Background: an optimization exercise with open tools, aiming at small area and a short achievable clock period. Do not read the settings as production practice. At most, simulation tests tie the RTL to the original design; equivalence was not proved. The series may have gaps, and a smaller design here may also do less where the tests do not look. The RTL of runs 7 and 8 was laid out without a check of its function.

run_1/final_congestion.png
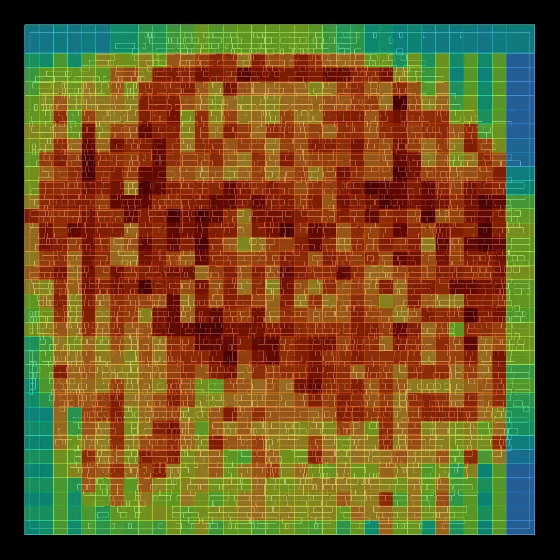
run_1/metal_stack.png
(2 px per um) Two of the layers only.
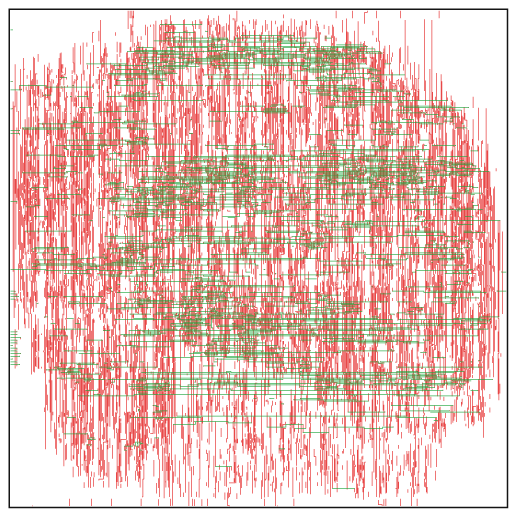
run_1/gate_families.png
(2 px per um)
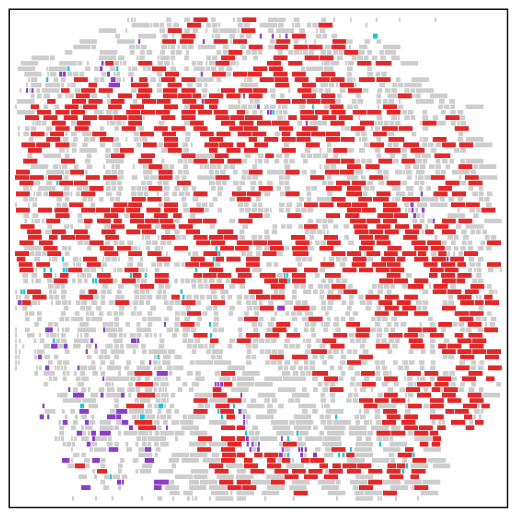
--- flow/design.v: outline only ---
// module coeff_selector: 120 lines
// module iir_filter: 2184 lines
// module iir_fa: 4 lines
// module iir_ha: 4 lines
// module iir_variable_filter: 12 lines
module iir_variable_filter (
    input  wire               clk,
    input  wire               reset_n,
    input  wire        [8:0]  filter_index,
    input  wire signed [15:0] data_in,
    output wire signed [31:0] data_out
);
  // ...
==> flow/flow/run.sh <==
#!/bin/bash
# The standard layout (standard.sh: the standard flow's synthesis and ORFS flow, unchanged), except that the
# port buffers are the platform's smallest buffer (buffer_ports -buffer_cell) instead of the
# delay cell the resizer picks by default. make's full output goes to flow_make.log; ORFS keeps
# each step's own log under orfs/logs/.
set -euo pipefail
bash standard.sh "BUFFER_PORTS_ARGS=-buffer_cell sky130_fd_sc_hd__buf_1" finish > flow_make.log 2>&1
==> flow/standard.sh <==
#!/bin/bash
# synth_recipe.tcl (not shown) runs the flow's synth.tcl, then flattens the netlist and writes it again
# the make line also repeats each setting of config.mk as NAME=value (left out here)
make -C /OpenROAD-flow-scripts/flow DESIGN_CONFIG=/design/flow/config.mk WORK_HOME=/design/flow/orfs CLKGATE_MAP_FILE= SYNTH_SCRIPT=/design/flow/synth_recipe.tcl "${@:-finish}"
==> flow/config.mk <==
export PLATFORM = sky130hd
export DESIGN_NAME = iir_variable_filter
export DESIGN_NICKNAME = iir_variable_filter
export VERILOG_FILES = /design/flow/design.v
export SDC_FILE = /design/flow/constraint.sdc
export NUM_CORES = 4
export LEC_CHECK = 0
export CAP_MARGIN = 5
export CORE_MARGIN = 2
export CORE_UTILIZATION = 50
export CTS_BUF_LIST = sky130_fd_sc_hd__clkbuf_8
export SETUP_SLACK_MARGIN = 5
export SLEW_MARGIN = 5
export SYNTH_HIERARCHICAL = 1
export TNS_END_PERCENT = 0
==> flow/constraint.sdc <==
create_clock -name core_clock -period 15.0 [get_ports {clk}]
set_input_delay 3.0000 -clock core_clock [delete_from_list [all_inputs] [get_ports {clk}]]
set_output_delay 3.0000 -clock core_clock [all_outputs]
set_load 0.01 [all_outputs]
==> impl_metrics.env, run 1 <==
export IMPL_status="timing/DRC/antenna clean"
export IMPL_row_count=89
export IMPL_hp_class="register to register"
export IMPL_place_area_um2=30800
export IMPL_die_area_um2=61700
export IMPL_synth_top_area_share_pct=41.9
export IMPL_path_max_fanout=8
export IMPL_stdcell_area_um2=32800
export IMPL_critPathCaptureType="register"
export IMPL_dp_hpwl_mm=82.0
export IMPL_yosys_warnings=8
export IMPL_timing_hold_ws_ps=397
export IMPL_hold_path_depth=0
export IMPL_setup_viol=0
export IMPL_async_reset_ff_share_pct=100
export IMPL_layout_setup_ws_ps=4980
export IMPL_cpPeakStageDelay_ps=610
export IMPL_die_w_um=248
export IMPL_relSlewSlack_pct=26.9
export IMPL_cpMostUsedCell="fa_1"
export IMPL_yosysTopAreaCell="fa_1"
export IMPL_cts_root_buf="clkbuf_8"
export IMPL_cts_buffer_depth=2
export IMPL_finalHoldViolations=0
export IMPL_clkLatencyLatePin_ps=590
export IMPL_drv_slew=0
export IMPL_h_tree_depth=4
export IMPL_via_per_inst=6.87
export IMPL_drc=0
export IMPL_critical_path_class="input port to register"
export IMPL_ctsResizeCount=91
export IMPL_area_growth_pct=9.84
export IMPL_post_route_util_pct=55.5
export IMPL_clock_sinks=141
export IMPL_fill_cells=5183
export IMPL_cts_tree="built"
export IMPL_die_height_um=248
export IMPL_cts_buffers_inserted=17
export IMPL_io_pins=59
export IMPL_required_ps=15490
export IMPL_postRouteAntennaNets=0
export IMPL_dr_first_iter_drc_count=3059
export IMPL_cts_hold_buf=0
export IMPL_grt_pass1_vias=26100
export IMPL_grt_ovfl_total=0
export IMPL_rrSetupSlack_ps=6020
export IMPL_drive_gt1_share_pct=13.7
export IMPL_coreArea_um2=59000
export IMPL_min_period_ps=10020
export IMPL_synth_seq_area_share_pct=11.8
export IMPL_synth_enable_flop_cells=0
export IMPL_worst_path_buf_inv=7
export IMPL_synth_fp_nets=3485
export IMPL_fin_tns_setup_ps=0
export IMPL_netlist_area_um2=29800
export IMPL_track_usage_pct=40.0
export IMPL_ys_top_cells_by_count="624 x fa_1, 530 x xnor2_1, 434 x a22oi_1"
export IMPL_drt_wl_total_mm=119
export IMPL_dp_cells=3382
export IMPL_yosysMostFrequentCell="fa_1"
export IMPL_ff_latch_area_um2=3530
export IMPL_num_vias=24000
export IMPL_crit_cells=28
export IMPL_synth_seq_cells=141
export IMPL_synth_main_ff_cell="dfrtp_1"
export IMPL_clk_pin_slew_ps=120
export IMPL_place_congestion=0.977
export IMPL_slowest_stage="fa_2"
export IMPL_rsz0062_at_grt="true"
export IMPL_dr_pass1_iters=8
export IMPL_grt_pass1_wl_mm=175
export IMPL_synth_distinct_cells=79
export IMPL_start_util_pct=50.6
export IMPL_netlist_instances=2748
export IMPL_final_nets=3448
export IMPL_multi_input_area_um2=25800
export IMPL_worstMarginPinSlew_ps=1100
export IMPL_path_delay_family="adder cells"
export IMPL_dp_slack_ps=3400
export IMPL_synth_area_leaders="fa_1 42%, xnor2_1 16%, dfrtp_1 12%, a22oi_1 11%, ha_1 3.6%"
export IMPL_syn_avg_cell_area_um2=10.9
export IMPL_fin_crit_sh_pct=66.8
export IMPL_maxCapViolations=0
export IMPL_worstSetupStartpointType="input port"
export IMPL_fin_cells=3500
export IMPL_timing_fmax_ghz=0.0998
export IMPL_postCtsSetupRepairBufs=21
export IMPL_worstPathArrival_ps=10510
export IMPL_io_buffer_count=58
export IMPL_antenna_found_initial=6
export IMPL_rr_worst_depth=23
export IMPL_grt_max_degree=55
export IMPL_clock_skew_ps=30.2
## Picture notes: final_congestion.png
gr busiest metal: met2
DR WL/cell: 34.1 um

## Picture notes: metal_stack.png
met2: in red, wire length 53.0 mm. met3: in green, wire length 15000 um.

## Picture notes: gate_families.png
inverters: in cyan, cells 50, most used inv_1, where widely spread. NOR gates: in purple, cells 99, most used nor2_1. adder and majority cells: in red, cells 710, most used fa_1, where widely spread.

run 1: final cells by class:
class                           instances  share of cell area [%]
Timing Repair Buffer                  234                    5.82
Antenna cell                            3                  0.0229
Inverter                               50                   0.615
Sequential cell                       141                    10.8
Multi-Input combinational cell       2267                    78.6
Tap cell                              773                    2.95
Clock buffer                           18                   0.756
Clock inverter                         14                   0.443
run 1: per-layer routing:
layer | vias up | part of all wire (%) | track usage, %
li1 | 9179 | - | -
met1 | 12300 | 35 | 49.6
met2 | 1968 | 44 | 60.6
met3 | 582 | 13 | 12.6
met4 | 4 | 7.8 | 25.5
met5 | - | 0.021 | 0
run 1: layout by cell type (no fill, tap or decap), types with 10 or more instances in the layout:
| master | count |
|---|---|
| a21oi_1 | 27 |
| nor2_1 | 46 |
| buf_1 | 52 |
| o21ai_1 | 18 |
| o21ai_0 | 43 |
| dfrtp_1 | 141 |
| o21a_1 | 12 |
| a22o_1 | 17 |
| nor3_1 | 16 |
| clkbuf_8 | 23 |
| buf_12 | 12 |
| nand3_1 | 10 |
| ha_4 | 12 |
| buf_6 | 19 |
| a22oi_1 | 421 |
| fa_2 | 25 |
| xnor2_1 | 527 |
| xor2_1 | 45 |
| fa_1 | 599 |
| ha_1 | 72 |
| and2_1 | 21 |
| buf_4 | 127 |
| inv_1 | 44 |
| nand2_1 | 159 |
| a22oi_2 | 13 |
| o21ai_2 | 12 |
run 1: cells by family (layout without fill, tap and decap cells):
logic type                 count (synthesis)  count (layout)  share of synthesized area (%)
buffers and inverters                    340             316                           4.72
AOI/OAI and AO/OA                        640             640                           15.5
and+or+nand+nor                          332             332                           5.25
xor gates and xnor gates                 575             575                           16.9
other                                      0               3                              0
muxes                                     10              10                          0.340
adders and majority gates                710             710                           45.5
DFF                                      141             141                           11.8
run 1: worst register-to-register path: cells and delay by family, from the launching register on:
kind / cells / cell delay (ps)
AOI/OAI and AO/OA: 1 / 150
adders and majority gates: 20 / 7940
DFF: 1 / 400
xor gates and xnor gates: 1 / 170
and+or+nand+nor: 1 / 230
run_1/final_all.png
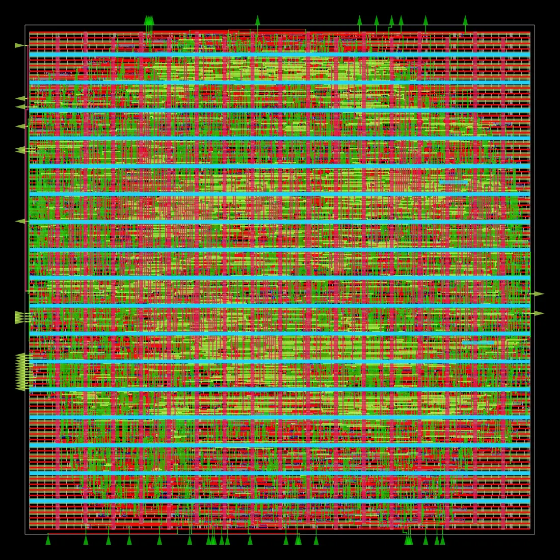

==> run 2: changes to the inputs <==
==> flow/config.mk (replaced) <==
export PLATFORM = sky130hd
export DESIGN_NAME = iir_variable_filter
export DESIGN_NICKNAME = iir_variable_filter
export VERILOG_FILES = /design/flow/design.v
export SDC_FILE = /design/flow/constraint.sdc
export NUM_CORES = 4
export LEC_CHECK = 0
export CAP_MARGIN = 20
export CORE_MARGIN = 2
export CORE_UTILIZATION = 50
export CTS_BUF_LIST = sky130_fd_sc_hd__clkbuf_8 sky130_fd_sc_hd__clkbuf_16
export SETUP_SLACK_MARGIN = 5
export SLEW_MARGIN = 20
export SYNTH_HIERARCHICAL = 1
export TNS_END_PERCENT = 0
run_2/final_all.png
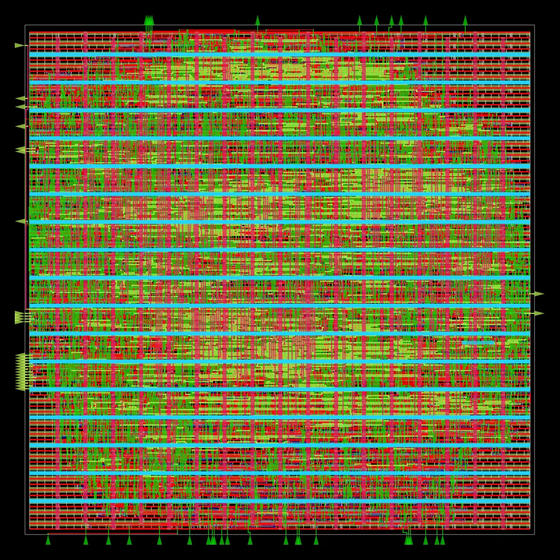
final instance area: 33300 um2
routed wire length: 121 mm

run_2/cell_classes.png
(2 px per um) Fill, decap, tap and diode cells in grey.
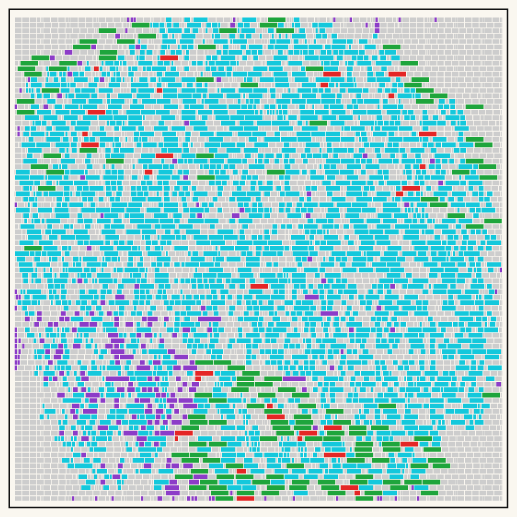
other buffers and delay cells: in purple, cells 237. clock drivers and dummy loads: in red, cells 32. all other logic: in cyan, cells 2318. flip-flops: in green, cells 141.

==> impl_metrics.env, run 2 <==
export IMPL_status="timing/DRC/antenna clean"
export IMPL_clkLatencyLatePin_ps=510
export IMPL_worstPathArrival_ps=10430
export IMPL_hold_path_depth=0
export IMPL_drc=0
export IMPL_worstMarginPinSlew_ps=1190
export IMPL_cts_buffer_depth=2
export IMPL_cts_tree="built"
export IMPL_path_max_fanout=8
export IMPL_layout_setup_ws_ps=4980
export IMPL_h_tree_depth=4
export IMPL_timing_fmax_ghz=0.0998
export IMPL_rrSetupSlack_ps=6020
export IMPL_synth_fp_nets=3485
export IMPL_grt_pass1_wl_mm=176
export IMPL_synth_main_ff_cell="dfrtp_1"
export IMPL_place_area_um2=30800
export IMPL_synth_enable_flop_cells=0
export IMPL_maxCapViolations=0
export IMPL_antenna_found_initial=4
export IMPL_place_congestion=0.977
export IMPL_fin_tns_setup_ps=0
export IMPL_hp_class="register to register"
export IMPL_ys_top_cells_by_count="624 x fa_1, 530 x xnor2_1, 434 x a22oi_1"
export IMPL_synth_seq_area_share_pct=11.8
export IMPL_grt_max_degree=55
export IMPL_dp_slack_ps=3400
export IMPL_netlist_area_um2=29800
export IMPL_die_w_um=248
export IMPL_rsz0062_at_grt="true"
export IMPL_finalHoldViolations=0
export IMPL_grt_ovfl_total=0
export IMPL_mostFrequentLayoutCells="591 x fa_1, 522 x xnor2_1, 414 x a22oi_1"
export IMPL_clk_pin_slew_ps=80
export IMPL_relSlewSlack_pct=20.7
export IMPL_rr_worst_depth=23
export IMPL_die_area_um2=61700
export IMPL_wire_per_inst_um=34.6
export IMPL_critPathCaptureType="register"
export IMPL_required_ps=15410
export IMPL_timing_hold_ws_ps=397
export IMPL_cts_root_buf="clkbuf_16"
export IMPL_synth_seq_cells=141
export IMPL_fin_crit_sh_pct=66.8
export IMPL_synth_area_leaders="fa_1 42%, xnor2_1 16%, dfrtp_1 12%, a22oi_1 11%, ha_1 3.6%"
export IMPL_dr_pass1_iters=7
export IMPL_cts_hold_buf=0
export IMPL_grt_pass1_vias=26200
export IMPL_synth_distinct_cells=79
export IMPL_coreArea_um2=59000
export IMPL_clock_skew_ps=19.2
export IMPL_critical_path_class="input port to register"
export IMPL_worstSetupStartpointType="input port"
export IMPL_dr_first_iter_drc_count=3115
export IMPL_yosys_warnings=8
export IMPL_track_usage_pct=40.3
export IMPL_io_pins=59
export IMPL_final_common_cell="fa_1"
export IMPL_drive_gt1_share_pct=15.2
export IMPL_final_nets=3452
export IMPL_yosysTopAreaCell="fa_1"
export IMPL_dp_cells=3382
export IMPL_dp_hpwl_mm=82.0
export IMPL_cts_buffers_inserted=17
export IMPL_synth_top_area_share_pct=41.9
export IMPL_num_vias=24100
export IMPL_area_growth_pct=11.7
export IMPL_via_per_inst=6.88
export IMPL_syn_avg_cell_area_um2=10.9
export IMPL_postRouteAntennaNets=0
export IMPL_die_height_um=248
export IMPL_post_route_util_pct=56.5
export IMPL_start_util_pct=50.6
export IMPL_row_count=89
export IMPL_setup_viol=0
export IMPL_io_buffer_count=58
export IMPL_drv_slew=0
export IMPL_min_period_ps=10020
export IMPL_async_reset_ff_share_pct=100
export IMPL_yosysMostFrequentCell="fa_1"
## run 2: worst max-delay path: stages
cell and delay [ps]:
buf_6 110, buf_12 130, clkinvlp_4 140, buf_6 130, ha_4 210, nor3_4 60, buf_6 140, or3_4 400
o211ai_1 140, buf_4 180, buf_12 150, a22oi_1 90, xnor2_1 260, fa_1 480, fa_1 600, fa_1 460
fa_1 410, fa_1 540, fa_1 440, fa_1 490, ha_4 310, and3_4 190, nand2_2 60, o21a_4 250
o211a_4 280, nor3_4 350, a31oi_4 150, o311ai_2 260
## run 2: per-layer routing
layer / wire length, um / part of all wire, % / global-route usage, %
met2: 53500 / 44 / 60.5
met1: 42800 / 35 / 50.2
met5: 13 / 0.011 / 0
met3: 15400 / 13 / 12.9
met4: 9420 / 7.8 / 25.8
## run 2: cell type report
type	instances	area (um2)
tap	773	967
timing repair buffer	237	2050
clock inverter	14	145
antenna	2	5.00
multi-input combinational	2268	26000
inverter	50	201
clock buffer	18	439
sequential	141	3530
fill	5120	25700
## run 2: cells by family (layout without fill, tap and decap cells)
logic type | count (synthesis) | in the layout | synth area share, %
xor+xnor | 575 | 575 | 16.9
other cells | 0 | 2 | 0
compound gates | 640 | 641 | 15.5
simple gates | 332 | 332 | 5.25
flops | 141 | 141 | 11.8
buf+inv | 340 | 319 | 4.72
fa+ha+maj | 710 | 710 | 45.5
mux | 10 | 10 | 0.340
## run 2: repair_timing
action                                  4_1_cts  5_1_grt
setup buffers                                35       39
cloned                                        5        8
resized for setup                           121      166
endpoints found under the setup margin       19       16
pin swaps                                    21       84
endpoints found under the hold margin         0        0
run_2/wire_density.png
(1.5 px per um) 25 x 25 tiles, from white (low) to dark blue (high), scaled to the fullest tile. Values are wire area over tile area, all layers added.
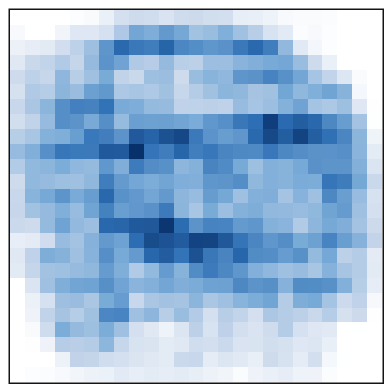

==> run 3: changes to the inputs <==
--- a/flow/config.mk
+++ b/flow/config.mk
@@ -5,6 +5,7 @@
 export SDC_FILE = /design/flow/constraint.sdc
 export NUM_CORES = 4
 export LEC_CHECK = 0
+export ABC_AREA = 1
 export CAP_MARGIN = 20
 export CORE_MARGIN = 2
 export CORE_UTILIZATION = 50
run_3/wire_density.png
(1.5 px per um) 25 x 25 tiles, from white (low) to dark blue (high), scaled to the fullest tile. Values are wire area over tile area, all layers added.
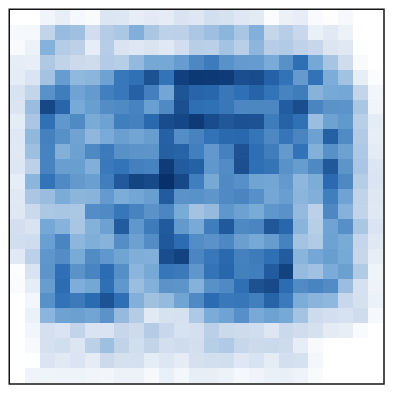
The densest ninth of the die: middle. 46% of the tiles are over half the peak. The fullest tile reaches 0.79. The mean over all tiles is 0.34. The emptiest ninth of the die: bottom right. 5.1% of the tiles are nearly empty.

==> impl_metrics.env, run 3 <==
export IMPL_grt_pass1_vias=26200
export IMPL_worstSetupStartpointType="input port"
export IMPL_netlist_instances=3040
export IMPL_postRouteAntennaNets=0
export IMPL_row_count=89
export IMPL_synth_seq_area_share_pct=11.8
export IMPL_synth_seq_cells=141
export IMPL_multi_input_area_um2=24700
export IMPL_synth_main_ff_cell="dfrtp_1"
export IMPL_setup_viol=0
export IMPL_grt_pass1_wl_mm=176
export IMPL_cts_tree="built"
export IMPL_h_tree_depth=4
export IMPL_min_period_ps=9890
export IMPL_status="timing/DRC/antenna clean"
export IMPL_relSlewSlack_pct=36.7
export IMPL_antenna_cells=0
export IMPL_ys_top_cells_by_count="624 x fa_1, 545 x xor2_1, 447 x o22ai_1"
export IMPL_antenna_found_initial=1
export IMPL_synth_enable_flop_cells=0
export IMPL_clkLatencyLatePin_ps=510
export IMPL_synth_distinct_cells=45
export IMPL_synth_top_area_share_pct=41.7
export IMPL_finalHoldViolations=0
export IMPL_path_max_fanout=21
export IMPL_io_pins=59
export IMPL_timing_fmax_ghz=0.101
export IMPL_worstPathArrival_ps=10270
export IMPL_grt_ovfl_total=0
export IMPL_area_growth_pct=7.32
export IMPL_die_height_um=249
export IMPL_final_common_cell="fa_1"
export IMPL_yosysMostFrequentCell="fa_1"
export IMPL_io_buffer_count=58
export IMPL_fill_cells=5391
export IMPL_worstMarginPinSlew_ps=950
export IMPL_dp_hpwl_mm=91.3
export IMPL_grt_max_degree=76
export IMPL_die_area_um2=61900
export IMPL_cts_buffers_inserted=17
export IMPL_synth_area_leaders="fa_1 42%, xor2_1 16%, dfrtp_1 12%, o22ai_1 9.3%, nand2_1 4.6%"
export IMPL_critPathCaptureType="register"
export IMPL_critical_path_class="input port to register"
export IMPL_mostFrequentLayoutCells="619 x fa_1, 543 x xor2_1, 442 x o22ai_1"
export IMPL_rrSetupSlack_ps=5950
export IMPL_stdcell_area_um2=32200
export IMPL_dp_slack_ps=3320
export IMPL_place_area_um2=30600
export IMPL_fin_crit_sh_pct=66.0
export IMPL_yosys_warnings=8
export IMPL_clock_sinks=141
export IMPL_hold_path_depth=0
export IMPL_drt_wl_total_mm=119
export IMPL_fin_tns_setup_ps=0
export IMPL_clk_pin_slew_ps=70
export IMPL_maxCapViolations=0
export IMPL_required_ps=15380
export IMPL_syn_avg_cell_area_um2=9.86
export IMPL_layout_setup_ws_ps=5110
export IMPL_rr_worst_depth=24
export IMPL_async_reset_ff_share_pct=100
export IMPL_die_w_um=249
export IMPL_start_util_pct=50.7
export IMPL_final_nets=3754
export IMPL_via_per_inst=6.56
run_3/final_congestion.png
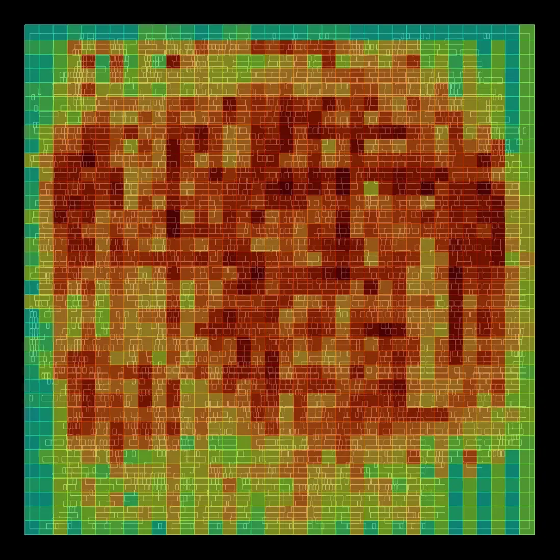
GRT met1 Usage: 51.8%
Final Util: 54.4%
Total GRT Usage: 39.3%
met2 usage: 57.2%
met3 Use GR: 11.3%

## run 3: changes by cell type in the layout (fill, tap and decap cells not counted), sizes merged, moves of 63 or more
cell and delta:
nand2 +217, clkinv +63, xor2 +500, a22oi -434, o22ai +445, xnor2 -508
inv +175
## run 3: stage by stage
stage | hold WS (ps) | cells | utilization [%]
5_1_grt | 406 | 3803 | 54.4
3_5_place_dp | 376 | 3722 | 51.8
2_1_floorplan | 352 | 3040 | -
6_report | 389 | 3803 | 54.4
4_1_cts | 394 | 3764 | 53.3
3_3_place_gp | 369 | 3722 | 51.8
## run 3: final cells by class
class | instances | share of cell area (%)
multi-input combinational | 2403 | 76.7
sequential | 141 | 11.0
inverter | 289 | 3.84
timing repair buffer | 165 | 3.61
tap | 773 | 3.01
clock buffer | 17 | 1.32
clock inverter | 15 | 0.533
## run 3: logic make-up after synthesis
| group | after synthesis | synth area share, % |
|---|---|---|
| simple gates | 532 | 7.39 |
| fa+ha+maj | 710 | 45.3 |
| buf+inv | 497 | 6.97 |
| flops | 141 | 11.8 |
| xor+xnor | 567 | 16.6 |
| compound gates | 593 | 12.0 |
## run 3: critical path, stage by stage
cell        delay [ps]
clkbuf_4           230
clkinvlp_4         200
buf_4              190
ha_4               190
inv_1              140
nand2_1            230
nand2_1            150
buf_4              480
xor2_1             470
fa_1               540
fa_1               550
fa_1               500
fa_1               580
fa_1               450
fa_1               560
fa_1               420
ha_1               360
nand2_1            100
inv_2               80
nand2_1             60
nor2_2             150
nand2_2            160
nor3_2             160
nand2_2             80
a21oi_1            160
nor2_1              70
## run 3: timing repair
item                                    4_1_cts  5_1_grt
endpoints found under the setup margin       19       16
setup buffers                                10       38
gates cloned                                  0        1
pin swaps                                     3        5
resized for setup                            80       72
hold endpoints to repair                      0        0
## run 3: metal layers
metal,global-route usage [%],vias to the layer above,routed length (um)
li1,-,9890,-
met5,0,-,0
met3,11.3,490,14800
met4,24.3,0,8730
met1,51.8,12500,44200
met2,57.2,2030,51300
run_3/cell_classes.png
(2 px per um) Fill, decap, tap and diode cells in grey.
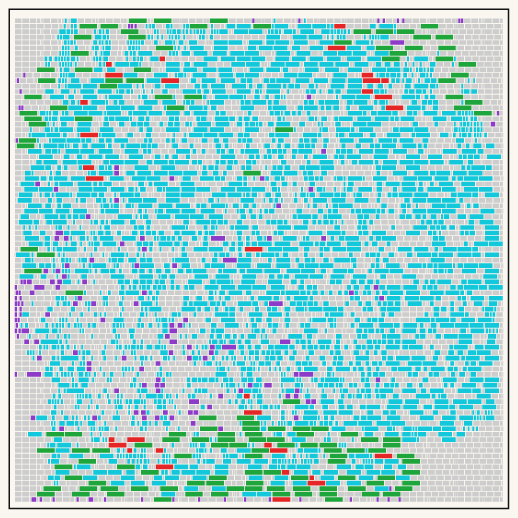

==> run 4: changes to the inputs <==
--- a/flow/config.mk
+++ b/flow/config.mk
@@ -5,12 +5,11 @@
 export SDC_FILE = /design/flow/constraint.sdc
 export NUM_CORES = 4
 export LEC_CHECK = 0
-export ABC_AREA = 1
 export CAP_MARGIN = 20
 export CORE_MARGIN = 2
 export CORE_UTILIZATION = 50
 export CTS_BUF_LIST = sky130_fd_sc_hd__clkbuf_8 sky130_fd_sc_hd__clkbuf_16
-export SETUP_SLACK_MARGIN = 5
+export SETUP_SLACK_MARGIN = 4
 export SLEW_MARGIN = 20
 export SYNTH_HIERARCHICAL = 1
 export TNS_END_PERCENT = 0
run_4/cell_classes.png
(2 px per um) Fill, decap, tap and diode cells in grey.
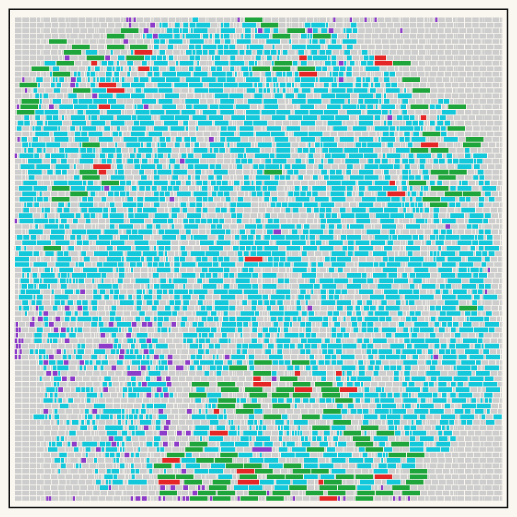
other buffers and delay cells: in purple, cells 158. flip-flops: in green, cells 141. all other logic: in cyan, cells 2319. clock drivers and dummy loads: in red, cells 32.

==> impl_metrics.env, run 4 <==
export IMPL_status="timing/DRC/antenna clean"
export IMPL_maxCapViolations=0
export IMPL_die_area_um2=61700
export IMPL_fill_cells=5196
export IMPL_synth_compound_area_share_pct=15.5
export IMPL_clk_pin_slew_ps=70
export IMPL_start_util_pct=50.6
export IMPL_worstSetupStartpointType="input port"
export IMPL_use_met3_pct=9.39
export IMPL_io_buffer_count=58
export IMPL_worstMarginPinSlew_ps=1170
export IMPL_clock_skew_ps=33.8
export IMPL_top_usage_layer="met2"
export IMPL_ff_latch_area_um2=3530
export IMPL_fin_crit_sh_pct=72.0
export IMPL_cts_tree="built"
export IMPL_coreArea_um2=59000
export IMPL_hp_class="register to register"
export IMPL_drv_slew=0
export IMPL_hold_path_depth=0
export IMPL_drt_wl_total_mm=113
export IMPL_num_vias=23300
export IMPL_grt_pass1_vias=25000
export IMPL_cts_buffer_depth=2
export IMPL_cts_buffers_inserted=17
export IMPL_row_count=89
export IMPL_setup_viol=0
export IMPL_synthMuxAreaShare_pct=0.340
export IMPL_worstPathArrival_ps=11220
export IMPL_area_growth_pct=5.99
export IMPL_yosys_warnings=8
export IMPL_syn_avg_cell_area_um2=10.9
export IMPL_synth_main_ff_cell="dfrtp_1"
export IMPL_antenna_found_initial=2
export IMPL_synth_top_family_by_area="adder cells"
export IMPL_min_period_ps=10800
export IMPL_dr_first_iter_drc_count=2651
export IMPL_rr_worst_depth=23
export IMPL_drc=0
export IMPL_yosysTopAreaCell="fa_1"
export IMPL_synth_area_leaders="fa_1 42%, xnor2_1 16%, dfrtp_1 12%, a22oi_1 11%, ha_1 3.6%"
export IMPL_synth_simple_gate_area_share_pct=5.25
export IMPL_grt_pass1_wl_mm=169
export IMPL_multi_input_area_um2=25300
export IMPL_yosysMostFrequentCell="fa_1"
export IMPL_clkLatencyLatePin_ps=520
export IMPL_final_nets=3374
export IMPL_relSlewSlack_pct=22.2
export IMPL_synthAdderAreaFrac_pct=45.5
export IMPL_die_w_um=248
export IMPL_dp_hpwl_mm=80.0
export IMPL_grt_max_degree=79
export IMPL_drive_gt1_share_pct=8.15
export IMPL_critical_path_class="input port to register"
export IMPL_io_pins=59
export IMPL_rsz0062_at_grt="true"
export IMPL_synth_top_area_share_pct=41.9
export IMPL_via_per_inst=6.80
export IMPL_netlist_area_um2=29800
export IMPL_cts_hold_buf=0
export IMPL_required_ps=15420
export IMPL_path_max_fanout=50
export IMPL_synth_enable_flop_cells=0
export IMPL_timing_hold_ws_ps=394
export IMPL_async_reset_ff_share_pct=100
export IMPL_mostFrequentLayoutCells="624 x fa_1, 530 x xnor2_1, 434 x a22oi_1"
export IMPL_place_congestion=0.993
export IMPL_clock_sinks=141
export IMPL_cts_root_buf="clkbuf_16"
export IMPL_critPathCaptureType="register"
export IMPL_synth_distinct_cells=79
export IMPL_synthXorXnorAreaFrac_pct=16.9
export IMPL_grt_ovfl_total=0
export IMPL_h_tree_depth=4
export IMPL_ys_top_cells_by_count="624 x fa_1, 530 x xnor2_1, 434 x a22oi_1"
export IMPL_postRouteAntennaNets=0
export IMPL_die_height_um=248
export IMPL_synth_seq_area_share_pct=11.8
export IMPL_finalHoldViolations=0
export IMPL_synth_fp_nets=3485
export IMPL_track_usage_pct=38.4
export IMPL_timing_fmax_ghz=0.0926
export IMPL_synth_seq_cells=141
export IMPL_netlist_instances=2748
export IMPL_rrSetupSlack_ps=6130
export IMPL_dr_pass1_iters=5
export IMPL_final_common_cell="fa_1"
export IMPL_fin_tns_setup_ps=0
run_4/final_congestion.png
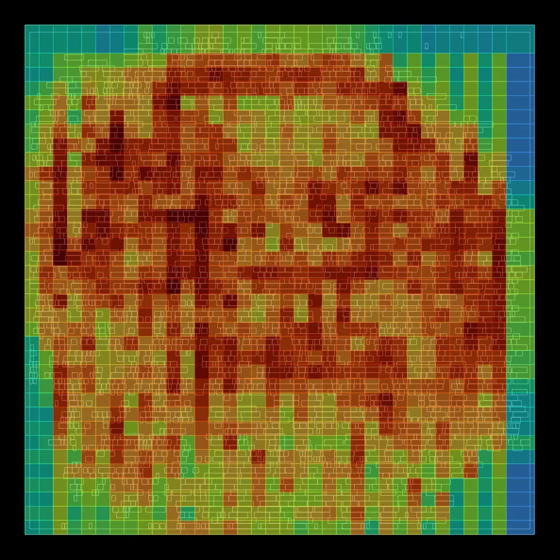
Final Util: 53.6%
DR WL/cell: 33.1 um
met2 usage: 57.7%
GRT met1 Usage: 49.9%

==> run 4: cell types whose count changed in the layout (fill, tap and decap cells not counted), moves of 15 or more <==
cell,before,now
a21oi_1,53,32
o22ai_1,442,2
xnor2_1,21,530
a22o_1,0,17
a22oi_1,0,434
inv_1,206,47
nand2_2,19,4
nand3_1,64,8
and2_1,3,23
nor3_1,0,16
xor2_1,543,45
clkinv_1,38,0
nand2_1,359,161
==> run 4: per-stage QoR <==
stage / cell area [um2] / instances / setup WS (ps) / utilization, %
floorplan: 29800 / 2748 / 4590 / -
global placement: 30700 / 3379 / 2860 / 52.0
detailed placement: 30700 / 3379 / 2800 / 52.0
CTS: 31400 / 3418 / 4030 / 53.3
global route: 31600 / 3423 / 4000 / 53.6
finish: 31600 / 3425 / 4200 / 53.6
==> run 4: logic make-up (layout without fill, tap and decap cells) <==
family                   Yosys count  count (layout)
other                              0               2
adder cells (fa/ha/maj)          710             710
flip-flops                       141             141
buffers and inverters            340             240
XOR/XNOR                         575             575
AND/OR/NAND/NOR                  332             332
AO/OA/AOI/OAI                    640             642
multiplexers                      10              10
==> run 4: timing repair <==
action,in CTS,in global routing
endpoints found under the hold margin,0,0
setup buffers,6,3
resized for setup,12,25
setup endpoints to repair,16,11
pin swaps,2,0
cloned,1,1
==> run 4: routing by layer <==
metal	share of wire (%)	wire [um]	vias up
li1	-	-	9036
met1	37	41400	12100
met2	45	50800	1677
met3	11	12500	444
met4	7.5	8530	0
met5	0	0	-
==> run 4: critical path: stages <==
cell and delay, ps:
buf_4 580, buf_6 580, a211o_1 820, buf_4 370, a22oi_1 120, xnor2_1 280
fa_1 500, fa_1 470, fa_1 570, fa_1 450, fa_1 450, fa_1 510
fa_1 410, ha_1 340, a21o_1 210, a21oi_1 190, o21ai_0 110, o211ai_1 130
o211a_1 360, nor3_4 100, a31oi_1 310, mux2i_1 220
==> run 4: area by class of cell <==
type	count	area share, %
antenna	2	0.0158
clock buffer	17	1.34
clock inverter	15	0.641
inverter	50	0.593
multi-input combinational	2269	79.9
sequential	141	11.2
tap	773	3.06
timing repair buffer	158	3.28
run_4/metal_stack.png
(2 px per um) Two of the layers only.
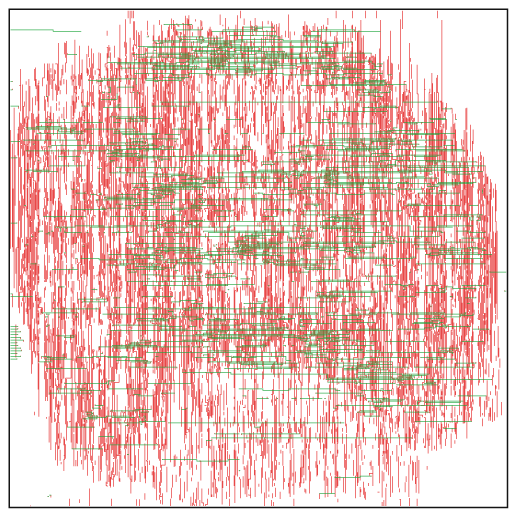

==> run 5: changes to the inputs <==
--- a/flow/config.mk
+++ b/flow/config.mk
@@ -5,11 +5,14 @@
 export SDC_FILE = /design/flow/constraint.sdc
 export NUM_CORES = 4
 export LEC_CHECK = 0
+export ABC_AREA = 1
 export CAP_MARGIN = 20
 export CORE_MARGIN = 2
 export CORE_UTILIZATION = 50
 export CTS_BUF_LIST = sky130_fd_sc_hd__clkbuf_8 sky130_fd_sc_hd__clkbuf_16
-export SETUP_SLACK_MARGIN = 4
+export CTS_CLUSTER_DIAMETER = 100
+export CTS_CLUSTER_SIZE = 30
+export SETUP_SLACK_MARGIN = 5
 export SLEW_MARGIN = 20
 export SYNTH_HIERARCHICAL = 1
 export TNS_END_PERCENT = 0
run_5/metal_stack.png
(2 px per um) Two of the layers only.
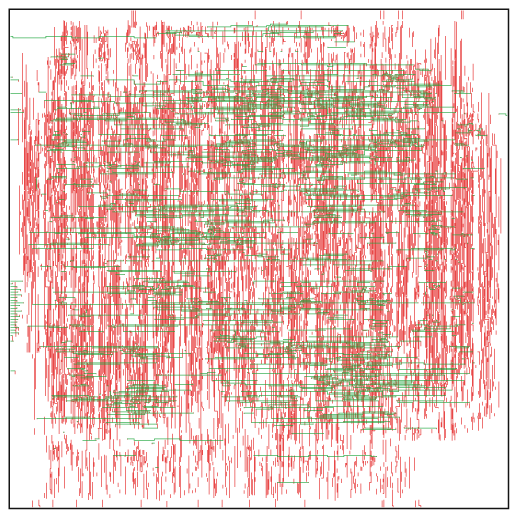
met2: in red, wire length 51.3 mm. met3: in green, wire length 14800 um.

run_5/final_all.png
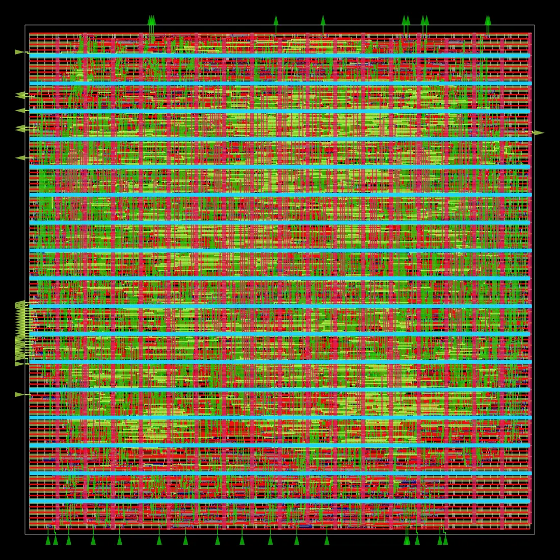
Die W: 249 um
Std-Cell Rows: 89
fin cells: 3803

==> impl_metrics.env, run 5 <==
export IMPL_dp_hpwl_mm=91.3
export IMPL_postRouteAntennaNets=0
export IMPL_synth_fp_nets=3777
export IMPL_start_util_pct=50.7
export IMPL_required_ps=15380
export IMPL_place_congestion=1.06
export IMPL_synth_distinct_cells=45
export IMPL_setup_viol=0
export IMPL_grt_pass1_wl_mm=176
export IMPL_cts_root_buf="clkbuf_16"
export IMPL_relSlewSlack_pct=36.7
export IMPL_slowest_stage="fa_1"
export IMPL_cpPeakStageDelay_ps=580
export IMPL_rr_worst_depth=24
export IMPL_grt_pass1_vias=26200
export IMPL_cts_hold_buf=0
export IMPL_syn_avg_cell_area_um2=9.86
export IMPL_via_per_inst=6.56
export IMPL_antenna_cells=0
export IMPL_synth_main_ff_cell="dfrtp_1"
export IMPL_worstSetupStartpointType="input port"
export IMPL_clock_skew_ps=23.9
export IMPL_drc=0
export IMPL_dr_first_iter_drc_count=3034
export IMPL_hold_path_depth=0
export IMPL_netlist_area_um2=30000
export IMPL_area_growth_pct=7.32
export IMPL_path_max_fanout=21
export IMPL_critical_path_class="input port to register"
export IMPL_maxCapViolations=0
export IMPL_mostFrequentLayoutCells="619 x fa_1, 543 x xor2_1, 442 x o22ai_1"
export IMPL_fin_tns_setup_ps=0
export IMPL_min_period_ps=9890
export IMPL_synth_seq_area_share_pct=11.8
export IMPL_io_pins=59
export IMPL_track_usage_pct=39.3
export IMPL_rsz0062_at_grt="true"
export IMPL_ys_top_cells_by_count="624 x fa_1, 545 x xor2_1, 447 x o22ai_1"
export IMPL_worstPathArrival_ps=10270
export IMPL_async_reset_ff_share_pct=100
export IMPL_synth_top_area_share_pct=41.7
export IMPL_cts_tree="built"
export IMPL_cts_buffer_depth=2
export IMPL_cts_buffers_inserted=17
export IMPL_hp_class="register to register"
export IMPL_critPathCaptureType="register"
export IMPL_drt_wl_total_mm=119
export IMPL_yosys_warnings=8
export IMPL_timing_hold_ws_ps=389
export IMPL_finalHoldViolations=0
export IMPL_final_nets=3754
export IMPL_cpMostUsedCell="fa_1"
export IMPL_clock_sinks=141
export IMPL_yosysTopAreaCell="fa_1"
export IMPL_fin_crit_sh_pct=66.0
export IMPL_drive_gt1_share_pct=9.11
export IMPL_die_area_um2=61900
export IMPL_clk_pin_slew_ps=70
export IMPL_num_vias=24900
export IMPL_rrSetupSlack_ps=5950
export IMPL_synth_seq_cells=141
export IMPL_final_common_cell="fa_1"
export IMPL_dr_pass1_iters=5
export IMPL_status="timing/DRC/antenna clean"
export IMPL_drv_slew=0
export IMPL_clkLatencyLatePin_ps=510
[run 5: cell types whose count changed in the layout (fill, tap and decap cells not counted), sizes merged, moves of 22 or more]
cell / delta
o22ai: +445
and2: -22
clkinv: +58
a21oi: +24
nand2: +217
inv: +176
xnor2: -508
xor2: +500
nand3: +60
a22oi: -434
[run 5: critical path, delay by kind of cell]
kind | cells | cell delay [ps]
and+or+nand+nor | 9 | 1160
xor gates and xnor gates | 1 | 470
AOI/OAI and AO/OA | 1 | 160
adders and majority gates | 9 | 4150
buffers and inverters | 6 | 1320
[run 5: through the flow]
stage,utilization [%],instances,setup WS (ps),cell area (um2)
2_1_floorplan,-,3040,5260,30000
3_3_place_gp,51.8,3722,3370,30600
3_5_place_dp,51.8,3722,3320,30600
4_1_cts,53.3,3764,4970,31500
5_1_grt,54.4,3803,4910,32200
6_report,54.4,3803,5110,32200
[run 5: what timing repair did]
| action | in CTS | in global routing |
|---|---|---|
| gates resized for setup | 80 | 72 |
| pin swaps | 3 | 5 |
| buffers inserted | 10 | 38 |
| endpoints found under the setup margin | 19 | 16 |
| cloned | 0 | 1 |
[run 5: cells by family after synthesis]
group / synth area share, %
compound gates: 12.0
xor+xnor: 16.6
fa+ha+maj: 45.3
buf+inv: 6.97
flops: 11.8
simple gates: 7.39
[run 5: layer usage]
metal | vias to the layer above | GRT usage (%) | part of all wire [%]
li1 | 9890 | - | -
met1 | 12500 | 51.8 | 37
met2 | 2030 | 57.2 | 43
met3 | 490 | 11.3 | 12
met4 | 0 | 24.3 | 7.3
met5 | - | 0 | 0
[run 5: cell type report]
type | count | area (um2)
clock buffer | 17 | 425
clock inverter | 15 | 171
fill | 5391 | 27000
inverter | 289 | 1230
multi-input combinational | 2403 | 24700
sequential | 141 | 3530
tap | 773 | 967
timing repair buffer | 165 | 1160
run_5/gate_families.png
(2 px per um)
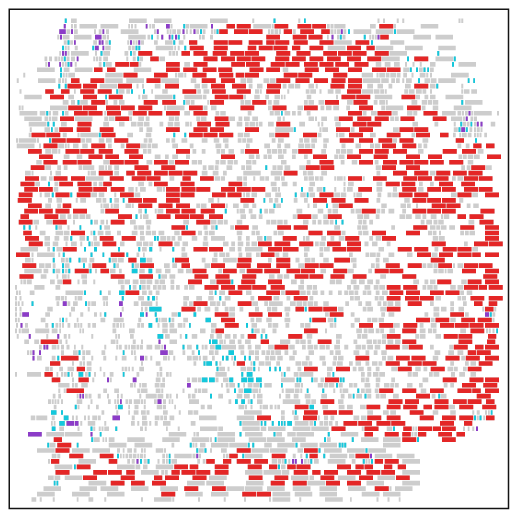

==> run 6: changes to the inputs <==
==> flow/flow/run.sh (replaced) <==
#!/bin/bash
# The standard layout (standard.sh: the standard flow's synthesis and ORFS flow, unchanged), except that the
# port buffers are the platform's smallest buffer (buffer_ports -buffer_cell) instead of the
# delay cell the resizer picks by default, and repair_timing aims for 6 ns of setup slack. make's full output goes to flow_make.log; ORFS keeps
# each step's own log under orfs/logs/.
set -euo pipefail
bash standard.sh "BUFFER_PORTS_ARGS=-buffer_cell sky130_fd_sc_hd__buf_1" SETUP_SLACK_MARGIN=6 finish > flow_make.log 2>&1
--- a/flow/config.mk
+++ b/flow/config.mk
@@ -10,8 +10,6 @@
 export CORE_MARGIN = 2
 export CORE_UTILIZATION = 50
 export CTS_BUF_LIST = sky130_fd_sc_hd__clkbuf_8 sky130_fd_sc_hd__clkbuf_16
-export CTS_CLUSTER_DIAMETER = 100
-export CTS_CLUSTER_SIZE = 30
 export SETUP_SLACK_MARGIN = 5
 export SLEW_MARGIN = 20
 export SYNTH_HIERARCHICAL = 1
run_6/gate_families.png
(2 px per um)
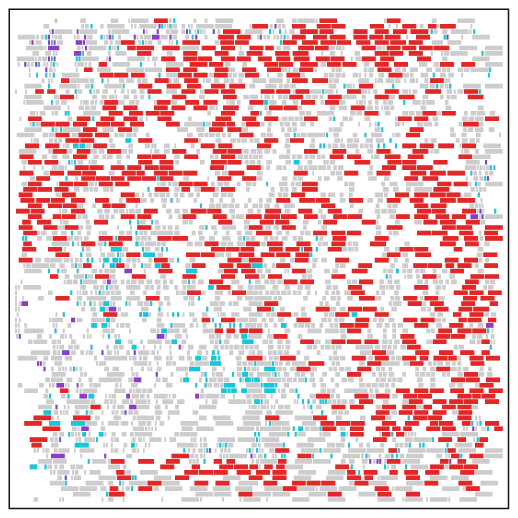
adder and majority cells: in red, cells 710, most used fa_1, where widely spread. NOR gates: in purple, cells 73, most used nor2_1, where widely spread. inverters: in cyan, cells 295, most used inv_1, where widely spread.

run_6/wire_density.png
(1.5 px per um) 25 x 25 tiles, from white (low) to dark blue (high), scaled to the fullest tile. Values are wire area over tile area, all layers added.
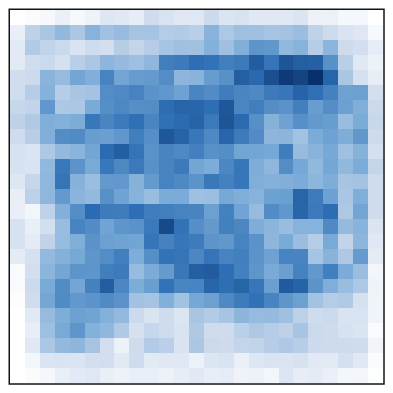
The fullest tile reaches 0.89. The densest ninth of the die: middle. 41% of the tiles are over half the peak. The mean over all tiles is 0.38. 1.4% of the tiles are nearly empty.

==> impl_metrics.env, run 6 <==
export IMPL_num_vias=25900
export IMPL_cts_root_buf="clkbuf_16"
export IMPL_worstMarginPinSlew_ps=977
export IMPL_clock_sinks=141
export IMPL_start_util_pct=50.7
export IMPL_cts_buffer_depth=2
export IMPL_postRouteAntennaNets=0
export IMPL_maxCapViolations=0
export IMPL_critPathCaptureType="register"
export IMPL_relSlewSlack_pct=34.9
export IMPL_setup_viol=0
export IMPL_min_period_ps=9310
export IMPL_wire_per_inst_um=33.5
export IMPL_syn_avg_cell_area_um2=9.86
export IMPL_dp_hpwl_mm=94.8
export IMPL_synth_distinct_cells=45
export IMPL_antenna_found_initial=1
export IMPL_finalHoldViolations=0
export IMPL_status="timing/DRC/antenna clean"
export IMPL_cpMostUsedCell="fa_1"
export IMPL_area_growth_pct=17.6
export IMPL_cts_hold_buf=0
export IMPL_synth_area_leaders="fa_1 42%, xor2_1 16%, dfrtp_1 12%, o22ai_1 9.3%, nand2_1 4.6%"
export IMPL_rr_worst_depth=24
export IMPL_rrSetupSlack_ps=5990
export IMPL_worstSetupStartpointType="input port"
export IMPL_synth_seq_cells=141
export IMPL_timing_fmax_ghz=0.107
export IMPL_netlist_instances=3040
export IMPL_hp_class="register to register"
export IMPL_clkLatencyLatePin_ps=530
export IMPL_fin_crit_sh_pct=62.1
export IMPL_die_area_um2=61900
export IMPL_path_max_fanout=7
export IMPL_grt_ovfl_total=0
export IMPL_synth_fp_nets=3777
export IMPL_fin_cells=3932
export IMPL_via_per_inst=6.60
export IMPL_final_common_cell="fa_1"
export IMPL_die_w_um=249
export IMPL_drt_wl_total_mm=132
export IMPL_clock_skew_ps=38.7
export IMPL_post_route_util_pct=59.6
export IMPL_drv_slew=0
export IMPL_netlist_area_um2=30000
export IMPL_worstPathArrival_ps=9790
export IMPL_rsz0062_at_grt="true"
export IMPL_clk_pin_slew_ps=110
export IMPL_row_count=89
export IMPL_fin_tns_setup_ps=0
export IMPL_io_buffer_count=58
export IMPL_dp_cells=3717
export IMPL_final_nets=3883
export IMPL_grt_pass1_vias=27800
export IMPL_async_reset_ff_share_pct=100
export IMPL_slowest_stage="fa_1"
export IMPL_drc=0
export IMPL_antenna_cells=0
export IMPL_synth_seq_area_share_pct=11.8
export IMPL_mostFrequentLayoutCells="559 x fa_1, 527 x xor2_1, 397 x o22ai_1"
export IMPL_yosys_warnings=8
export IMPL_critical_path_class="input port to register"
export IMPL_io_pins=59
export IMPL_hold_path_depth=0
export IMPL_coreArea_um2=59100
export IMPL_synth_top_area_share_pct=41.7
export IMPL_track_usage_pct=43.6
export IMPL_yosysMostFrequentCell="fa_1"
export IMPL_die_height_um=249
export IMPL_dr_first_iter_drc_count=3497
export IMPL_synth_main_ff_cell="dfrtp_1"
export IMPL_cpPeakStageDelay_ps=610
export IMPL_h_tree_depth=4
export IMPL_yosysTopAreaCell="fa_1"
export IMPL_cts_tree="built"
export IMPL_cts_buffers_inserted=17
export IMPL_grt_max_degree=79
export IMPL_dr_pass1_iters=7
export IMPL_place_congestion=1.01
export IMPL_grt_pass1_wl_mm=193
export IMPL_drive_gt1_share_pct=20.0
export IMPL_synth_enable_flop_cells=0
export IMPL_ys_top_cells_by_count="624 x fa_1, 545 x xor2_1, 447 x o22ai_1"
export IMPL_required_ps=15470
run 6: layer usage:
metal  vias to the layer above  wire [um]  GRT usage, %  part of all wire [%]
met4                         2      10900          29.3                   8.2
met3                       567      17200          14.6                    13
li1                      10100          -             -                     -
met2                      2095      55800          63.2                    42
met5                         -         14             0                 0.011
met1                     13100      47900          55.5                    36
run 6: what timing repair did:
| item | CTS | global route |
|---|---|---|
| setup buffers | 157 | 12 |
| pin swaps | 112 | 46 |
| hold endpoints to repair | 0 | 0 |
| setup endpoints to repair | 22 | 21 |
| cloned | 13 | 0 |
| resized for setup | 400 | 46 |
run 6: logic make-up (layout without fill, tap and decap cells):
family | count (synthesis) | count (layout) | share of synthesized area (%)
buffers and inverters | 497 | 614 | 6.97
AND/OR/NAND/NOR | 532 | 534 | 7.39
AO/OA/AOI/OAI | 593 | 593 | 12.0
flip-flops | 141 | 141 | 11.8
XOR/XNOR | 567 | 567 | 16.6
adder cells (fa/ha/maj) | 710 | 710 | 45.3
run 6: final cells by class:
type,instances,area [um2]
clock buffer,17,425
clock inverter,15,201
fill,4998,23900
inverter,289,1450
multi-input combinational,2404,26000
sequential,141,3530
tap,773,967
timing repair buffer,287,2610
timing repair inverter,6,46.3
run 6: stage by stage:
stage	cell area, um2	hold slack (ps)	setup WS, ps
2_1_floorplan	30500	352	5700
4_1_cts	34900	395	5850
3_3_place_gp	30900	365	3130
5_1_grt	35200	406	5570
6_report	35200	394	5690
3_5_place_dp	30900	380	3080
run 6: critical path, delay by kind of cell:
family | cells | cell delay, ps
compound gates | 3 | 380
xor+xnor | 1 | 190
fa+ha+maj | 10 | 4400
buf+inv | 10 | 1110
simple gates | 6 | 660
run_6/final_all.png
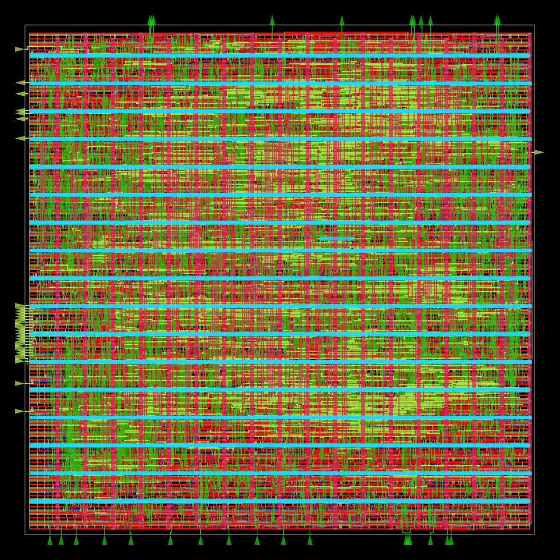

==> run 7: changes to the inputs <==
--- a/flow/design.v
+++ b/flow/design.v
@@ -4,34 +4,111 @@
     output logic       valid
 );
     wire [4:0] f = filter_index[4:0];
-    logic [83:0] rf, rlo, rhi;
-    always_comb begin
-        case (f[3:0])
-            4'd0: rlo = 84'b110110000100010101001000000110011001101101010100110100000011101000000010000010001101;
-            4'd1: rlo = 84'b000000011101110011110000011101111001100001000001111111000010011010000010000100001011;
-            4'd2: rlo = 84'b000100010100110111101010101110100000101011010000101001100011101010000000001111000111;
-            4'd3: rlo = 84'b000000011101110111000000000111111100010101000000101110000011011100001000001010000011;
-            4'd4: rlo = 84'b010100110001100110111100001101010000101011010000111111001011101010001000011010001101;
-            4'd5: rlo = 84'b011000000011100010000100100001110011011011000000111110001011101010000000010011001001;
-            4'd6: rlo = 84'b000000001111010001110010011010111001101101110001101101001011101100010010010010000111;
-            4'd7: rlo = 84'b000110001100100010100000100011110111100011100110001000100011101000100000100111011011;
-            4'd8: rlo = 84'b001001001011010010001000100010100101001100010101011000000010001100000000111110011100;
-            4'd9: rlo = 84'b000101000100000000110001100011100001010101001100011000100010110100010100110000010110;
-            4'd10: rlo = 84'b000000000111110101100000110011110011001010010001000110000011101010001100101000000010;
-            4'd11: rlo = 84'b000000000000000100000000011011111001000001000000000000000011110000000000111111000000;
-            4'd12: rlo = 84'b000000000111110010011000110011110011001010010001000111001100001011110000000101010100;
-            4'd13: rlo = 84'b000101000101000011010001100011100001010111001100011000101101011001000000001101011101;
-            4'd14: rlo = 84'b001001001011010101110000100010100101101100010101011001001101101001000011010110100001;
-            4'd15: rlo = 84'b000110001100100101010000100011110111100011100110001000101101010000011011110000111001;
-        endcase
-        case (f[1:0])
-            2'd0: rhi = 84'b000000001111011110001010011010111001101101110001101100010100011100000101101101110001;
-            2'd1: rhi = 84'b011000000011101101111100100001110011011001000000111110010100011100100001001010110001;
-            2'd2: rhi = 84'b010101110001001011001100001101010000101101010000111111010100011000010001000110010111;
-            2'd3: rhi = 84'b000000011101111001111000000111111100010101000000101110010100111010000111111100011001;
-        endcase
-    end
-    assign rf = f[4] ? rhi : rlo;
+    wire [4:0] sel;
+    assign sel[0] = ~f[4] & (f[3:2] == 2'd0);
+    assign sel[1] = ~f[4] & (f[3:2] == 2'd1);
+    assign sel[2] = ~f[4] & (f[3:2] == 2'd2);
+    assign sel[3] = ~f[4] & (f[3:2] == 2'd3);
+    assign sel[4] = f[4];
+    wire g1 = (f[1:0] == 2'd0);
+    wire g2 = (f[1:0] == 2'd1);
+    wire g3 = (f[1:0] == 2'd0) | (f[1:0] == 2'd1);
+    wire g4 = (f[1:0] == 2'd2);
+    wire g5 = (f[1:0] == 2'd0) | (f[1:0] == 2'd2);
+    wire g6 = (f[1:0] == 2'd1) | (f[1:0] == 2'd2);
+    wire g7 = (f[1:0] == 2'd0) | (f[1:0] == 2'd1) | (f[1:0] == 2'd2);
+    wire g8 = (f[1:0] == 2'd3);
+    wire g9 = (f[1:0] == 2'd0) | (f[1:0] == 2'd3);
+    wire g10 = (f[1:0] == 2'd1) | (f[1:0] == 2'd3);
+    wire g11 = (f[1:0] == 2'd0) | (f[1:0] == 2'd1) | (f[1:0] == 2'd3);
+    wire g12 = (f[1:0] == 2'd2) | (f[1:0] == 2'd3);
+    wire g13 = (f[1:0] == 2'd0) | (f[1:0] == 2'd2) | (f[1:0] == 2'd3);
+    wire g14 = (f[1:0] == 2'd1) | (f[1:0] == 2'd2) | (f[1:0] == 2'd3);
+    wire [83:0] rf;
+    assign rf[0] = sel[0] | sel[1] | (sel[3] & g14) | sel[4];
+    assign rf[1] = (sel[0] & g14) | (sel[1] & g12) | (sel[2] & g6) | (sel[4] & g4);
+    assign rf[2] = (sel[0] & g5) | (sel[1] & g5) | (sel[2] & g3) | (sel[3] & g3) | (sel[4] & g4);
+    assign rf[3] = (sel[0] & g3) | (sel[1] & g11) | (sel[2] & g1) | (sel[3] & g10) | (sel[4] & g8);
+    assign rf[4] = (sel[1] & g8) | (sel[2] & g3) | (sel[3] & g11) | sel[4];
+    assign rf[5] = (sel[3] & g12) | (sel[4] & g3);
+    assign rf[6] = (sel[0] & g4) | (sel[1] & g10) | (sel[2] & g8) | (sel[3] & g3) | (sel[4] & g1);
+    assign rf[7] = (sel[0] & g13) | sel[1] | (sel[2] & g9) | (sel[3] & g4) | (sel[4] & g6);
+    assign rf[8] = (sel[0] & g6) | (sel[1] & g8) | (sel[2] & g9) | (sel[3] & g7) | (sel[4] & g13);
+    assign rf[9] = (sel[0] & g12) | (sel[1] & g1) | (sel[2] & g13) | (sel[3] & g2) | (sel[4] & g11);
+    assign rf[10] = (sel[1] & g7) | (sel[2] & g11) | (sel[3] & g12) | (sel[4] & g8);
+    assign rf[11] = (sel[1] & g8) | sel[2] | (sel[3] & g8) | (sel[4] & g9);
+    assign rf[12] = (sel[3] & g12) | sel[4];
+    assign rf[13] = (sel[0] & g3) | (sel[1] & g4) | (sel[3] & g12) | (sel[4] & g8);
+    assign rf[14] = (sel[2] & g6) | (sel[4] & g9);
+    assign rf[15] = (sel[0] & g8) | (sel[1] & g1) | (sel[2] & g4) | (sel[3] & g8);
+    assign rf[16] = (sel[1] & g4) | (sel[2] & g2) | (sel[3] & g9) | (sel[4] & g4);
+    assign rf[17] = (sel[1] & g8) | (sel[3] & g1) | (sel[4] & g2);
+    assign rf[18] = (sel[3] & g7);
+    assign rf[19] = (sel[0] & g6) | (sel[1] & g3) | (sel[2] & g4) | (sel[3] & g1) | (sel[4] & g8);
+    assign rf[20] = (sel[0] & g8) | (sel[1] & g4) | (sel[2] & g3) | (sel[4] & g3);
+    assign rf[21] = sel[0] | sel[1] | (sel[2] & g5) | (sel[3] & g7) | sel[4];
+    assign rf[22] = (sel[0] & g10) | (sel[2] & g10) | (sel[3] & g10) | sel[4];
+    assign rf[23] = (sel[0] & g5) | sel[1] | (sel[2] & g14) | (sel[3] & g4) | (sel[4] & g8);
+    assign rf[24] = (sel[0] & g13) | sel[1] | (sel[2] & g12) | (sel[3] & g14);
+    assign rf[25] = sel[0] | sel[1] | sel[2];
+    assign rf[26] = sel[3] | sel[4];
+    assign rf[27] = (sel[1] & g7) | sel[3];
+    assign rf[28] = sel[4];
+    assign rf[29] = (sel[0] & g4) | (sel[1] & g8) | (sel[2] & g2) | (sel[3] & g10);
+    assign rf[30] = (sel[0] & g6) | (sel[1] & g5) | (sel[3] & g5) | (sel[4] & g4);
+    assign rf[31] = (sel[0] & g10) | (sel[1] & g3) | (sel[2] & g4) | (sel[3] & g1) | (sel[4] & g14);
+    assign rf[32] = (sel[0] & g11) | (sel[1] & g7) | (sel[2] & g4) | (sel[3] & g1) | sel[4];
+    assign rf[33] = (sel[0] & g14) | sel[1] | (sel[2] & g3) | (sel[3] & g14) | sel[4];
+    assign rf[34] = (sel[0] & g3) | (sel[1] & g3) | (sel[2] & g3) | (sel[3] & g6) | (sel[4] & g6);
+    assign rf[35] = sel[0] | (sel[1] & g7) | sel[4];
+    assign rf[36] = (sel[0] & g2) | (sel[1] & g4) | (sel[2] & g5) | (sel[3] & g5) | (sel[4] & g1);
+    assign rf[37] = (sel[1] & g8) | (sel[3] & g8);
+    assign rf[38] = (sel[0] & g1) | (sel[1] & g8) | (sel[2] & g3) | (sel[3] & g14);
+    assign rf[39] = (sel[2] & g2) | (sel[3] & g2);
+    assign rf[40] = (sel[0] & g5) | (sel[1] & g5) | (sel[2] & g5) | (sel[3] & g5) | (sel[4] & g5);
+    assign rf[41] = (sel[1] & g12) | (sel[3] & g8) | (sel[4] & g1);
+    assign rf[42] = sel[0] | sel[1] | (sel[2] & g10) | (sel[3] & g10) | sel[4];
+    assign rf[43] = (sel[0] & g4) | (sel[1] & g11) | (sel[2] & g4) | (sel[3] & g11);
+    assign rf[44] = (sel[0] & g9) | (sel[1] & g4) | (sel[2] & g3) | (sel[3] & g6) | (sel[4] & g13);
+    assign rf[45] = (sel[0] & g5) | (sel[1] & g7) | (sel[2] & g5) | (sel[3] & g5) | (sel[4] & g7);
+    assign rf[46] = (sel[0] & g8) | (sel[1] & g2) | (sel[2] & g2) | (sel[3] & g2) | (sel[4] & g10);
+    assign rf[47] = (sel[0] & g7) | (sel[1] & g13) | (sel[3] & g12) | (sel[4] & g5);
+    assign rf[48] = (sel[0] & g3) | (sel[1] & g14) | sel[2] | sel[3] | (sel[4] & g3);
+    assign rf[49] = (sel[1] & g10) | (sel[2] & g4) | (sel[3] & g9) | (sel[4] & g2);
+    assign rf[50] = (sel[0] & g8) | (sel[1] & g8) | (sel[2] & g1) | (sel[3] & g12) | (sel[4] & g8);
+    assign rf[51] = (sel[0] & g11) | (sel[1] & g4) | (sel[2] & g8) | (sel[4] & g9);
+    assign rf[52] = (sel[0] & g11) | sel[1] | (sel[2] & g12) | (sel[3] & g9) | sel[4];
+    assign rf[53] = (sel[0] & g14) | (sel[1] & g14) | sel[2] | sel[3] | (sel[4] & g11);
+    assign rf[54] = (sel[0] & g10) | (sel[1] & g11) | (sel[2] & g14) | (sel[3] & g11) | (sel[4] & g14);
+    assign rf[55] = (sel[0] & g13) | (sel[1] & g12) | sel[2] | sel[3] | (sel[4] & g9);
+    assign rf[56] = sel[0] | (sel[1] & g1) | (sel[4] & g12);
+    assign rf[57] = (sel[0] & g6) | (sel[1] & g5) | (sel[2] & g8) | (sel[4] & g5);
+    assign rf[58] = (sel[0] & g2) | (sel[1] & g4) | (sel[2] & g12) | (sel[3] & g1) | (sel[4] & g1);
+    assign rf[59] = (sel[0] & g4) | (sel[1] & g10) | (sel[2] & g7) | sel[3] | (sel[4] & g2);
+    assign rf[60] = (sel[2] & g2) | (sel[3] & g2);
+    assign rf[61] = (sel[0] & g4) | (sel[1] & g4) | (sel[4] & g1);
+    assign rf[62] = (sel[1] & g3) | (sel[4] & g6);
+    assign rf[63] = (sel[0] & g5) | (sel[1] & g1) | (sel[2] & g1) | (sel[3] & g1) | sel[4];
+    assign rf[64] = (sel[0] & g2) | (sel[1] & g5) | (sel[2] & g2) | sel[3] | (sel[4] & g10);
+    assign rf[65] = (sel[0] & g6) | (sel[1] & g13) | (sel[2] & g6) | (sel[3] & g4) | (sel[4] & g10);
+    assign rf[66] = sel[0] | (sel[1] & g4) | (sel[2] & g4) | (sel[3] & g14) | (sel[4] & g14);
+    assign rf[67] = (sel[0] & g14) | (sel[1] & g11) | (sel[2] & g1) | (sel[3] & g3) | (sel[4] & g5);
+    assign rf[68] = (sel[0] & g13) | (sel[1] & g1) | (sel[2] & g12) | (sel[3] & g12) | (sel[4] & g3);
+    assign rf[69] = sel[4];
+    assign rf[70] = sel[0] | (sel[1] & g4) | (sel[2] & g5) | (sel[3] & g5) | (sel[4] & g9);
+    assign rf[71] = (sel[0] & g14) | (sel[1] & g11) | (sel[2] & g4) | (sel[3] & g9) | (sel[4] & g10);
+    assign rf[72] = (sel[0] & g10) | (sel[1] & g7) | (sel[2] & g5) | (sel[3] & g7) | sel[4];
+    assign rf[73] = (sel[1] & g6) | (sel[2] & g5) | (sel[3] & g5) | (sel[4] & g3);
+    assign rf[74] = sel[0] | (sel[1] & g12) | (sel[2] & g6) | (sel[3] & g11) | (sel[4] & g9);
+    assign rf[75] = (sel[0] & g10) | (sel[1] & g12) | (sel[2] & g1) | (sel[3] & g12) | (sel[4] & g9);
+    assign rf[76] = (sel[0] & g14) | (sel[1] & g1) | (sel[4] & g12);
+    assign rf[77] = (sel[1] & g1) | (sel[4] & g4);
+    assign rf[78] = (sel[2] & g3) | (sel[3] & g6) | (sel[4] & g4);
+    assign rf[79] = (sel[0] & g1) | (sel[1] & g8) | (sel[3] & g8);
+    assign rf[80] = (sel[0] & g5) | (sel[1] & g9) | (sel[2] & g2) | (sel[3] & g10) | (sel[4] & g4);
+    assign rf[81] = (sel[1] & g2) | (sel[2] & g1) | (sel[3] & g4) | (sel[4] & g2);
+    assign rf[82] = (sel[0] & g1) | (sel[1] & g3) | (sel[4] & g6);
+    assign rf[83] = (sel[0] & g1);
     assign cw[0] = rf[0];
     assign cw[1] = rf[1];
     assign cw[2] = rf[2];
==> flow/flow/run.sh (replaced) <==
#!/bin/bash
# The standard layout (standard.sh: the standard flow's synthesis and ORFS flow, unchanged), except that the
# port buffers are the platform's smallest buffer (buffer_ports -buffer_cell) instead of the
# delay cell the resizer picks by default. make's full output goes to flow_make.log; ORFS keeps
# each step's own log under orfs/logs/.
set -euo pipefail
bash standard.sh "BUFFER_PORTS_ARGS=-buffer_cell sky130_fd_sc_hd__buf_1" finish > flow_make.log 2>&1
run_7/final_all.png
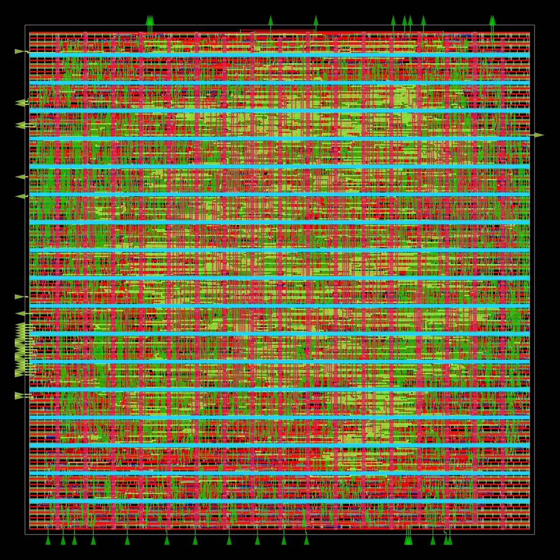
die height: 248 um
routed wire length: 123 mm
fin cells: 3800
Die W: 248 um
Top Ports: 59

==> impl_metrics.env, run 7 <==
export IMPL_cts_buffers_inserted=17
export IMPL_coreArea_um2=59000
export IMPL_grt_ovfl_total=0
export IMPL_dp_slack_ps=3330
export IMPL_required_ps=15410
export IMPL_hold_path_depth=0
export IMPL_worstPathArrival_ps=10250
export IMPL_finalHoldViolations=0
export IMPL_synth_distinct_cells=40
export IMPL_synth_area_leaders="fa_1 42%, xor2_1 16%, dfrtp_1 12%, o22ai_1 9.3%, nand2_1 4.4%"
export IMPL_cts_buffer_depth=2
export IMPL_yosysMostFrequentCell="fa_1"
export IMPL_antenna_found_initial=1
export IMPL_synth_enable_flop_cells=0
export IMPL_netlist_instances=3036
export IMPL_syn_avg_cell_area_um2=9.84
export IMPL_clkLatencyLatePin_ps=500
export IMPL_worstMarginPinSlew_ps=1020
export IMPL_fill_cells=5372
export IMPL_dr_first_iter_drc_count=3057
export IMPL_place_congestion=1.02
export IMPL_final_nets=3750
export IMPL_met2WireLength_mm=51.7
export IMPL_grt_pass1_vias=26000
export IMPL_via_per_inst=6.52
export IMPL_grt_max_degree=64
export IMPL_final_common_cell="fa_1"
export IMPL_synth_seq_cells=141
export IMPL_layout_setup_ws_ps=5160
export IMPL_status="timing/DRC/antenna clean"
export IMPL_track_usage_pct=40.6
export IMPL_postRouteAntennaNets=0
export IMPL_clk_pin_slew_ps=80
export IMPL_fin_crit_sh_pct=65.6
export IMPL_yosys_warnings=7
export IMPL_top_layer="met4"
export IMPL_relSlewSlack_pct=32.0
export IMPL_met3_length_mm=14.6
export IMPL_ys_top_cells_by_count="624 x fa_1, 545 x xor2_1, 446 x o22ai_1"
export IMPL_cts_tree="built"
export IMPL_synth_fp_nets=3773
export IMPL_globalRouteMet1Util_pct=54.3
export IMPL_worstSetupStartpointType="input port"
export IMPL_io_buffer_count=58
export IMPL_min_period_ps=9840
export IMPL_dr_pass1_iters=9
export IMPL_dp_hpwl_mm=94.8
export IMPL_start_util_pct=50.6
export IMPL_path_max_fanout=15
export IMPL_async_reset_ff_share_pct=100
export IMPL_yosysTopAreaCell="fa_1"
export IMPL_num_vias=24800
export IMPL_synth_main_ff_cell="dfrtp_1"
export IMPL_maxCapViolations=0
export IMPL_synth_seq_area_share_pct=11.8
export IMPL_rr_worst_depth=24
export IMPL_drive_gt1_share_pct=9.15
export IMPL_die_area_um2=61700
export IMPL_h_tree_depth=4
export IMPL_grt_pass1_wl_mm=181
export IMPL_use_met2_pct=58.4
export IMPL_critical_path_class="input port to register"
export IMPL_cts_hold_buf=0
export IMPL_rsz0062_at_grt="true"
export IMPL_drv_slew=0
export IMPL_drt_met1_wl_mm=46.5
export IMPL_rrSetupSlack_ps=5840
export IMPL_drc=0
export IMPL_wire_per_inst_um=32.4
export IMPL_clock_skew_ps=28.1
export IMPL_use_met3_pct=10.4
export IMPL_hp_class="register to register"
export IMPL_setup_viol=0
export IMPL_clock_sinks=141
export IMPL_cts_root_buf="clkbuf_16"
export IMPL_netlist_area_um2=29900
export IMPL_synth_top_area_share_pct=41.8
export IMPL_row_count=89
export IMPL_fin_tns_setup_ps=0
export IMPL_top_usage_layer="met2"
export IMPL_mostFrequentLayoutCells="618 x fa_1, 543 x xor2_1, 442 x o22ai_1"
export IMPL_area_growth_pct=7.33
export IMPL_critPathCaptureType="register"
export IMPL_timing_fmax_ghz=0.102
run_7/wire_density.png
(1.5 px per um) 25 x 25 tiles, from white (low) to dark blue (high), scaled to the fullest tile. Values are wire area over tile area, all layers added.
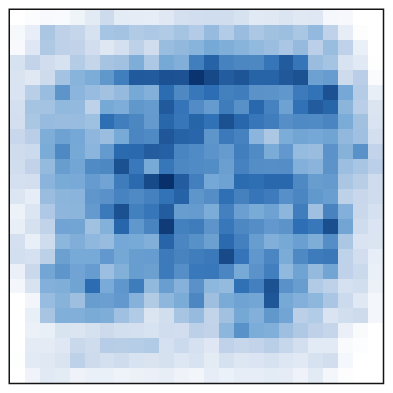
The densest ninth of the die: middle. 3.4% of the tiles are nearly empty. The mean over all tiles is 0.36. 40% of the tiles are over half the peak.

## run 7: cell types whose count changed in the layout (fill, tap and decap cells not counted), moves of 20 or more
cell / delta
buf_12: -24
buf_4: -90
fa_1: +59
fa_2: -59
inv_1: +28
nand2_1: +20
nand4_1: +21
nor2_1: +38
o22ai_1: +45
o22ai_2: -40
## run 7: what timing repair did
action,CTS,global route
pin swaps,6,3
setup endpoints to repair,19,16
resized for setup,96,71
gates cloned,0,1
buffers inserted,23,17
## run 7: critical path, cell delays in order
cell        delay, ps
clkbuf_2          170
inv_2             180
ha_4              260
nor2_4            100
nor2_2            280
nor2_1            140
nand2_1           270
clkinvlp_4        340
o22ai_1           380
fa_1              520
fa_1              510
fa_2              430
fa_1              530
fa_1              440
fa_1              530
fa_1              450
ha_1              320
nand2_1            90
nor2_2            250
and2_1            180
nand2_1           100
nand2_4           140
buf_12            160
nand3_1           230
a21oi_1           190
## run 7: layout make-up
| type | instances | area (um2) | share of cell area [%] |
|---|---|---|---|
| multi-input combinational | 2388 | 24600 | 76.6 |
| sequential | 141 | 3530 | 11.0 |
| inverter | 311 | 1340 | 4.19 |
| timing repair buffer | 154 | 1050 | 3.26 |
| tap | 773 | 967 | 3.01 |
| clock buffer | 17 | 425 | 1.33 |
| clock inverter | 15 | 193 | 0.601 |
| antenna | 1 | 2.50 | 0.00780 |
## run 7: per-stage QoR
step                cell area [um2]  instances  hold WS, ps  util (%)
finish                        32100       3800          395      54.4
global route                  32100       3799          404      54.4
CTS                           31700       3781          400      53.6
detailed placement            30600       3726          382      51.8
global placement              30600       3726          367      51.8
floorplan                     29900       3036          352         -
## run 7: logic make-up after synthesis
group / after synthesis / share of synthesized area (%)
AND/OR/NAND/NOR: 564 / 8.13
buffers and inverters: 507 / 6.92
adder cells (fa/ha/maj): 710 / 45.4
XOR/XNOR: 567 / 16.6
AO/OA/AOI/OAI: 547 / 11.1
flip-flops: 141 / 11.8
run_7/metal_stack.png
(2 px per um) Two of the layers only.
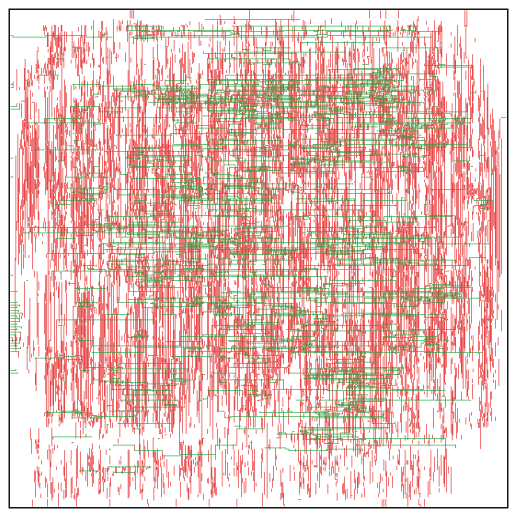

==> run 8: changes to the inputs <==
--- a/flow/config.mk
+++ b/flow/config.mk
@@ -8,7 +8,7 @@
 export ABC_AREA = 1
 export CAP_MARGIN = 20
 export CORE_MARGIN = 2
-export CORE_UTILIZATION = 50
+export CORE_UTILIZATION = 60
 export CTS_BUF_LIST = sky130_fd_sc_hd__clkbuf_8 sky130_fd_sc_hd__clkbuf_16
 export SETUP_SLACK_MARGIN = 5
 export SLEW_MARGIN = 20
run_8/metal_stack.png
(2 px per um) Two of the layers only.
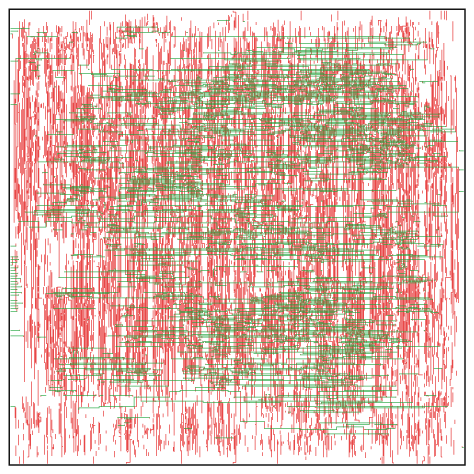
met3: in green, wire length 18000 um. met2: in red, wire length 49.5 mm.

run_8/gate_families.png
(2 px per um)
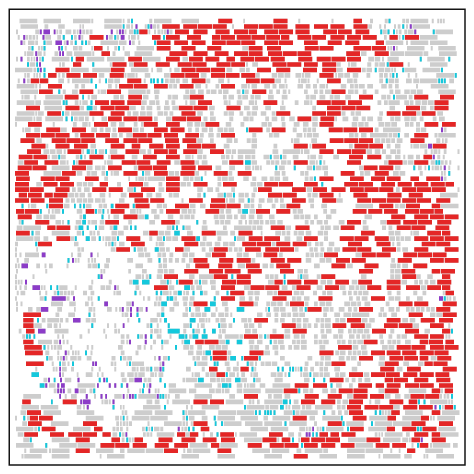
NOR gates: in purple, cells 108, most used nor2_1, where widely spread. inverters: in cyan, cells 311, most used inv_1, where widely spread. adder and majority cells: in red, cells 710, most used fa_1, where widely spread.

==> impl_metrics.env, run 8 <==
export IMPL_required_ps=15390
export IMPL_die_height_um=227
export IMPL_path_delay_family="adder cells"
export IMPL_postRouteAntennaNets=0
export IMPL_mostFrequentLayoutCells="620 x fa_1, 539 x xor2_1, 439 x o22ai_1"
export IMPL_drc=0
export IMPL_final_nets=3746
export IMPL_synth_area_leaders="fa_1 42%, xor2_1 16%, dfrtp_1 12%, o22ai_1 9.3%, nand2_1 4.4%"
export IMPL_synth_enable_flop_cells=0
export IMPL_h_tree_depth=4
export IMPL_worstMarginPinSlew_ps=912
export IMPL_dr_first_iter_drc_count=3727
export IMPL_slowest_stage="fa_1"
export IMPL_via_per_inst=6.91
export IMPL_drv_slew=0
export IMPL_min_period_ps=9840
export IMPL_antenna_found_initial=1
export IMPL_netlist_instances=3036
export IMPL_cts_tree="built"
export IMPL_area_growth_pct=6.89
export IMPL_hold_path_depth=0
export IMPL_synthAdderAreaFrac_pct=45.4
export IMPL_status="timing/DRC/antenna clean"
export IMPL_hp_class="register to register"
export IMPL_dr_pass1_iters=14
export IMPL_critPathCaptureType="register"
export IMPL_clock_sinks=141
export IMPL_cpMostUsedCell="fa_1"
export IMPL_drt_wl_total_mm=121
export IMPL_rrSetupSlack_ps=5730
export IMPL_grt_pass1_vias=26900
export IMPL_yosysTopAreaCell="fa_1"
export IMPL_grt_pass1_wl_mm=179
export IMPL_synth_main_ff_cell="dfrtp_1"
export IMPL_fin_cells=3688
export IMPL_stdcell_area_um2=31900
export IMPL_path_max_fanout=9
export IMPL_rr_worst_depth=24
export IMPL_clock_skew_ps=29.6
export IMPL_clkLatencyLatePin_ps=520
export IMPL_row_count=81
export IMPL_worstPathArrival_ps=10230
export IMPL_netlist_area_um2=29900
export IMPL_synth_top_family_by_area="adder cells"
export IMPL_timing_hold_ws_ps=382
export IMPL_cts_hold_buf=0
export IMPL_dp_cells=3607
export IMPL_start_util_pct=60.9
export IMPL_cpPeakStageDelay_ps=550
export IMPL_track_usage_pct=49.0
export IMPL_synth_simple_gate_area_share_pct=8.13
export IMPL_rsz0062_at_grt="true"
export IMPL_die_area_um2=51600
export IMPL_finalHoldViolations=0
export IMPL_ys_top_cells_by_count="624 x fa_1, 545 x xor2_1, 446 x o22ai_1"
export IMPL_relSlewSlack_pct=39.2
export IMPL_cts_buffer_depth=2
export IMPL_io_buffer_count=58
export IMPL_fin_crit_sh_pct=65.6
export IMPL_synth_compound_area_share_pct=11.1
export IMPL_dp_slack_ps=3400
export IMPL_cts_root_buf="clkbuf_16"
export IMPL_die_w_um=227
export IMPL_synth_fp_nets=3773
export IMPL_critical_path_class="input port to register"
export IMPL_clk_pin_slew_ps=70
export IMPL_synth_seq_cells=141
export IMPL_dp_hpwl_mm=90.9
export IMPL_synth_distinct_cells=40
export IMPL_synth_seq_area_share_pct=11.8
export IMPL_wire_per_inst_um=32.9
export IMPL_yosysMostFrequentCell="fa_1"
export IMPL_num_vias=25500
export IMPL_setup_viol=0
export IMPL_maxCapViolations=0
export IMPL_worst_path_buf_inv=4
export IMPL_synthXorXnorAreaFrac_pct=16.6
export IMPL_synth_top_area_share_pct=41.8
export IMPL_async_reset_ff_share_pct=100
export IMPL_synthMuxAreaShare_pct=0
export IMPL_final_common_cell="fa_1"
export IMPL_worstSetupStartpointType="input port"
export IMPL_syn_avg_cell_area_um2=9.84
export IMPL_timing_fmax_ghz=0.102
export IMPL_coreArea_um2=49100
export IMPL_fin_tns_setup_ps=0
export IMPL_layout_setup_ws_ps=5160
export IMPL_yosys_warnings=7
export IMPL_drive_gt1_share_pct=9.40
export IMPL_cts_buffers_inserted=17
export IMPL_crit_cells=30
export IMPL_grt_max_degree=78
export IMPL_place_congestion=1.04
run 8: cell counts after synthesis:
Identical to the previous run, type by type.
run 8: final cells by class:
type | count | area (um2)
clock buffer | 17 | 425
inverter | 311 | 1350
multi-input combinational | 2388 | 24600
timing repair buffer | 150 | 1030
tap | 664 | 831
clock inverter | 15 | 130
fill | 4101 | 17100
sequential | 141 | 3530
antenna | 2 | 5.00
run 8: stage by stage:
stage | util (%)
2_1_floorplan | -
3_3_place_gp | 61.9
3_5_place_dp | 61.9
4_1_cts | 63.9
5_1_grt | 65.1
6_report | 65.1
run 8: metal layers:
metal	track usage [%]	vias up	part of all wire [%]
met5	0	-	0
met4	36.6	0	9.9
met3	21.2	727	15
met2	67.9	2358	41
met1	60.8	12600	34
li1	-	9813	-
run 8: cells by family (layout without fill, tap and decap cells):
| family | Yosys count | in the layout |
|---|---|---|
| buf+inv | 507 | 493 |
| fa+ha+maj | 710 | 710 |
| simple gates | 564 | 564 |
| other cells | 0 | 2 |
| compound gates | 547 | 547 |
| xor+xnor | 567 | 567 |
| flops | 141 | 141 |
run 8: timing repair:
item,4_1_cts,5_1_grt
endpoints found under the setup margin,19,16
buffers inserted,15,30
pin swaps,5,4
gates cloned,0,1
resized for setup,101,79
endpoints found under the hold margin,0,0
run_8/cell_classes.png
(2 px per um) Fill, decap, tap and diode cells in grey.
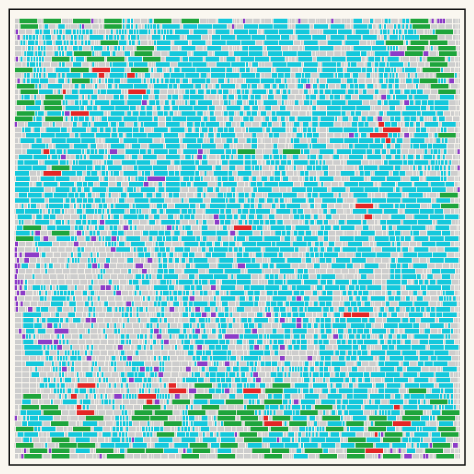

==> run 9: changes to the inputs <==
--- a/flow/design.v
+++ b/flow/design.v
@@ -280,100 +280,29 @@
     iir_fa u_sa29 (.a(~data_in[15]), .b(sc13), .c(ss14), .s(ss29), .co(sc29));
     wire ss30, sc30;
     iir_fa u_sa30 (.a(~qn[16]), .b(qn[15]), .c(sc14), .s(ss30), .co(sc30));
-    wire [18:0] s_next;
-    wire [18:0] sn_a = {1'b1, sc30, sc29, sc28, sc27, sc26, sc25, sc24, sc23, sc22, sc21, sc20, sc19, sc18, sc17, sc16, shc0, sc15, ss15};
-    wire [18:0] sn_b = {1'b0, ~qn[16], ss30, ss29, ss28, ss27, ss26, ss25, ss24, ss23, ss22, ss21, ss20, ss19, ss18, ss17, ss16, shs0, 1'b0};
-    wire [18:0] sn_g = sn_a & sn_b;
-    wire [18:0] sn_p = sn_a ^ sn_b;
-    wire sn_G1 = sn_g[1] | (sn_p[1] & sn_g[0]);
-    wire sn_P1 = sn_p[1] & sn_p[0];
-    wire sn_G2 = sn_g[3] | (sn_p[3] & sn_g[2]);
-    wire sn_P2 = sn_p[3] & sn_p[2];
-    wire sn_G3 = sn_g[5] | (sn_p[5] & sn_g[4]);
-    wire sn_P3 = sn_p[5] & sn_p[4];
-    wire sn_G4 = sn_g[7] | (sn_p[7] & sn_g[6]);
-    wire sn_P4 = sn_p[7] & sn_p[6];
-    wire sn_G5 = sn_g[9] | (sn_p[9] & sn_g[8]);
-    wire sn_P5 = sn_p[9] & sn_p[8];
-    wire sn_G6 = sn_g[11] | (sn_p[11] & sn_g[10]);
-    wire sn_P6 = sn_p[11] & sn_p[10];
-    wire sn_G7 = sn_g[13] | (sn_p[13] & sn_g[12]);
-    wire sn_P7 = sn_p[13] & sn_p[12];
-    wire sn_G8 = sn_g[15] | (sn_p[15] & sn_g[14]);
-    wire sn_P8 = sn_p[15] & sn_p[14];
-    wire sn_G9 = sn_g[17] | (sn_p[17] & sn_g[16]);
-    wire sn_P9 = sn_p[17] & sn_p[16];
-    wire sn_G10 = sn_g[2] | (sn_p[2] & sn_G1);
-    wire sn_P10 = sn_p[2] & sn_P1;
-    wire sn_G11 = sn_G2 | (sn_P2 & sn_G1);
-    wire sn_P11 = sn_P2 & sn_P1;
-    wire sn_G12 = sn_g[6] | (sn_p[6] & sn_G3);
-    wire sn_P12 = sn_p[6] & sn_P3;
-    wire sn_G13 = sn_G4 | (sn_P4 & sn_G3);
-    wire sn_P13 = sn_P4 & sn_P3;
-    wire sn_G14 = sn_g[10] | (sn_p[10] & sn_G5);
-    wire sn_P14 = sn_p[10] & sn_P5;
-    wire sn_G15 = sn_G6 | (sn_P6 & sn_G5);
-    wire sn_P15 = sn_P6 & sn_P5;
-    wire sn_G16 = sn_g[14] | (sn_p[14] & sn_G7);
-    wire sn_P16 = sn_p[14] & sn_P7;
-    wire sn_G17 = sn_G8 | (sn_P8 & sn_G7);
-    wire sn_P17 = sn_P8 & sn_P7;
-    wire sn_G18 = sn_g[4] | (sn_p[4] & sn_G11);
-    wire sn_P18 = sn_p[4] & sn_P11;
-    wire sn_G19 = sn_G3 | (sn_P3 & sn_G11);
-    wire sn_P19 = sn_P3 & sn_P11;
-    wire sn_G20 = sn_G12 | (sn_P12 & sn_G11);
-    wire sn_P20 = sn_P12 & sn_P11;
-    wire sn_G21 = sn_G13 | (sn_P13 & sn_G11);
-    wire sn_P21 = sn_P13 & sn_P11;
-    wire sn_G22 = sn_g[12] | (sn_p[12] & sn_G15);
-    wire sn_P22 = sn_p[12] & sn_P15;
-    wire sn_G23 = sn_G7 | (sn_P7 & sn_G15);
-    wire sn_P23 = sn_P7 & sn_P15;
-    wire sn_G24 = sn_G16 | (sn_P16 & sn_G15);
-    wire sn_P24 = sn_P16 & sn_P15;
-    wire sn_G25 = sn_G17 | (sn_P17 & sn_G15);
-    wire sn_P25 = sn_P17 & sn_P15;
-    wire sn_G26 = sn_g[8] | (sn_p[8] & sn_G21);
-    wire sn_P26 = sn_p[8] & sn_P21;
-    wire sn_G27 = sn_G5 | (sn_P5 & sn_G21);
-    wire sn_P27 = sn_P5 & sn_P21;
-    wire sn_G28 = sn_G14 | (sn_P14 & sn_G21);
-    wire sn_P28 = sn_P14 & sn_P21;
-    wire sn_G29 = sn_G15 | (sn_P15 & sn_G21);
-    wire sn_P29 = sn_P15 & sn_P21;
-    wire sn_G30 = sn_G22 | (sn_P22 & sn_G21);
-    wire sn_P30 = sn_P22 & sn_P21;
-    wire sn_G31 = sn_G23 | (sn_P23 & sn_G21);
-    wire sn_P31 = sn_P23 & sn_P21;
-    wire sn_G32 = sn_G24 | (sn_P24 & sn_G21);
-    wire sn_P32 = sn_P24 & sn_P21;
-    wire sn_G33 = sn_G25 | (sn_P25 & sn_G21);
-    wire sn_P33 = sn_P25 & sn_P21;
-    wire sn_G34 = sn_g[16] | (sn_p[16] & sn_G33);
-    wire sn_P34 = sn_p[16] & sn_P33;
-    wire sn_G35 = sn_G9 | (sn_P9 & sn_G33);
-    wire sn_P35 = sn_P9 & sn_P33;
-    assign s_next[0] = sn_p[0];
-    assign s_next[1] = sn_p[1] ^ sn_g[0];
-    assign s_next[2] = sn_p[2] ^ sn_G1;
-    assign s_next[3] = sn_p[3] ^ sn_G10;
-    assign s_next[4] = sn_p[4] ^ sn_G11;
-    assign s_next[5] = sn_p[5] ^ sn_G18;
-    assign s_next[6] = sn_p[6] ^ sn_G19;
-    assign s_next[7] = sn_p[7] ^ sn_G20;
-    assign s_next[8] = sn_p[8] ^ sn_G21;
-    assign s_next[9] = sn_p[9] ^ sn_G26;
-    assign s_next[10] = sn_p[10] ^ sn_G27;
-    assign s_next[11] = sn_p[11] ^ sn_G28;
-    assign s_next[12] = sn_p[12] ^ sn_G29;
-    assign s_next[13] = sn_p[13] ^ sn_G30;
-    assign s_next[14] = sn_p[14] ^ sn_G31;
-    assign s_next[15] = sn_p[15] ^ sn_G32;
-    assign s_next[16] = sn_p[16] ^ sn_G33;
-    assign s_next[17] = sn_p[17] ^ sn_G34;
-    assign s_next[18] = sn_p[18] ^ sn_G35;
+    wire [18:0] s_next;    
+    wire [19:0] snc;
+    assign snc[0] = 1'b0;
+    assign s_next[0] = ss15;
+    assign snc[1] = 1'b0;
+    iir_fa u_snf1 (.a(sc15), .b(shs0), .c(snc[1]), .s(s_next[1]), .co(snc[2]));
+    iir_fa u_snf2 (.a(shc0), .b(ss16), .c(snc[2]), .s(s_next[2]), .co(snc[3]));
+    iir_fa u_snf3 (.a(sc16), .b(ss17), .c(snc[3]), .s(s_next[3]), .co(snc[4]));
+    iir_fa u_snf4 (.a(sc17), .b(ss18), .c(snc[4]), .s(s_next[4]), .co(snc[5]));
+    iir_fa u_snf5 (.a(sc18), .b(ss19), .c(snc[5]), .s(s_next[5]), .co(snc[6]));
+    iir_fa u_snf6 (.a(sc19), .b(ss20), .c(snc[6]), .s(s_next[6]), .co(snc[7]));
+    iir_fa u_snf7 (.a(sc20), .b(ss21), .c(snc[7]), .s(s_next[7]), .co(snc[8]));
+    iir_fa u_snf8 (.a(sc21), .b(ss22), .c(snc[8]), .s(s_next[8]), .co(snc[9]));
+    iir_fa u_snf9 (.a(sc22), .b(ss23), .c(snc[9]), .s(s_next[9]), .co(snc[10]));
+    iir_fa u_snf10 (.a(sc23), .b(ss24), .c(snc[10]), .s(s_next[10]), .co(snc[11]));
+    iir_fa u_snf11 (.a(sc24), .b(ss25), .c(snc[11]), .s(s_next[11]), .co(snc[12]));
+    iir_fa u_snf12 (.a(sc25), .b(ss26), .c(snc[12]), .s(s_next[12]), .co(snc[13]));
+    iir_fa u_snf13 (.a(sc26), .b(ss27), .c(snc[13]), .s(s_next[13]), .co(snc[14]));
+    iir_fa u_snf14 (.a(sc27), .b(ss28), .c(snc[14]), .s(s_next[14]), .co(snc[15]));
+    iir_fa u_snf15 (.a(sc28), .b(ss29), .c(snc[15]), .s(s_next[15]), .co(snc[16]));
+    iir_fa u_snf16 (.a(sc29), .b(ss30), .c(snc[16]), .s(s_next[16]), .co(snc[17]));
+    iir_fa u_snf17 (.a(sc30), .b(~qn[16]), .c(snc[17]), .s(s_next[17]), .co(snc[18]));
+    assign s_next[18] = 1'b1 ^ 1'b0 ^ snc[18];
     wire pp_b_0_0 = (((cw[6] & s[0])) ^ cw[0]);
     wire pp_b_0_1 = (((cw[6] & s[1]) | (cw[13] & s[0])) ^ cw[0]);
     wire pp_b_0_2 = (((cw[6] & s[2]) | (cw[13] & s[1])) ^ cw[0]);
==> flow/flow/run.sh (replaced) <==
#!/bin/bash
# The standard layout (standard.sh: the standard flow's synthesis and ORFS flow, unchanged), except that the
# port buffers are the platform's smallest buffer (buffer_ports -buffer_cell) instead of the
# delay cell the resizer picks by default, and repair_timing aims for 5.5 ns of setup slack. make's full output goes to flow_make.log; ORFS keeps
# each step's own log under orfs/logs/.
set -euo pipefail
bash standard.sh "BUFFER_PORTS_ARGS=-buffer_cell sky130_fd_sc_hd__buf_1" SETUP_SLACK_MARGIN=5.5 finish > flow_make.log 2>&1
--- a/flow/config.mk
+++ b/flow/config.mk
@@ -8,7 +8,7 @@
 export ABC_AREA = 1
 export CAP_MARGIN = 20
 export CORE_MARGIN = 2
-export CORE_UTILIZATION = 60
+export CORE_UTILIZATION = 50
 export CTS_BUF_LIST = sky130_fd_sc_hd__clkbuf_8 sky130_fd_sc_hd__clkbuf_16
 export SETUP_SLACK_MARGIN = 5
 export SLEW_MARGIN = 20
run_9/cell_classes.png
(2 px per um) Fill, decap, tap and diode cells in grey.
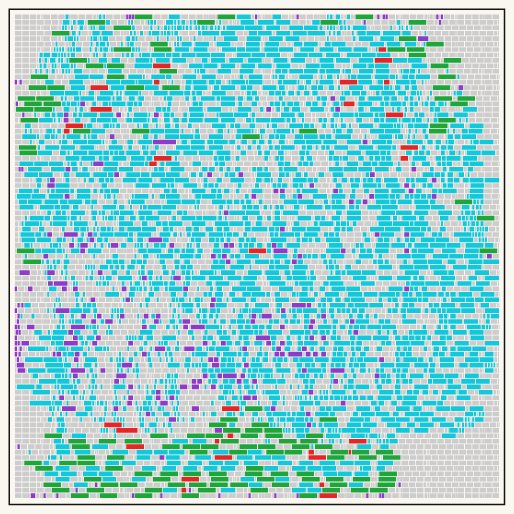
other buffers and delay cells: in purple, cells 240. clock drivers and dummy loads: in red, cells 32. all other logic: in cyan, cells 2610. flip-flops: in green, cells 141.

==> impl_metrics.env, run 9 <==
export IMPL_required_ps=15390
export IMPL_netlist_instances=2941
export IMPL_cts_buffer_depth=2
export IMPL_drt_met1_wl_mm=43.9
export IMPL_h_tree_depth=4
export IMPL_worstPathArrival_ps=9780
export IMPL_yosysTopAreaCell="fa_1"
export IMPL_start_util_pct=50.3
export IMPL_num_vias=25000
export IMPL_dr_pass1_iters=8
export IMPL_die_height_um=247
export IMPL_relSlewSlack_pct=40.0
export IMPL_finalHoldViolations=0
export IMPL_synth_enable_flop_cells=0
export IMPL_cpMostUsedCell="fa_1"
export IMPL_final_nets=3743
export IMPL_async_reset_ff_share_pct=100
export IMPL_grt_pass1_wl_mm=178
export IMPL_coreArea_um2=58700
export IMPL_crit_cells=27
export IMPL_timing_fmax_ghz=0.106
export IMPL_place_congestion=1.04
export IMPL_wire_per_inst_um=32.5
export IMPL_worstMarginPinSlew_ps=899
export IMPL_ff_latch_area_um2=3530
export IMPL_drv_slew=0
export IMPL_grt_pass1_vias=26100
export IMPL_clk_pin_slew_ps=70
export IMPL_area_growth_pct=13.5
export IMPL_yosys_warnings=7
export IMPL_hp_class="register to register"
export IMPL_critical_path_class="input port to register"
export IMPL_post_route_util_pct=57.0
export IMPL_critPathCaptureType="register"
export IMPL_min_period_ps=9390
export IMPL_worst_path_buf_inv=4
export IMPL_synth_fp_nets=3674
export IMPL_top_layer="met4"
export IMPL_antenna_found_initial=3
export IMPL_grt_ovfl_total=0
export IMPL_cts_buffers_inserted=17
export IMPL_mostFrequentLayoutCells="594 x fa_1, 527 x xor2_1, 423 x o22ai_1"
export IMPL_fin_cells=3800
export IMPL_fin_tns_setup_ps=0
export IMPL_met2WireLength_mm=51.9
export IMPL_setup_viol=0
export IMPL_synth_seq_cells=141
export IMPL_clock_skew_ps=31.4
export IMPL_ys_top_cells_by_count="637 x fa_1, 540 x xor2_1, 446 x o22ai_1"
export IMPL_die_area_um2=61000
export IMPL_netlist_area_um2=29500
export IMPL_synth_area_leaders="fa_1 43%, xor2_1 16%, dfrtp_1 12%, o22ai_1 9.5%, nand2_1 4.2%"
export IMPL_cts_tree="built"
export IMPL_row_count=89
export IMPL_fin_crit_sh_pct=62.6
export IMPL_track_usage_pct=41.3
export IMPL_yosysMostFrequentCell="fa_1"
export IMPL_synth_main_ff_cell="dfrtp_1"
export IMPL_maxCapViolations=0
export IMPL_drt_wl_total_mm=123
export IMPL_io_pins=59
export IMPL_synth_top_area_share_pct=43.2
export IMPL_rrSetupSlack_ps=5900
export IMPL_rr_worst_depth=21
export IMPL_rsz0062_at_grt="true"
export IMPL_drc=0
export IMPL_path_delay_family="adder cells"
export IMPL_dr_first_iter_drc_count=3574
export IMPL_die_w_um=247
export IMPL_cpPeakStageDelay_ps=560
export IMPL_slowest_stage="fa_1"
export IMPL_path_max_fanout=18
export IMPL_clkLatencyLatePin_ps=520
export IMPL_drive_gt1_share_pct=16.2
export IMPL_dp_cells=3631
export IMPL_clock_sinks=141
export IMPL_dp_hpwl_mm=91.3
export IMPL_fill_cells=5114
export IMPL_multi_input_area_um2=25000
export IMPL_postRouteAntennaNets=0
export IMPL_grt_max_degree=53
export IMPL_worstSetupStartpointType="input port"
export IMPL_final_common_cell="fa_1"
export IMPL_met3_length_mm=16.6
export IMPL_cts_root_buf="clkbuf_16"
export IMPL_syn_avg_cell_area_um2=10.0
export IMPL_via_per_inst=6.58
export IMPL_synth_distinct_cells=37
export IMPL_synth_seq_area_share_pct=12.0
export IMPL_io_buffer_count=58
export IMPL_hold_path_depth=0
export IMPL_status="timing/DRC/antenna clean"
run_9/gate_families.png
(2 px per um)
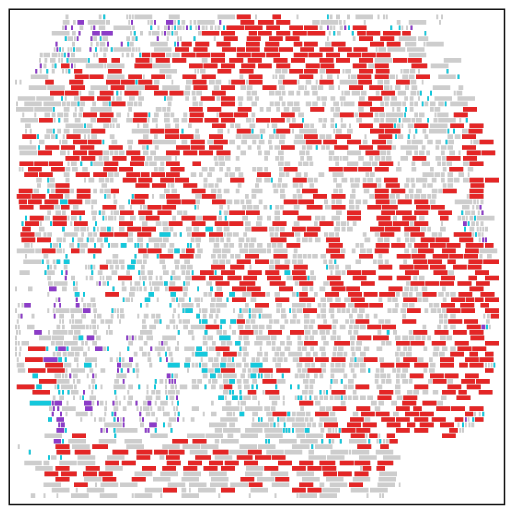
NOR gates: in purple, cells 103, most used nor2_1. adder and majority cells: in red, cells 706, most used fa_1, where widely spread. inverters: in cyan, cells 292, most used inv_1, where widely spread.

==> run 9: changes by cell type in the layout (fill, tap and decap cells not counted), moves of 16 or more <==
cell     delta
fa_1       -26
buf_4      +64
fa_2       +39
inv_1      -29
ha_1       -24
nand2_1    -40
o22ai_1    -16
nand3_1    -19
==> run 9: per-layer routing <==
layer  global-route usage (%)  vias up
met5                    0.408        -
met4                     27.9        0
met3                     13.6      673
met2                     59.6     2165
met1                     52.8    12500
li1                         -     9704
==> run 9: logic make-up after synthesis <==
kind of cell / count (synthesis) / share of synthesized area (%)
XOR/XNOR: 559 / 16.6
other: 1 / 0.0127
adder cells (fa/ha/maj): 706 / 46.2
buffers and inverters: 484 / 6.71
AND/OR/NAND/NOR: 520 / 7.61
flip-flops: 141 / 12.0
AO/OA/AOI/OAI: 530 / 10.9
==> run 9: worst register-to-register path: stages (launching register included) <==
cell,delay [ps]
dfrtp_1,390
ha_1,220
fa_1,400
fa_1,390
fa_1,390
fa_1,390
fa_1,390
fa_1,390
fa_1,420
fa_1,410
fa_1,410
fa_1,400
fa_1,390
fa_1,390
fa_1,390
fa_1,380
fa_1,690
fa_1,500
fa_1,480
fa_2,380
fa_2,350
fa_1,420
==> run 9: timing repair <==
item                       in CTS  in global routing
gates resized for setup       174                200
setup endpoints to repair      19                 17
hold buffers                    0                  0
pin swaps                      11                 55
gates cloned                    1                  6
setup buffers                  61                 65
==> run 9: cell type report <==
type,count,area share (%)
diodes,4,0.0299
clock inverters,15,0.538
flip-flops and latches,141,10.5
repair buffers,240,5.82
clock buffers,17,1.27
well taps,773,2.89
multi-input cells,2318,74.8
repair inverters,4,0.0897
inverters,288,4.06
==> run 9: metrics by stage <==
step	hold slack [ps]	setup WS [ps]	cell area, um2
after detailed placement	374	3390	30200
after global placement	372	3430	30200
after global routing	411	5460	33500
final	390	5610	33500
after floorplan	352	5480	29500
after CTS	391	5440	32000
run_9/wire_density.png
(1.5 px per um) 25 x 25 tiles, from white (low) to dark blue (high), scaled to the fullest tile. Values are wire area over tile area, all layers added.
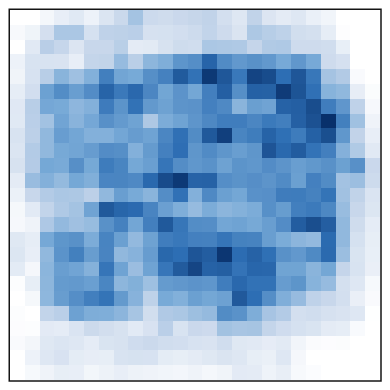

==> run 10: changes to the inputs <==
==> flow/flow/run.sh (replaced) <==
#!/bin/bash
# The standard layout (standard.sh: the standard flow's synthesis and ORFS flow, unchanged), except that the
# port buffers are the platform's smallest buffer (buffer_ports -buffer_cell) instead of the
# delay cell the resizer picks by default. make's full output goes to flow_make.log; ORFS keeps
# each step's own log under orfs/logs/.
set -euo pipefail
bash standard.sh "BUFFER_PORTS_ARGS=-buffer_cell sky130_fd_sc_hd__buf_1" finish > flow_make.log 2>&1
run_10/wire_density.png
(1.5 px per um) 25 x 25 tiles, from white (low) to dark blue (high), scaled to the fullest tile. Values are wire area over tile area, all layers added.
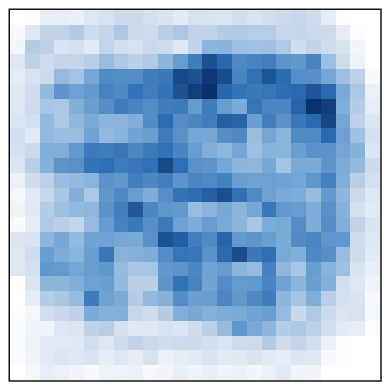
38% of the tiles are over half the peak. 4.0% of the tiles are nearly empty. The densest ninth of the die: middle. The mean over all tiles is 0.37.

==> impl_metrics.env, run 10 <==
export IMPL_synth_top_area_share_pct=43.2
export IMPL_hold_path_depth=0
export IMPL_critical_path_class="input port to register"
export IMPL_drt_wl_total_mm=124
export IMPL_die_height_um=247
export IMPL_antenna_found_initial=3
export IMPL_io_pins=59
export IMPL_syn_avg_cell_area_um2=10.0
export IMPL_worstMarginPinSlew_ps=935
export IMPL_final_common_cell="fa_1"
export IMPL_status="timing/DRC/antenna clean"
export IMPL_critPathCaptureType="register"
export IMPL_cts_tree="built"
export IMPL_rrSetupSlack_ps=5820
export IMPL_netlist_instances=2941
export IMPL_cpPeakStageDelay_ps=560
export IMPL_async_reset_ff_share_pct=100
export IMPL_synth_seq_cells=141
export IMPL_clock_skew_ps=34.1
export IMPL_grt_pass1_vias=25900
export IMPL_slowest_stage="fa_1"
export IMPL_grt_pass1_wl_mm=180
export IMPL_path_max_fanout=40
export IMPL_dp_cells=3635
export IMPL_clkLatencyLatePin_ps=520
export IMPL_cts_hold_buf=0
export IMPL_dr_first_iter_drc_count=3153
export IMPL_place_congestion=1.07
export IMPL_cts_buffer_depth=2
export IMPL_yosys_warnings=7
export IMPL_yosysTopAreaCell="fa_1"
export IMPL_finalHoldViolations=0
export IMPL_worstPathArrival_ps=10270
export IMPL_dp_hpwl_mm=94.2
export IMPL_synth_seq_area_share_pct=12.0
export IMPL_clock_sinks=141
export IMPL_die_w_um=247
export IMPL_grt_ovfl_total=0
export IMPL_rsz0062_at_grt="true"
export IMPL_fin_crit_sh_pct=66.0
export IMPL_fill_cells=5277
export IMPL_yosysMostFrequentCell="fa_1"
export IMPL_ys_top_cells_by_count="637 x fa_1, 540 x xor2_1, 446 x o22ai_1"
export IMPL_required_ps=15370
export IMPL_synth_area_leaders="fa_1 43%, xor2_1 16%, dfrtp_1 12%, o22ai_1 9.5%, nand2_1 4.2%"
export IMPL_maxCapViolations=0
export IMPL_synth_fp_nets=3674
export IMPL_final_nets=3658
export IMPL_track_usage_pct=42.0
export IMPL_start_util_pct=50.3
export IMPL_drc=0
export IMPL_synth_main_ff_cell="dfrtp_1"
export IMPL_num_vias=24300
export IMPL_clk_pin_slew_ps=80
export IMPL_io_buffer_count=58
export IMPL_timing_fmax_ghz=0.101
export IMPL_postRouteAntennaNets=0
export IMPL_wire_per_inst_um=33.3
export IMPL_mostFrequentLayoutCells="633 x fa_1, 536 x xor2_1, 442 x o22ai_1"
export IMPL_worstSetupStartpointType="input port"
export IMPL_cpMostUsedCell="fa_1"
export IMPL_coreArea_um2=58700
export IMPL_netlist_area_um2=29500
export IMPL_fin_cells=3711
export IMPL_rr_worst_depth=21
export IMPL_area_growth_pct=7.58
export IMPL_grt_max_degree=53
export IMPL_hp_class="register to register"
export IMPL_setup_viol=0
export IMPL_cts_buffers_inserted=17
export IMPL_via_per_inst=6.56
export IMPL_relSlewSlack_pct=37.7
export IMPL_die_area_um2=61000
export IMPL_synth_enable_flop_cells=0
export IMPL_drv_slew=0
export IMPL_row_count=89
export IMPL_drive_gt1_share_pct=9.50
export IMPL_cts_root_buf="clkbuf_16"
export IMPL_synth_distinct_cells=37
export IMPL_h_tree_depth=4
export IMPL_min_period_ps=9900
export IMPL_fin_tns_setup_ps=0
export IMPL_dr_pass1_iters=7
run_10/metal_stack.png
(2 px per um) Two of the layers only.
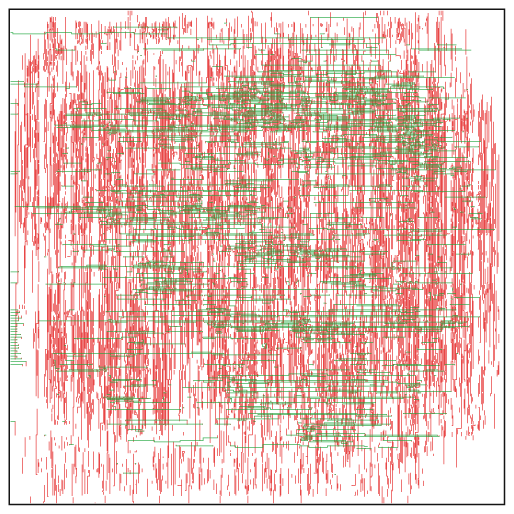
met2: in red, wire length 52.6 mm. met3: in green, wire length 15100 um.

==> run 10: per-layer routing <==
layer,track usage (%),part of all wire (%),vias to the layer above
met2,61.3,43,1925
met4,30.7,9.3,0
met1,52.7,36,12300
met3,12.8,12,581
li1,-,-,9531
met5,0,0,-
==> run 10: critical path, delay by kind of cell <==
| family | cells | cell delay (ps) |
|---|---|---|
| buf+inv | 4 | 680 |
| fa+ha+maj | 9 | 4250 |
| simple gates | 10 | 1530 |
| xor+xnor | 1 | 160 |
| compound gates | 2 | 590 |
==> run 10: cells by family after synthesis <==
family | after synthesis | synth area share, %
other cells | 1 | 0.0127
xor+xnor | 559 | 16.6
flops | 141 | 12.0
buf+inv | 484 | 6.71
fa+ha+maj | 706 | 46.2
simple gates | 520 | 7.61
compound gates | 530 | 10.9
==> run 10: cell type report <==
cell class                      count  area, um2  share of cell area, %
Antenna cell                        1       2.50                0.00789
Inverter                          288       1210                   3.80
Multi-Input combinational cell   2317      24300                   76.6
Clock buffer                       17        425                   1.34
Sequential cell                   141       3530                   11.1
Timing Repair Buffer              160       1100                   3.47
Clock inverter                     14        201                  0.635
Tap cell                          773        967                   3.05
==> run 10: metrics by stage <==
stage	hold slack, ps	cell area [um2]	setup WS [ps]	util, %
2_1_floorplan	352	29500	5040	-
3_3_place_gp	368	30200	3400	51.5
3_5_place_dp	367	30200	3360	51.5
4_1_cts	389	31100	4930	52.9
5_1_grt	407	31700	4930	54.1
6_report	390	31700	5100	54.1
==> run 10: repair_timing <==
action	CTS	global route
resized for setup	64	97
setup endpoints to repair	19	17
buffers inserted	6	36
gates cloned	0	2
pin swaps	4	6
endpoints found under the hold margin	0	0
run_10/gate_families.png
(2 px per um)
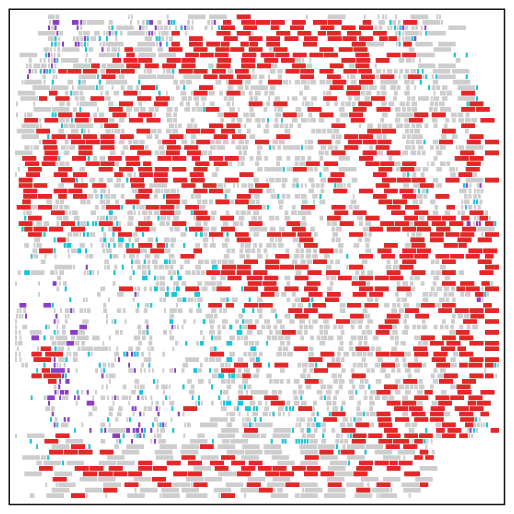

==> run 11: changes to the inputs <==
==> flow/run.sh (new file) <==
#!/bin/bash
# synth_recipe.tcl (not shown) runs the flow's synth.tcl, then flattens the netlist and writes it again
# the make line also repeats each setting of config.mk as NAME=value (left out here)
make -C /OpenROAD-flow-scripts/flow DESIGN_CONFIG=/design/flow/config.mk WORK_HOME=/design/flow/orfs CLKGATE_MAP_FILE= SYNTH_SCRIPT=/design/flow/synth_recipe.tcl finish
--- a/flow/config.mk
+++ b/flow/config.mk
@@ -8,8 +8,9 @@
 export ABC_AREA = 1
 export CAP_MARGIN = 20
 export CORE_MARGIN = 2
-export CORE_UTILIZATION = 50
+export CORE_UTILIZATION = 55
 export CTS_BUF_LIST = sky130_fd_sc_hd__clkbuf_8 sky130_fd_sc_hd__clkbuf_16
+export PLACE_DENSITY = 0.7
 export SETUP_SLACK_MARGIN = 5
 export SLEW_MARGIN = 20
 export SYNTH_HIERARCHICAL = 1
removed: flow/flow/run.sh
removed: flow/standard.sh
run_11/gate_families.png
(2 px per um)
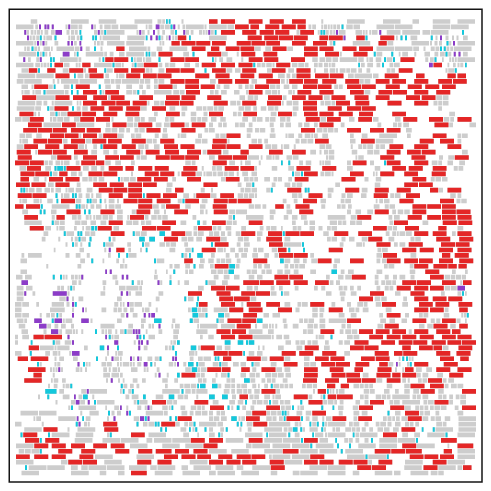
adder and majority cells: in red, cells 706, most used fa_1, where widely spread. inverters: in cyan, cells 288, most used inv_1, where widely spread. NOR gates: in purple, cells 102, most used nor2_1.

run_11/cell_classes.png
(2 px per um) Fill, decap, tap and diode cells in grey.
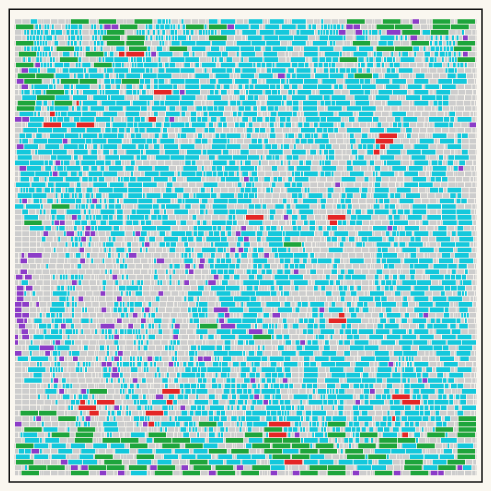
flip-flops: in green, cells 141. all other logic: in cyan, cells 2604. clock drivers and dummy loads: in red, cells 32. other buffers and delay cells: in purple, cells 166.

==> impl_metrics.env, run 11 <==
export IMPL_rrSetupSlack_ps=5660
export IMPL_crit_cells=27
export IMPL_fin_tns_setup_ps=0
export IMPL_via_per_inst=6.84
export IMPL_rr_worst_depth=21
export IMPL_wire_per_inst_um=34.3
export IMPL_io_pins=59
export IMPL_clkLatencyLatePin_ps=510
export IMPL_grt_pass1_vias=26000
export IMPL_synth_main_ff_cell="dfrtp_1"
export IMPL_yosysMostFrequentCell="fa_1"
export IMPL_synth_seq_area_share_pct=12.0
export IMPL_async_reset_ff_share_pct=100
export IMPL_fin_cells=3632
export IMPL_drt_wl_total_mm=125
export IMPL_cpMostUsedCell="fa_1"
export IMPL_row_count=84
export IMPL_track_usage_pct=46.0
export IMPL_worstMarginPinSlew_ps=984
export IMPL_num_vias=24800
export IMPL_status="timing/DRC/antenna clean"
export IMPL_coreArea_um2=52800
export IMPL_clock_skew_ps=22.1
export IMPL_top_usage_layer="met2"
export IMPL_min_period_ps=9950
export IMPL_path_delay_family="adder cells"
export IMPL_place_congestion=1.04
export IMPL_start_util_pct=55.9
export IMPL_hold_path_depth=0
export IMPL_drc=0
export IMPL_grt_max_degree=75
export IMPL_area_growth_pct=8.47
export IMPL_finalHoldViolations=0
export IMPL_die_area_um2=55500
export IMPL_worstSetupStartpointType="input port"
export IMPL_yosysTopAreaCell="fa_1"
export IMPL_slowest_stage="fa_1"
export IMPL_dp_hpwl_mm=93.6
export IMPL_netlist_area_um2=29500
export IMPL_cpPeakStageDelay_ps=530
export IMPL_dp_cells=3545
export IMPL_rsz0062_at_grt="true"
export IMPL_final_nets=3663
export IMPL_cts_buffers_inserted=17
export IMPL_worst_path_buf_inv=5
export IMPL_dr_first_iter_drc_count=3756
export IMPL_synth_area_leaders="fa_1 43%, xor2_1 16%, dfrtp_1 12%, o22ai_1 9.5%, nand2_1 4.2%"
export IMPL_die_height_um=236
export IMPL_synth_enable_flop_cells=0
export IMPL_synth_seq_cells=141
export IMPL_globalRouteMet1Util_pct=59.6
export IMPL_timing_fmax_ghz=0.101
export IMPL_clk_pin_slew_ps=70
export IMPL_drv_slew=0
export IMPL_worstPathArrival_ps=10340
export IMPL_io_buffer_count=58
export IMPL_cts_tree="built"
export IMPL_mostFrequentLayoutCells="626 x fa_1, 537 x xor2_1, 443 x o22ai_1"
export IMPL_postRouteAntennaNets=0
export IMPL_critPathCaptureType="register"
export IMPL_path_max_fanout=40
export IMPL_grt_pass1_wl_mm=181
export IMPL_synth_top_area_share_pct=43.2
export IMPL_final_common_cell="fa_1"
export IMPL_use_met3_pct=13.1
export IMPL_syn_avg_cell_area_um2=10.0
export IMPL_hp_class="register to register"
export IMPL_maxCapViolations=0
export IMPL_die_w_um=236
export IMPL_cts_root_buf="clkbuf_16"
export IMPL_setup_viol=0
export IMPL_yosys_warnings=7
export IMPL_synth_fp_nets=3674
## run 11: cell types whose count changed in the layout (fill, tap and decap cells not counted), sizes merged
| cell | previous run | this run |
|---|---|---|
| clkdlybuf4s50 | 0 | 51 |
| buf | 153 | 112 |
| clkinv | 52 | 70 |
| inv | 243 | 225 |
| clkbuf | 24 | 20 |
| bufinv | 3 | 1 |
| clkinvlp | 4 | 6 |
| dlygate4sd2 | 0 | 1 |
| nor2 | 100 | 99 |
## run 11: layout make-up
cell class                      instances  area (um2)  share of cell area, %
Antenna cell                            1        2.50                0.00782
Clock buffer                           18         439                   1.37
Sequential cell                       141        3530                   11.0
Tap cell                              688         861                   2.69
Multi-Input combinational cell       2316       24300                   75.9
Timing Repair Buffer                  166        1480                   4.64
Clock inverter                         14         136                  0.426
Inverter                              288        1250                   3.90
## run 11: logic make-up after synthesis
| logic type | after synthesis | share of synthesized area (%) |
|---|---|---|
| AOI/OAI and AO/OA | 530 | 10.9 |
| xor gates and xnor gates | 559 | 16.6 |
| adders and majority gates | 706 | 46.2 |
| buffers and inverters | 484 | 6.71 |
| DFF | 141 | 12.0 |
| other | 1 | 0.0127 |
| and+or+nand+nor | 520 | 7.61 |
## run 11: through the flow
stage / area [um2] / setup slack, ps / hold WS (ps) / utilization (%)
2_1_floorplan: 29500 / 5040 / 352 / -
3_3_place_gp: 30500 / 3040 / 368 / 57.7
3_5_place_dp: 30500 / 3080 / 377 / 57.7
4_1_cts: 31800 / 4970 / 396 / 60.3
5_1_grt: 32000 / 4890 / 417 / 60.6
6_report: 32000 / 5050 / 391 / 60.6
## run 11: layer usage
metal	routed length, um	up-vias
li1	-	9539
met5	0	-
met3	16400	641
met4	12000	0
met2	52300	2218
met1	43900	12400
## run 11: worst reg2reg max path, delay by kind of cell, from the launching register on
kind	cells	cell delay (ps)
adders and majority gates	21	8840
DFF	1	390
## run 11: repair_timing
action,in CTS,in global routing
setup endpoints to repair,21,18
gates resized for setup,147,29
pin swaps,10,5
setup buffers,43,11
run_11/metal_stack.png
(2 px per um) Two of the layers only.
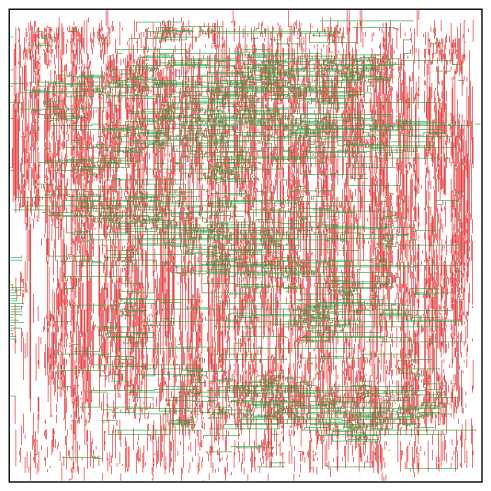

==> run 12: changes to the inputs <==
--- a/flow/config.mk
+++ b/flow/config.mk
@@ -8,9 +8,9 @@
 export ABC_AREA = 1
 export CAP_MARGIN = 20
 export CORE_MARGIN = 2
-export CORE_UTILIZATION = 55
+export CORE_UTILIZATION = 50
 export CTS_BUF_LIST = sky130_fd_sc_hd__clkbuf_8 sky130_fd_sc_hd__clkbuf_16
-export PLACE_DENSITY = 0.7
+export GPL_TIMING_DRIVEN = 0
 export SETUP_SLACK_MARGIN = 5
 export SLEW_MARGIN = 20
 export SYNTH_HIERARCHICAL = 1
run_12/metal_stack.png
(2 px per um) Two of the layers only.
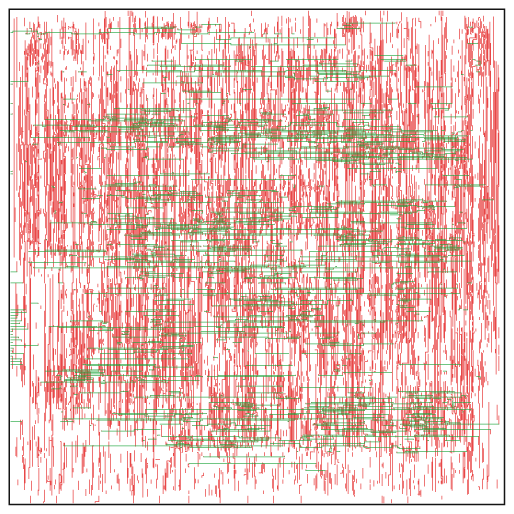
met2: in red, wire length 51.7 mm. met3: in green, wire length 13100 um.

==> impl_metrics.env, run 12 <==
export IMPL_grt_pass1_wl_mm=178
export IMPL_row_count=89
export IMPL_coreArea_um2=58700
export IMPL_synth_seq_area_share_pct=12.0
export IMPL_path_delay_family="adder cells"
export IMPL_required_ps=15370
export IMPL_synth_distinct_cells=37
export IMPL_netlist_area_um2=29500
export IMPL_antenna_cells=0
export IMPL_cpMostUsedCell="fa_1"
export IMPL_fin_tns_setup_ps=0
export IMPL_clkLatencyLatePin_ps=520
export IMPL_hp_class="register to register"
export IMPL_synth_seq_cells=141
export IMPL_rsz0062_at_grt="true"
export IMPL_h_tree_depth=4
export IMPL_rrSetupSlack_ps=5910
export IMPL_synth_main_ff_cell="dfrtp_1"
export IMPL_ys_top_cells_by_count="637 x fa_1, 540 x xor2_1, 446 x o22ai_1"
export IMPL_postRouteAntennaNets=0
export IMPL_async_reset_ff_share_pct=100
export IMPL_grt_ovfl_total=0
export IMPL_netlist_instances=2941
export IMPL_crit_cells=32
export IMPL_dp_hpwl_mm=103
export IMPL_critical_path_class="input port to register"
export IMPL_clock_skew_ps=31.9
export IMPL_relSlewSlack_pct=33.1
export IMPL_worstSetupStartpointType="input port"
export IMPL_drv_slew=0
export IMPL_grt_max_degree=78
export IMPL_track_usage_pct=41.9
export IMPL_fin_crit_sh_pct=66.1
export IMPL_worst_path_buf_inv=8
export IMPL_cts_root_buf="clkbuf_16"
export IMPL_cpPeakStageDelay_ps=530
export IMPL_yosysMostFrequentCell="fa_1"
export IMPL_grt_pass1_vias=25200
export IMPL_mostFrequentLayoutCells="601 x fa_1, 524 x xor2_1, 441 x o22ai_1"
export IMPL_io_pins=59
export IMPL_synth_enable_flop_cells=0
export IMPL_num_vias=24400
export IMPL_area_growth_pct=12.5
export IMPL_cts_buffers_inserted=17
export IMPL_dr_pass1_iters=9
export IMPL_synth_area_leaders="fa_1 43%, xor2_1 16%, dfrtp_1 12%, o22ai_1 9.5%, nand2_1 4.2%"
export IMPL_timing_fmax_ghz=0.101
export IMPL_maxCapViolations=0
export IMPL_final_nets=3815
export IMPL_die_area_um2=61000
export IMPL_cts_tree="built"
export IMPL_place_congestion=1.10
export IMPL_syn_avg_cell_area_um2=10.0
export IMPL_worstPathArrival_ps=10290
export IMPL_cts_buffer_depth=2
export IMPL_hold_path_depth=0
export IMPL_start_util_pct=50.3
export IMPL_clock_sinks=141
export IMPL_stdcell_area_um2=33200
export IMPL_synth_top_area_share_pct=43.2
export IMPL_path_max_fanout=10
export IMPL_critPathCaptureType="register"
export IMPL_final_common_cell="fa_1"
export IMPL_dr_first_iter_drc_count=3341
export IMPL_antenna_found_initial=2
export IMPL_place_area_um2=31100
export IMPL_worstMarginPinSlew_ps=1000
export IMPL_min_period_ps=9920
export IMPL_timing_hold_ws_ps=390
export IMPL_drt_wl_total_mm=123
export IMPL_wire_per_inst_um=31.8
export IMPL_die_w_um=247
export IMPL_fill_cells=5212
export IMPL_slowest_stage="fa_1"
export IMPL_rr_worst_depth=21
export IMPL_clk_pin_slew_ps=80
export IMPL_io_buffer_count=56
export IMPL_post_route_util_pct=56.6
export IMPL_setup_viol=0
export IMPL_synth_fp_nets=3674
export IMPL_status="timing/DRC/antenna clean"
export IMPL_drive_gt1_share_pct=15.1
export IMPL_drc=0
export IMPL_yosysTopAreaCell="fa_1"
export IMPL_via_per_inst=6.31
export IMPL_finalHoldViolations=0
export IMPL_die_height_um=247
export IMPL_yosys_warnings=7
run_12/wire_density.png
(1.5 px per um) 25 x 25 tiles, from white (low) to dark blue (high), scaled to the fullest tile. Values are wire area over tile area, all layers added.
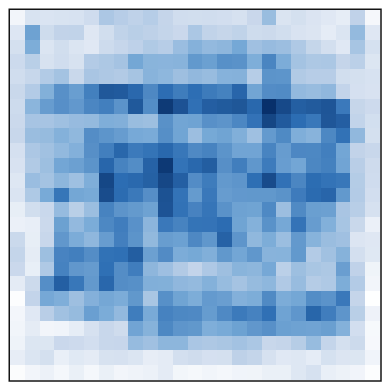
The densest ninth of the die: middle. 41% of the tiles are over half the peak. The fullest tile reaches 0.83.

==> run 12: cell types whose count changed in the layout (fill, tap and decap cells not counted), moves of 11 or more <==
cell,change
inv_4,+11
xor2_2,+13
fa_2,+25
clkinv_4,-17
clkbuf_1,+62
buf_2,+35
clkbuf_4,+24
clkbuf_2,+23
clkinv_2,+19
fa_1,-25
clkinv_1,-12
xor2_1,-13
==> run 12: per-stage QoR <==
stage | std cells | setup WS, ps
after global placement | 3770 | 2840
after floorplan | 2941 | 5040
after detailed placement | 3772 | 2760
final | 3868 | 5080
after global routing | 3868 | 4890
after CTS | 3850 | 5000
==> run 12: layer usage <==
metal / routed length [um] / vias up / share of wire [%] / GRT usage (%)
li1: - / 9863 / - / -
met1: 47500 / 12500 / 39 / 57.2
met2: 51700 / 1696 / 42 / 59.5
met3: 13100 / 368 / 11 / 9.32
met4: 10600 / 2 / 8.7 / 28.7
met5: 16 / - / 0.013 / 0
==> run 12: cell type report <==
class / instances / area, um2 / area share (%)
inverter: 288 / 1190 / 3.60
clock inverter: 13 / 151 / 0.456
sequential: 141 / 3530 / 10.6
multi-input combinational: 2316 / 24700 / 74.3
timing repair buffer: 122 / 1070 / 3.21
buffer: 196 / 1150 / 3.48
tap: 773 / 967 / 2.91
clock buffer: 19 / 453 / 1.36
==> run 12: kinds of logic after synthesis <==
| family | count (synthesis) | share of synthesized area, % |
|---|---|---|
| flip-flops | 141 | 12.0 |
| adder cells (fa/ha/maj) | 706 | 46.2 |
| AND/OR/NAND/NOR | 520 | 7.61 |
| buffers and inverters | 484 | 6.71 |
| XOR/XNOR | 559 | 16.6 |
| other | 1 | 0.0127 |
| AO/OA/AOI/OAI | 530 | 10.9 |
==> run 12: what timing repair did <==
item / in CTS / in global routing
resized for setup: 257 / 148
pin swaps: 23 / 31
cloned: 0 / 0
endpoints found under the setup margin: 21 / 18
setup buffers: 46 / 18
hold buffers: 0 / 0

## separate check: timing with driven ports
No port has a modelled driver above. Below, the same layouts with a new extraction and two added sets of constraints. Step 1: set_driving_cell puts a clkbuf_16 on clk and a buf_2 on each other input, an assumption about the parent block. Step 2 also shifts input and output timing later by t, the mid clock arrival at the registers, as if the neighbouring blocks saw the same clock. Three values: no drivers, after step 1, after step 2; two values: the first two.
run	t (ns)	setup slack, ns	hold WS [ns]	worst setup path after step 2	worst register clock-pin slew, ns
run 1	0.644	4.976 / 4.978 / 4.334	0.397 / 0.397 / 0.397	input to register	0.12 / 0.12
run 2	0.562	4.977 / 4.977 / 4.415	0.397 / 0.397 / 0.397	input to register	0.08 / 0.08
run 3	0.558	5.107 / 5.143 / 4.585	0.389 / 0.389 / 0.389	input to register	0.09 / 0.09
run 4	0.566	4.202 / 4.239 / 3.673	0.394 / 0.394 / 0.394	input to register	0.10 / 0.10
run 5	0.558	5.107 / 5.143 / 4.585	0.389 / 0.389 / 0.389	input to register	0.09 / 0.09
run 6	0.580	5.688 / 5.672 / 5.093	0.394 / 0.394 / 0.394	input to register	0.11 / 0.11
run 7	0.557	5.163 / 5.210 / 4.653	0.395 / 0.395 / 0.395	input to register	0.10 / 0.10
run 8	0.567	5.164 / 5.207 / 4.640	0.382 / 0.382 / 0.382	input to register	0.10 / 0.10
run 9	0.568	5.608 / 5.642 / 5.074	0.390 / 0.390 / 0.390	input to register	0.10 / 0.10
run 10	0.559	5.097 / 5.138 / 4.579	0.390 / 0.390 / 0.390	input to register	0.10 / 0.10
run 11	0.561	5.051 / 5.096 / 4.535	0.391 / 0.391 / 0.391	input to register	0.09 / 0.09
run 12	0.569	5.082 / 5.116 / 4.548	0.390 / 0.390 / 0.390	input to register	0.10 / 0.10
After both steps setup and hold are still met in every run listed. For run 1, which loses most, drivers alone change the setup slack by +0.002 ns; drivers and shift together by -0.642 ns.
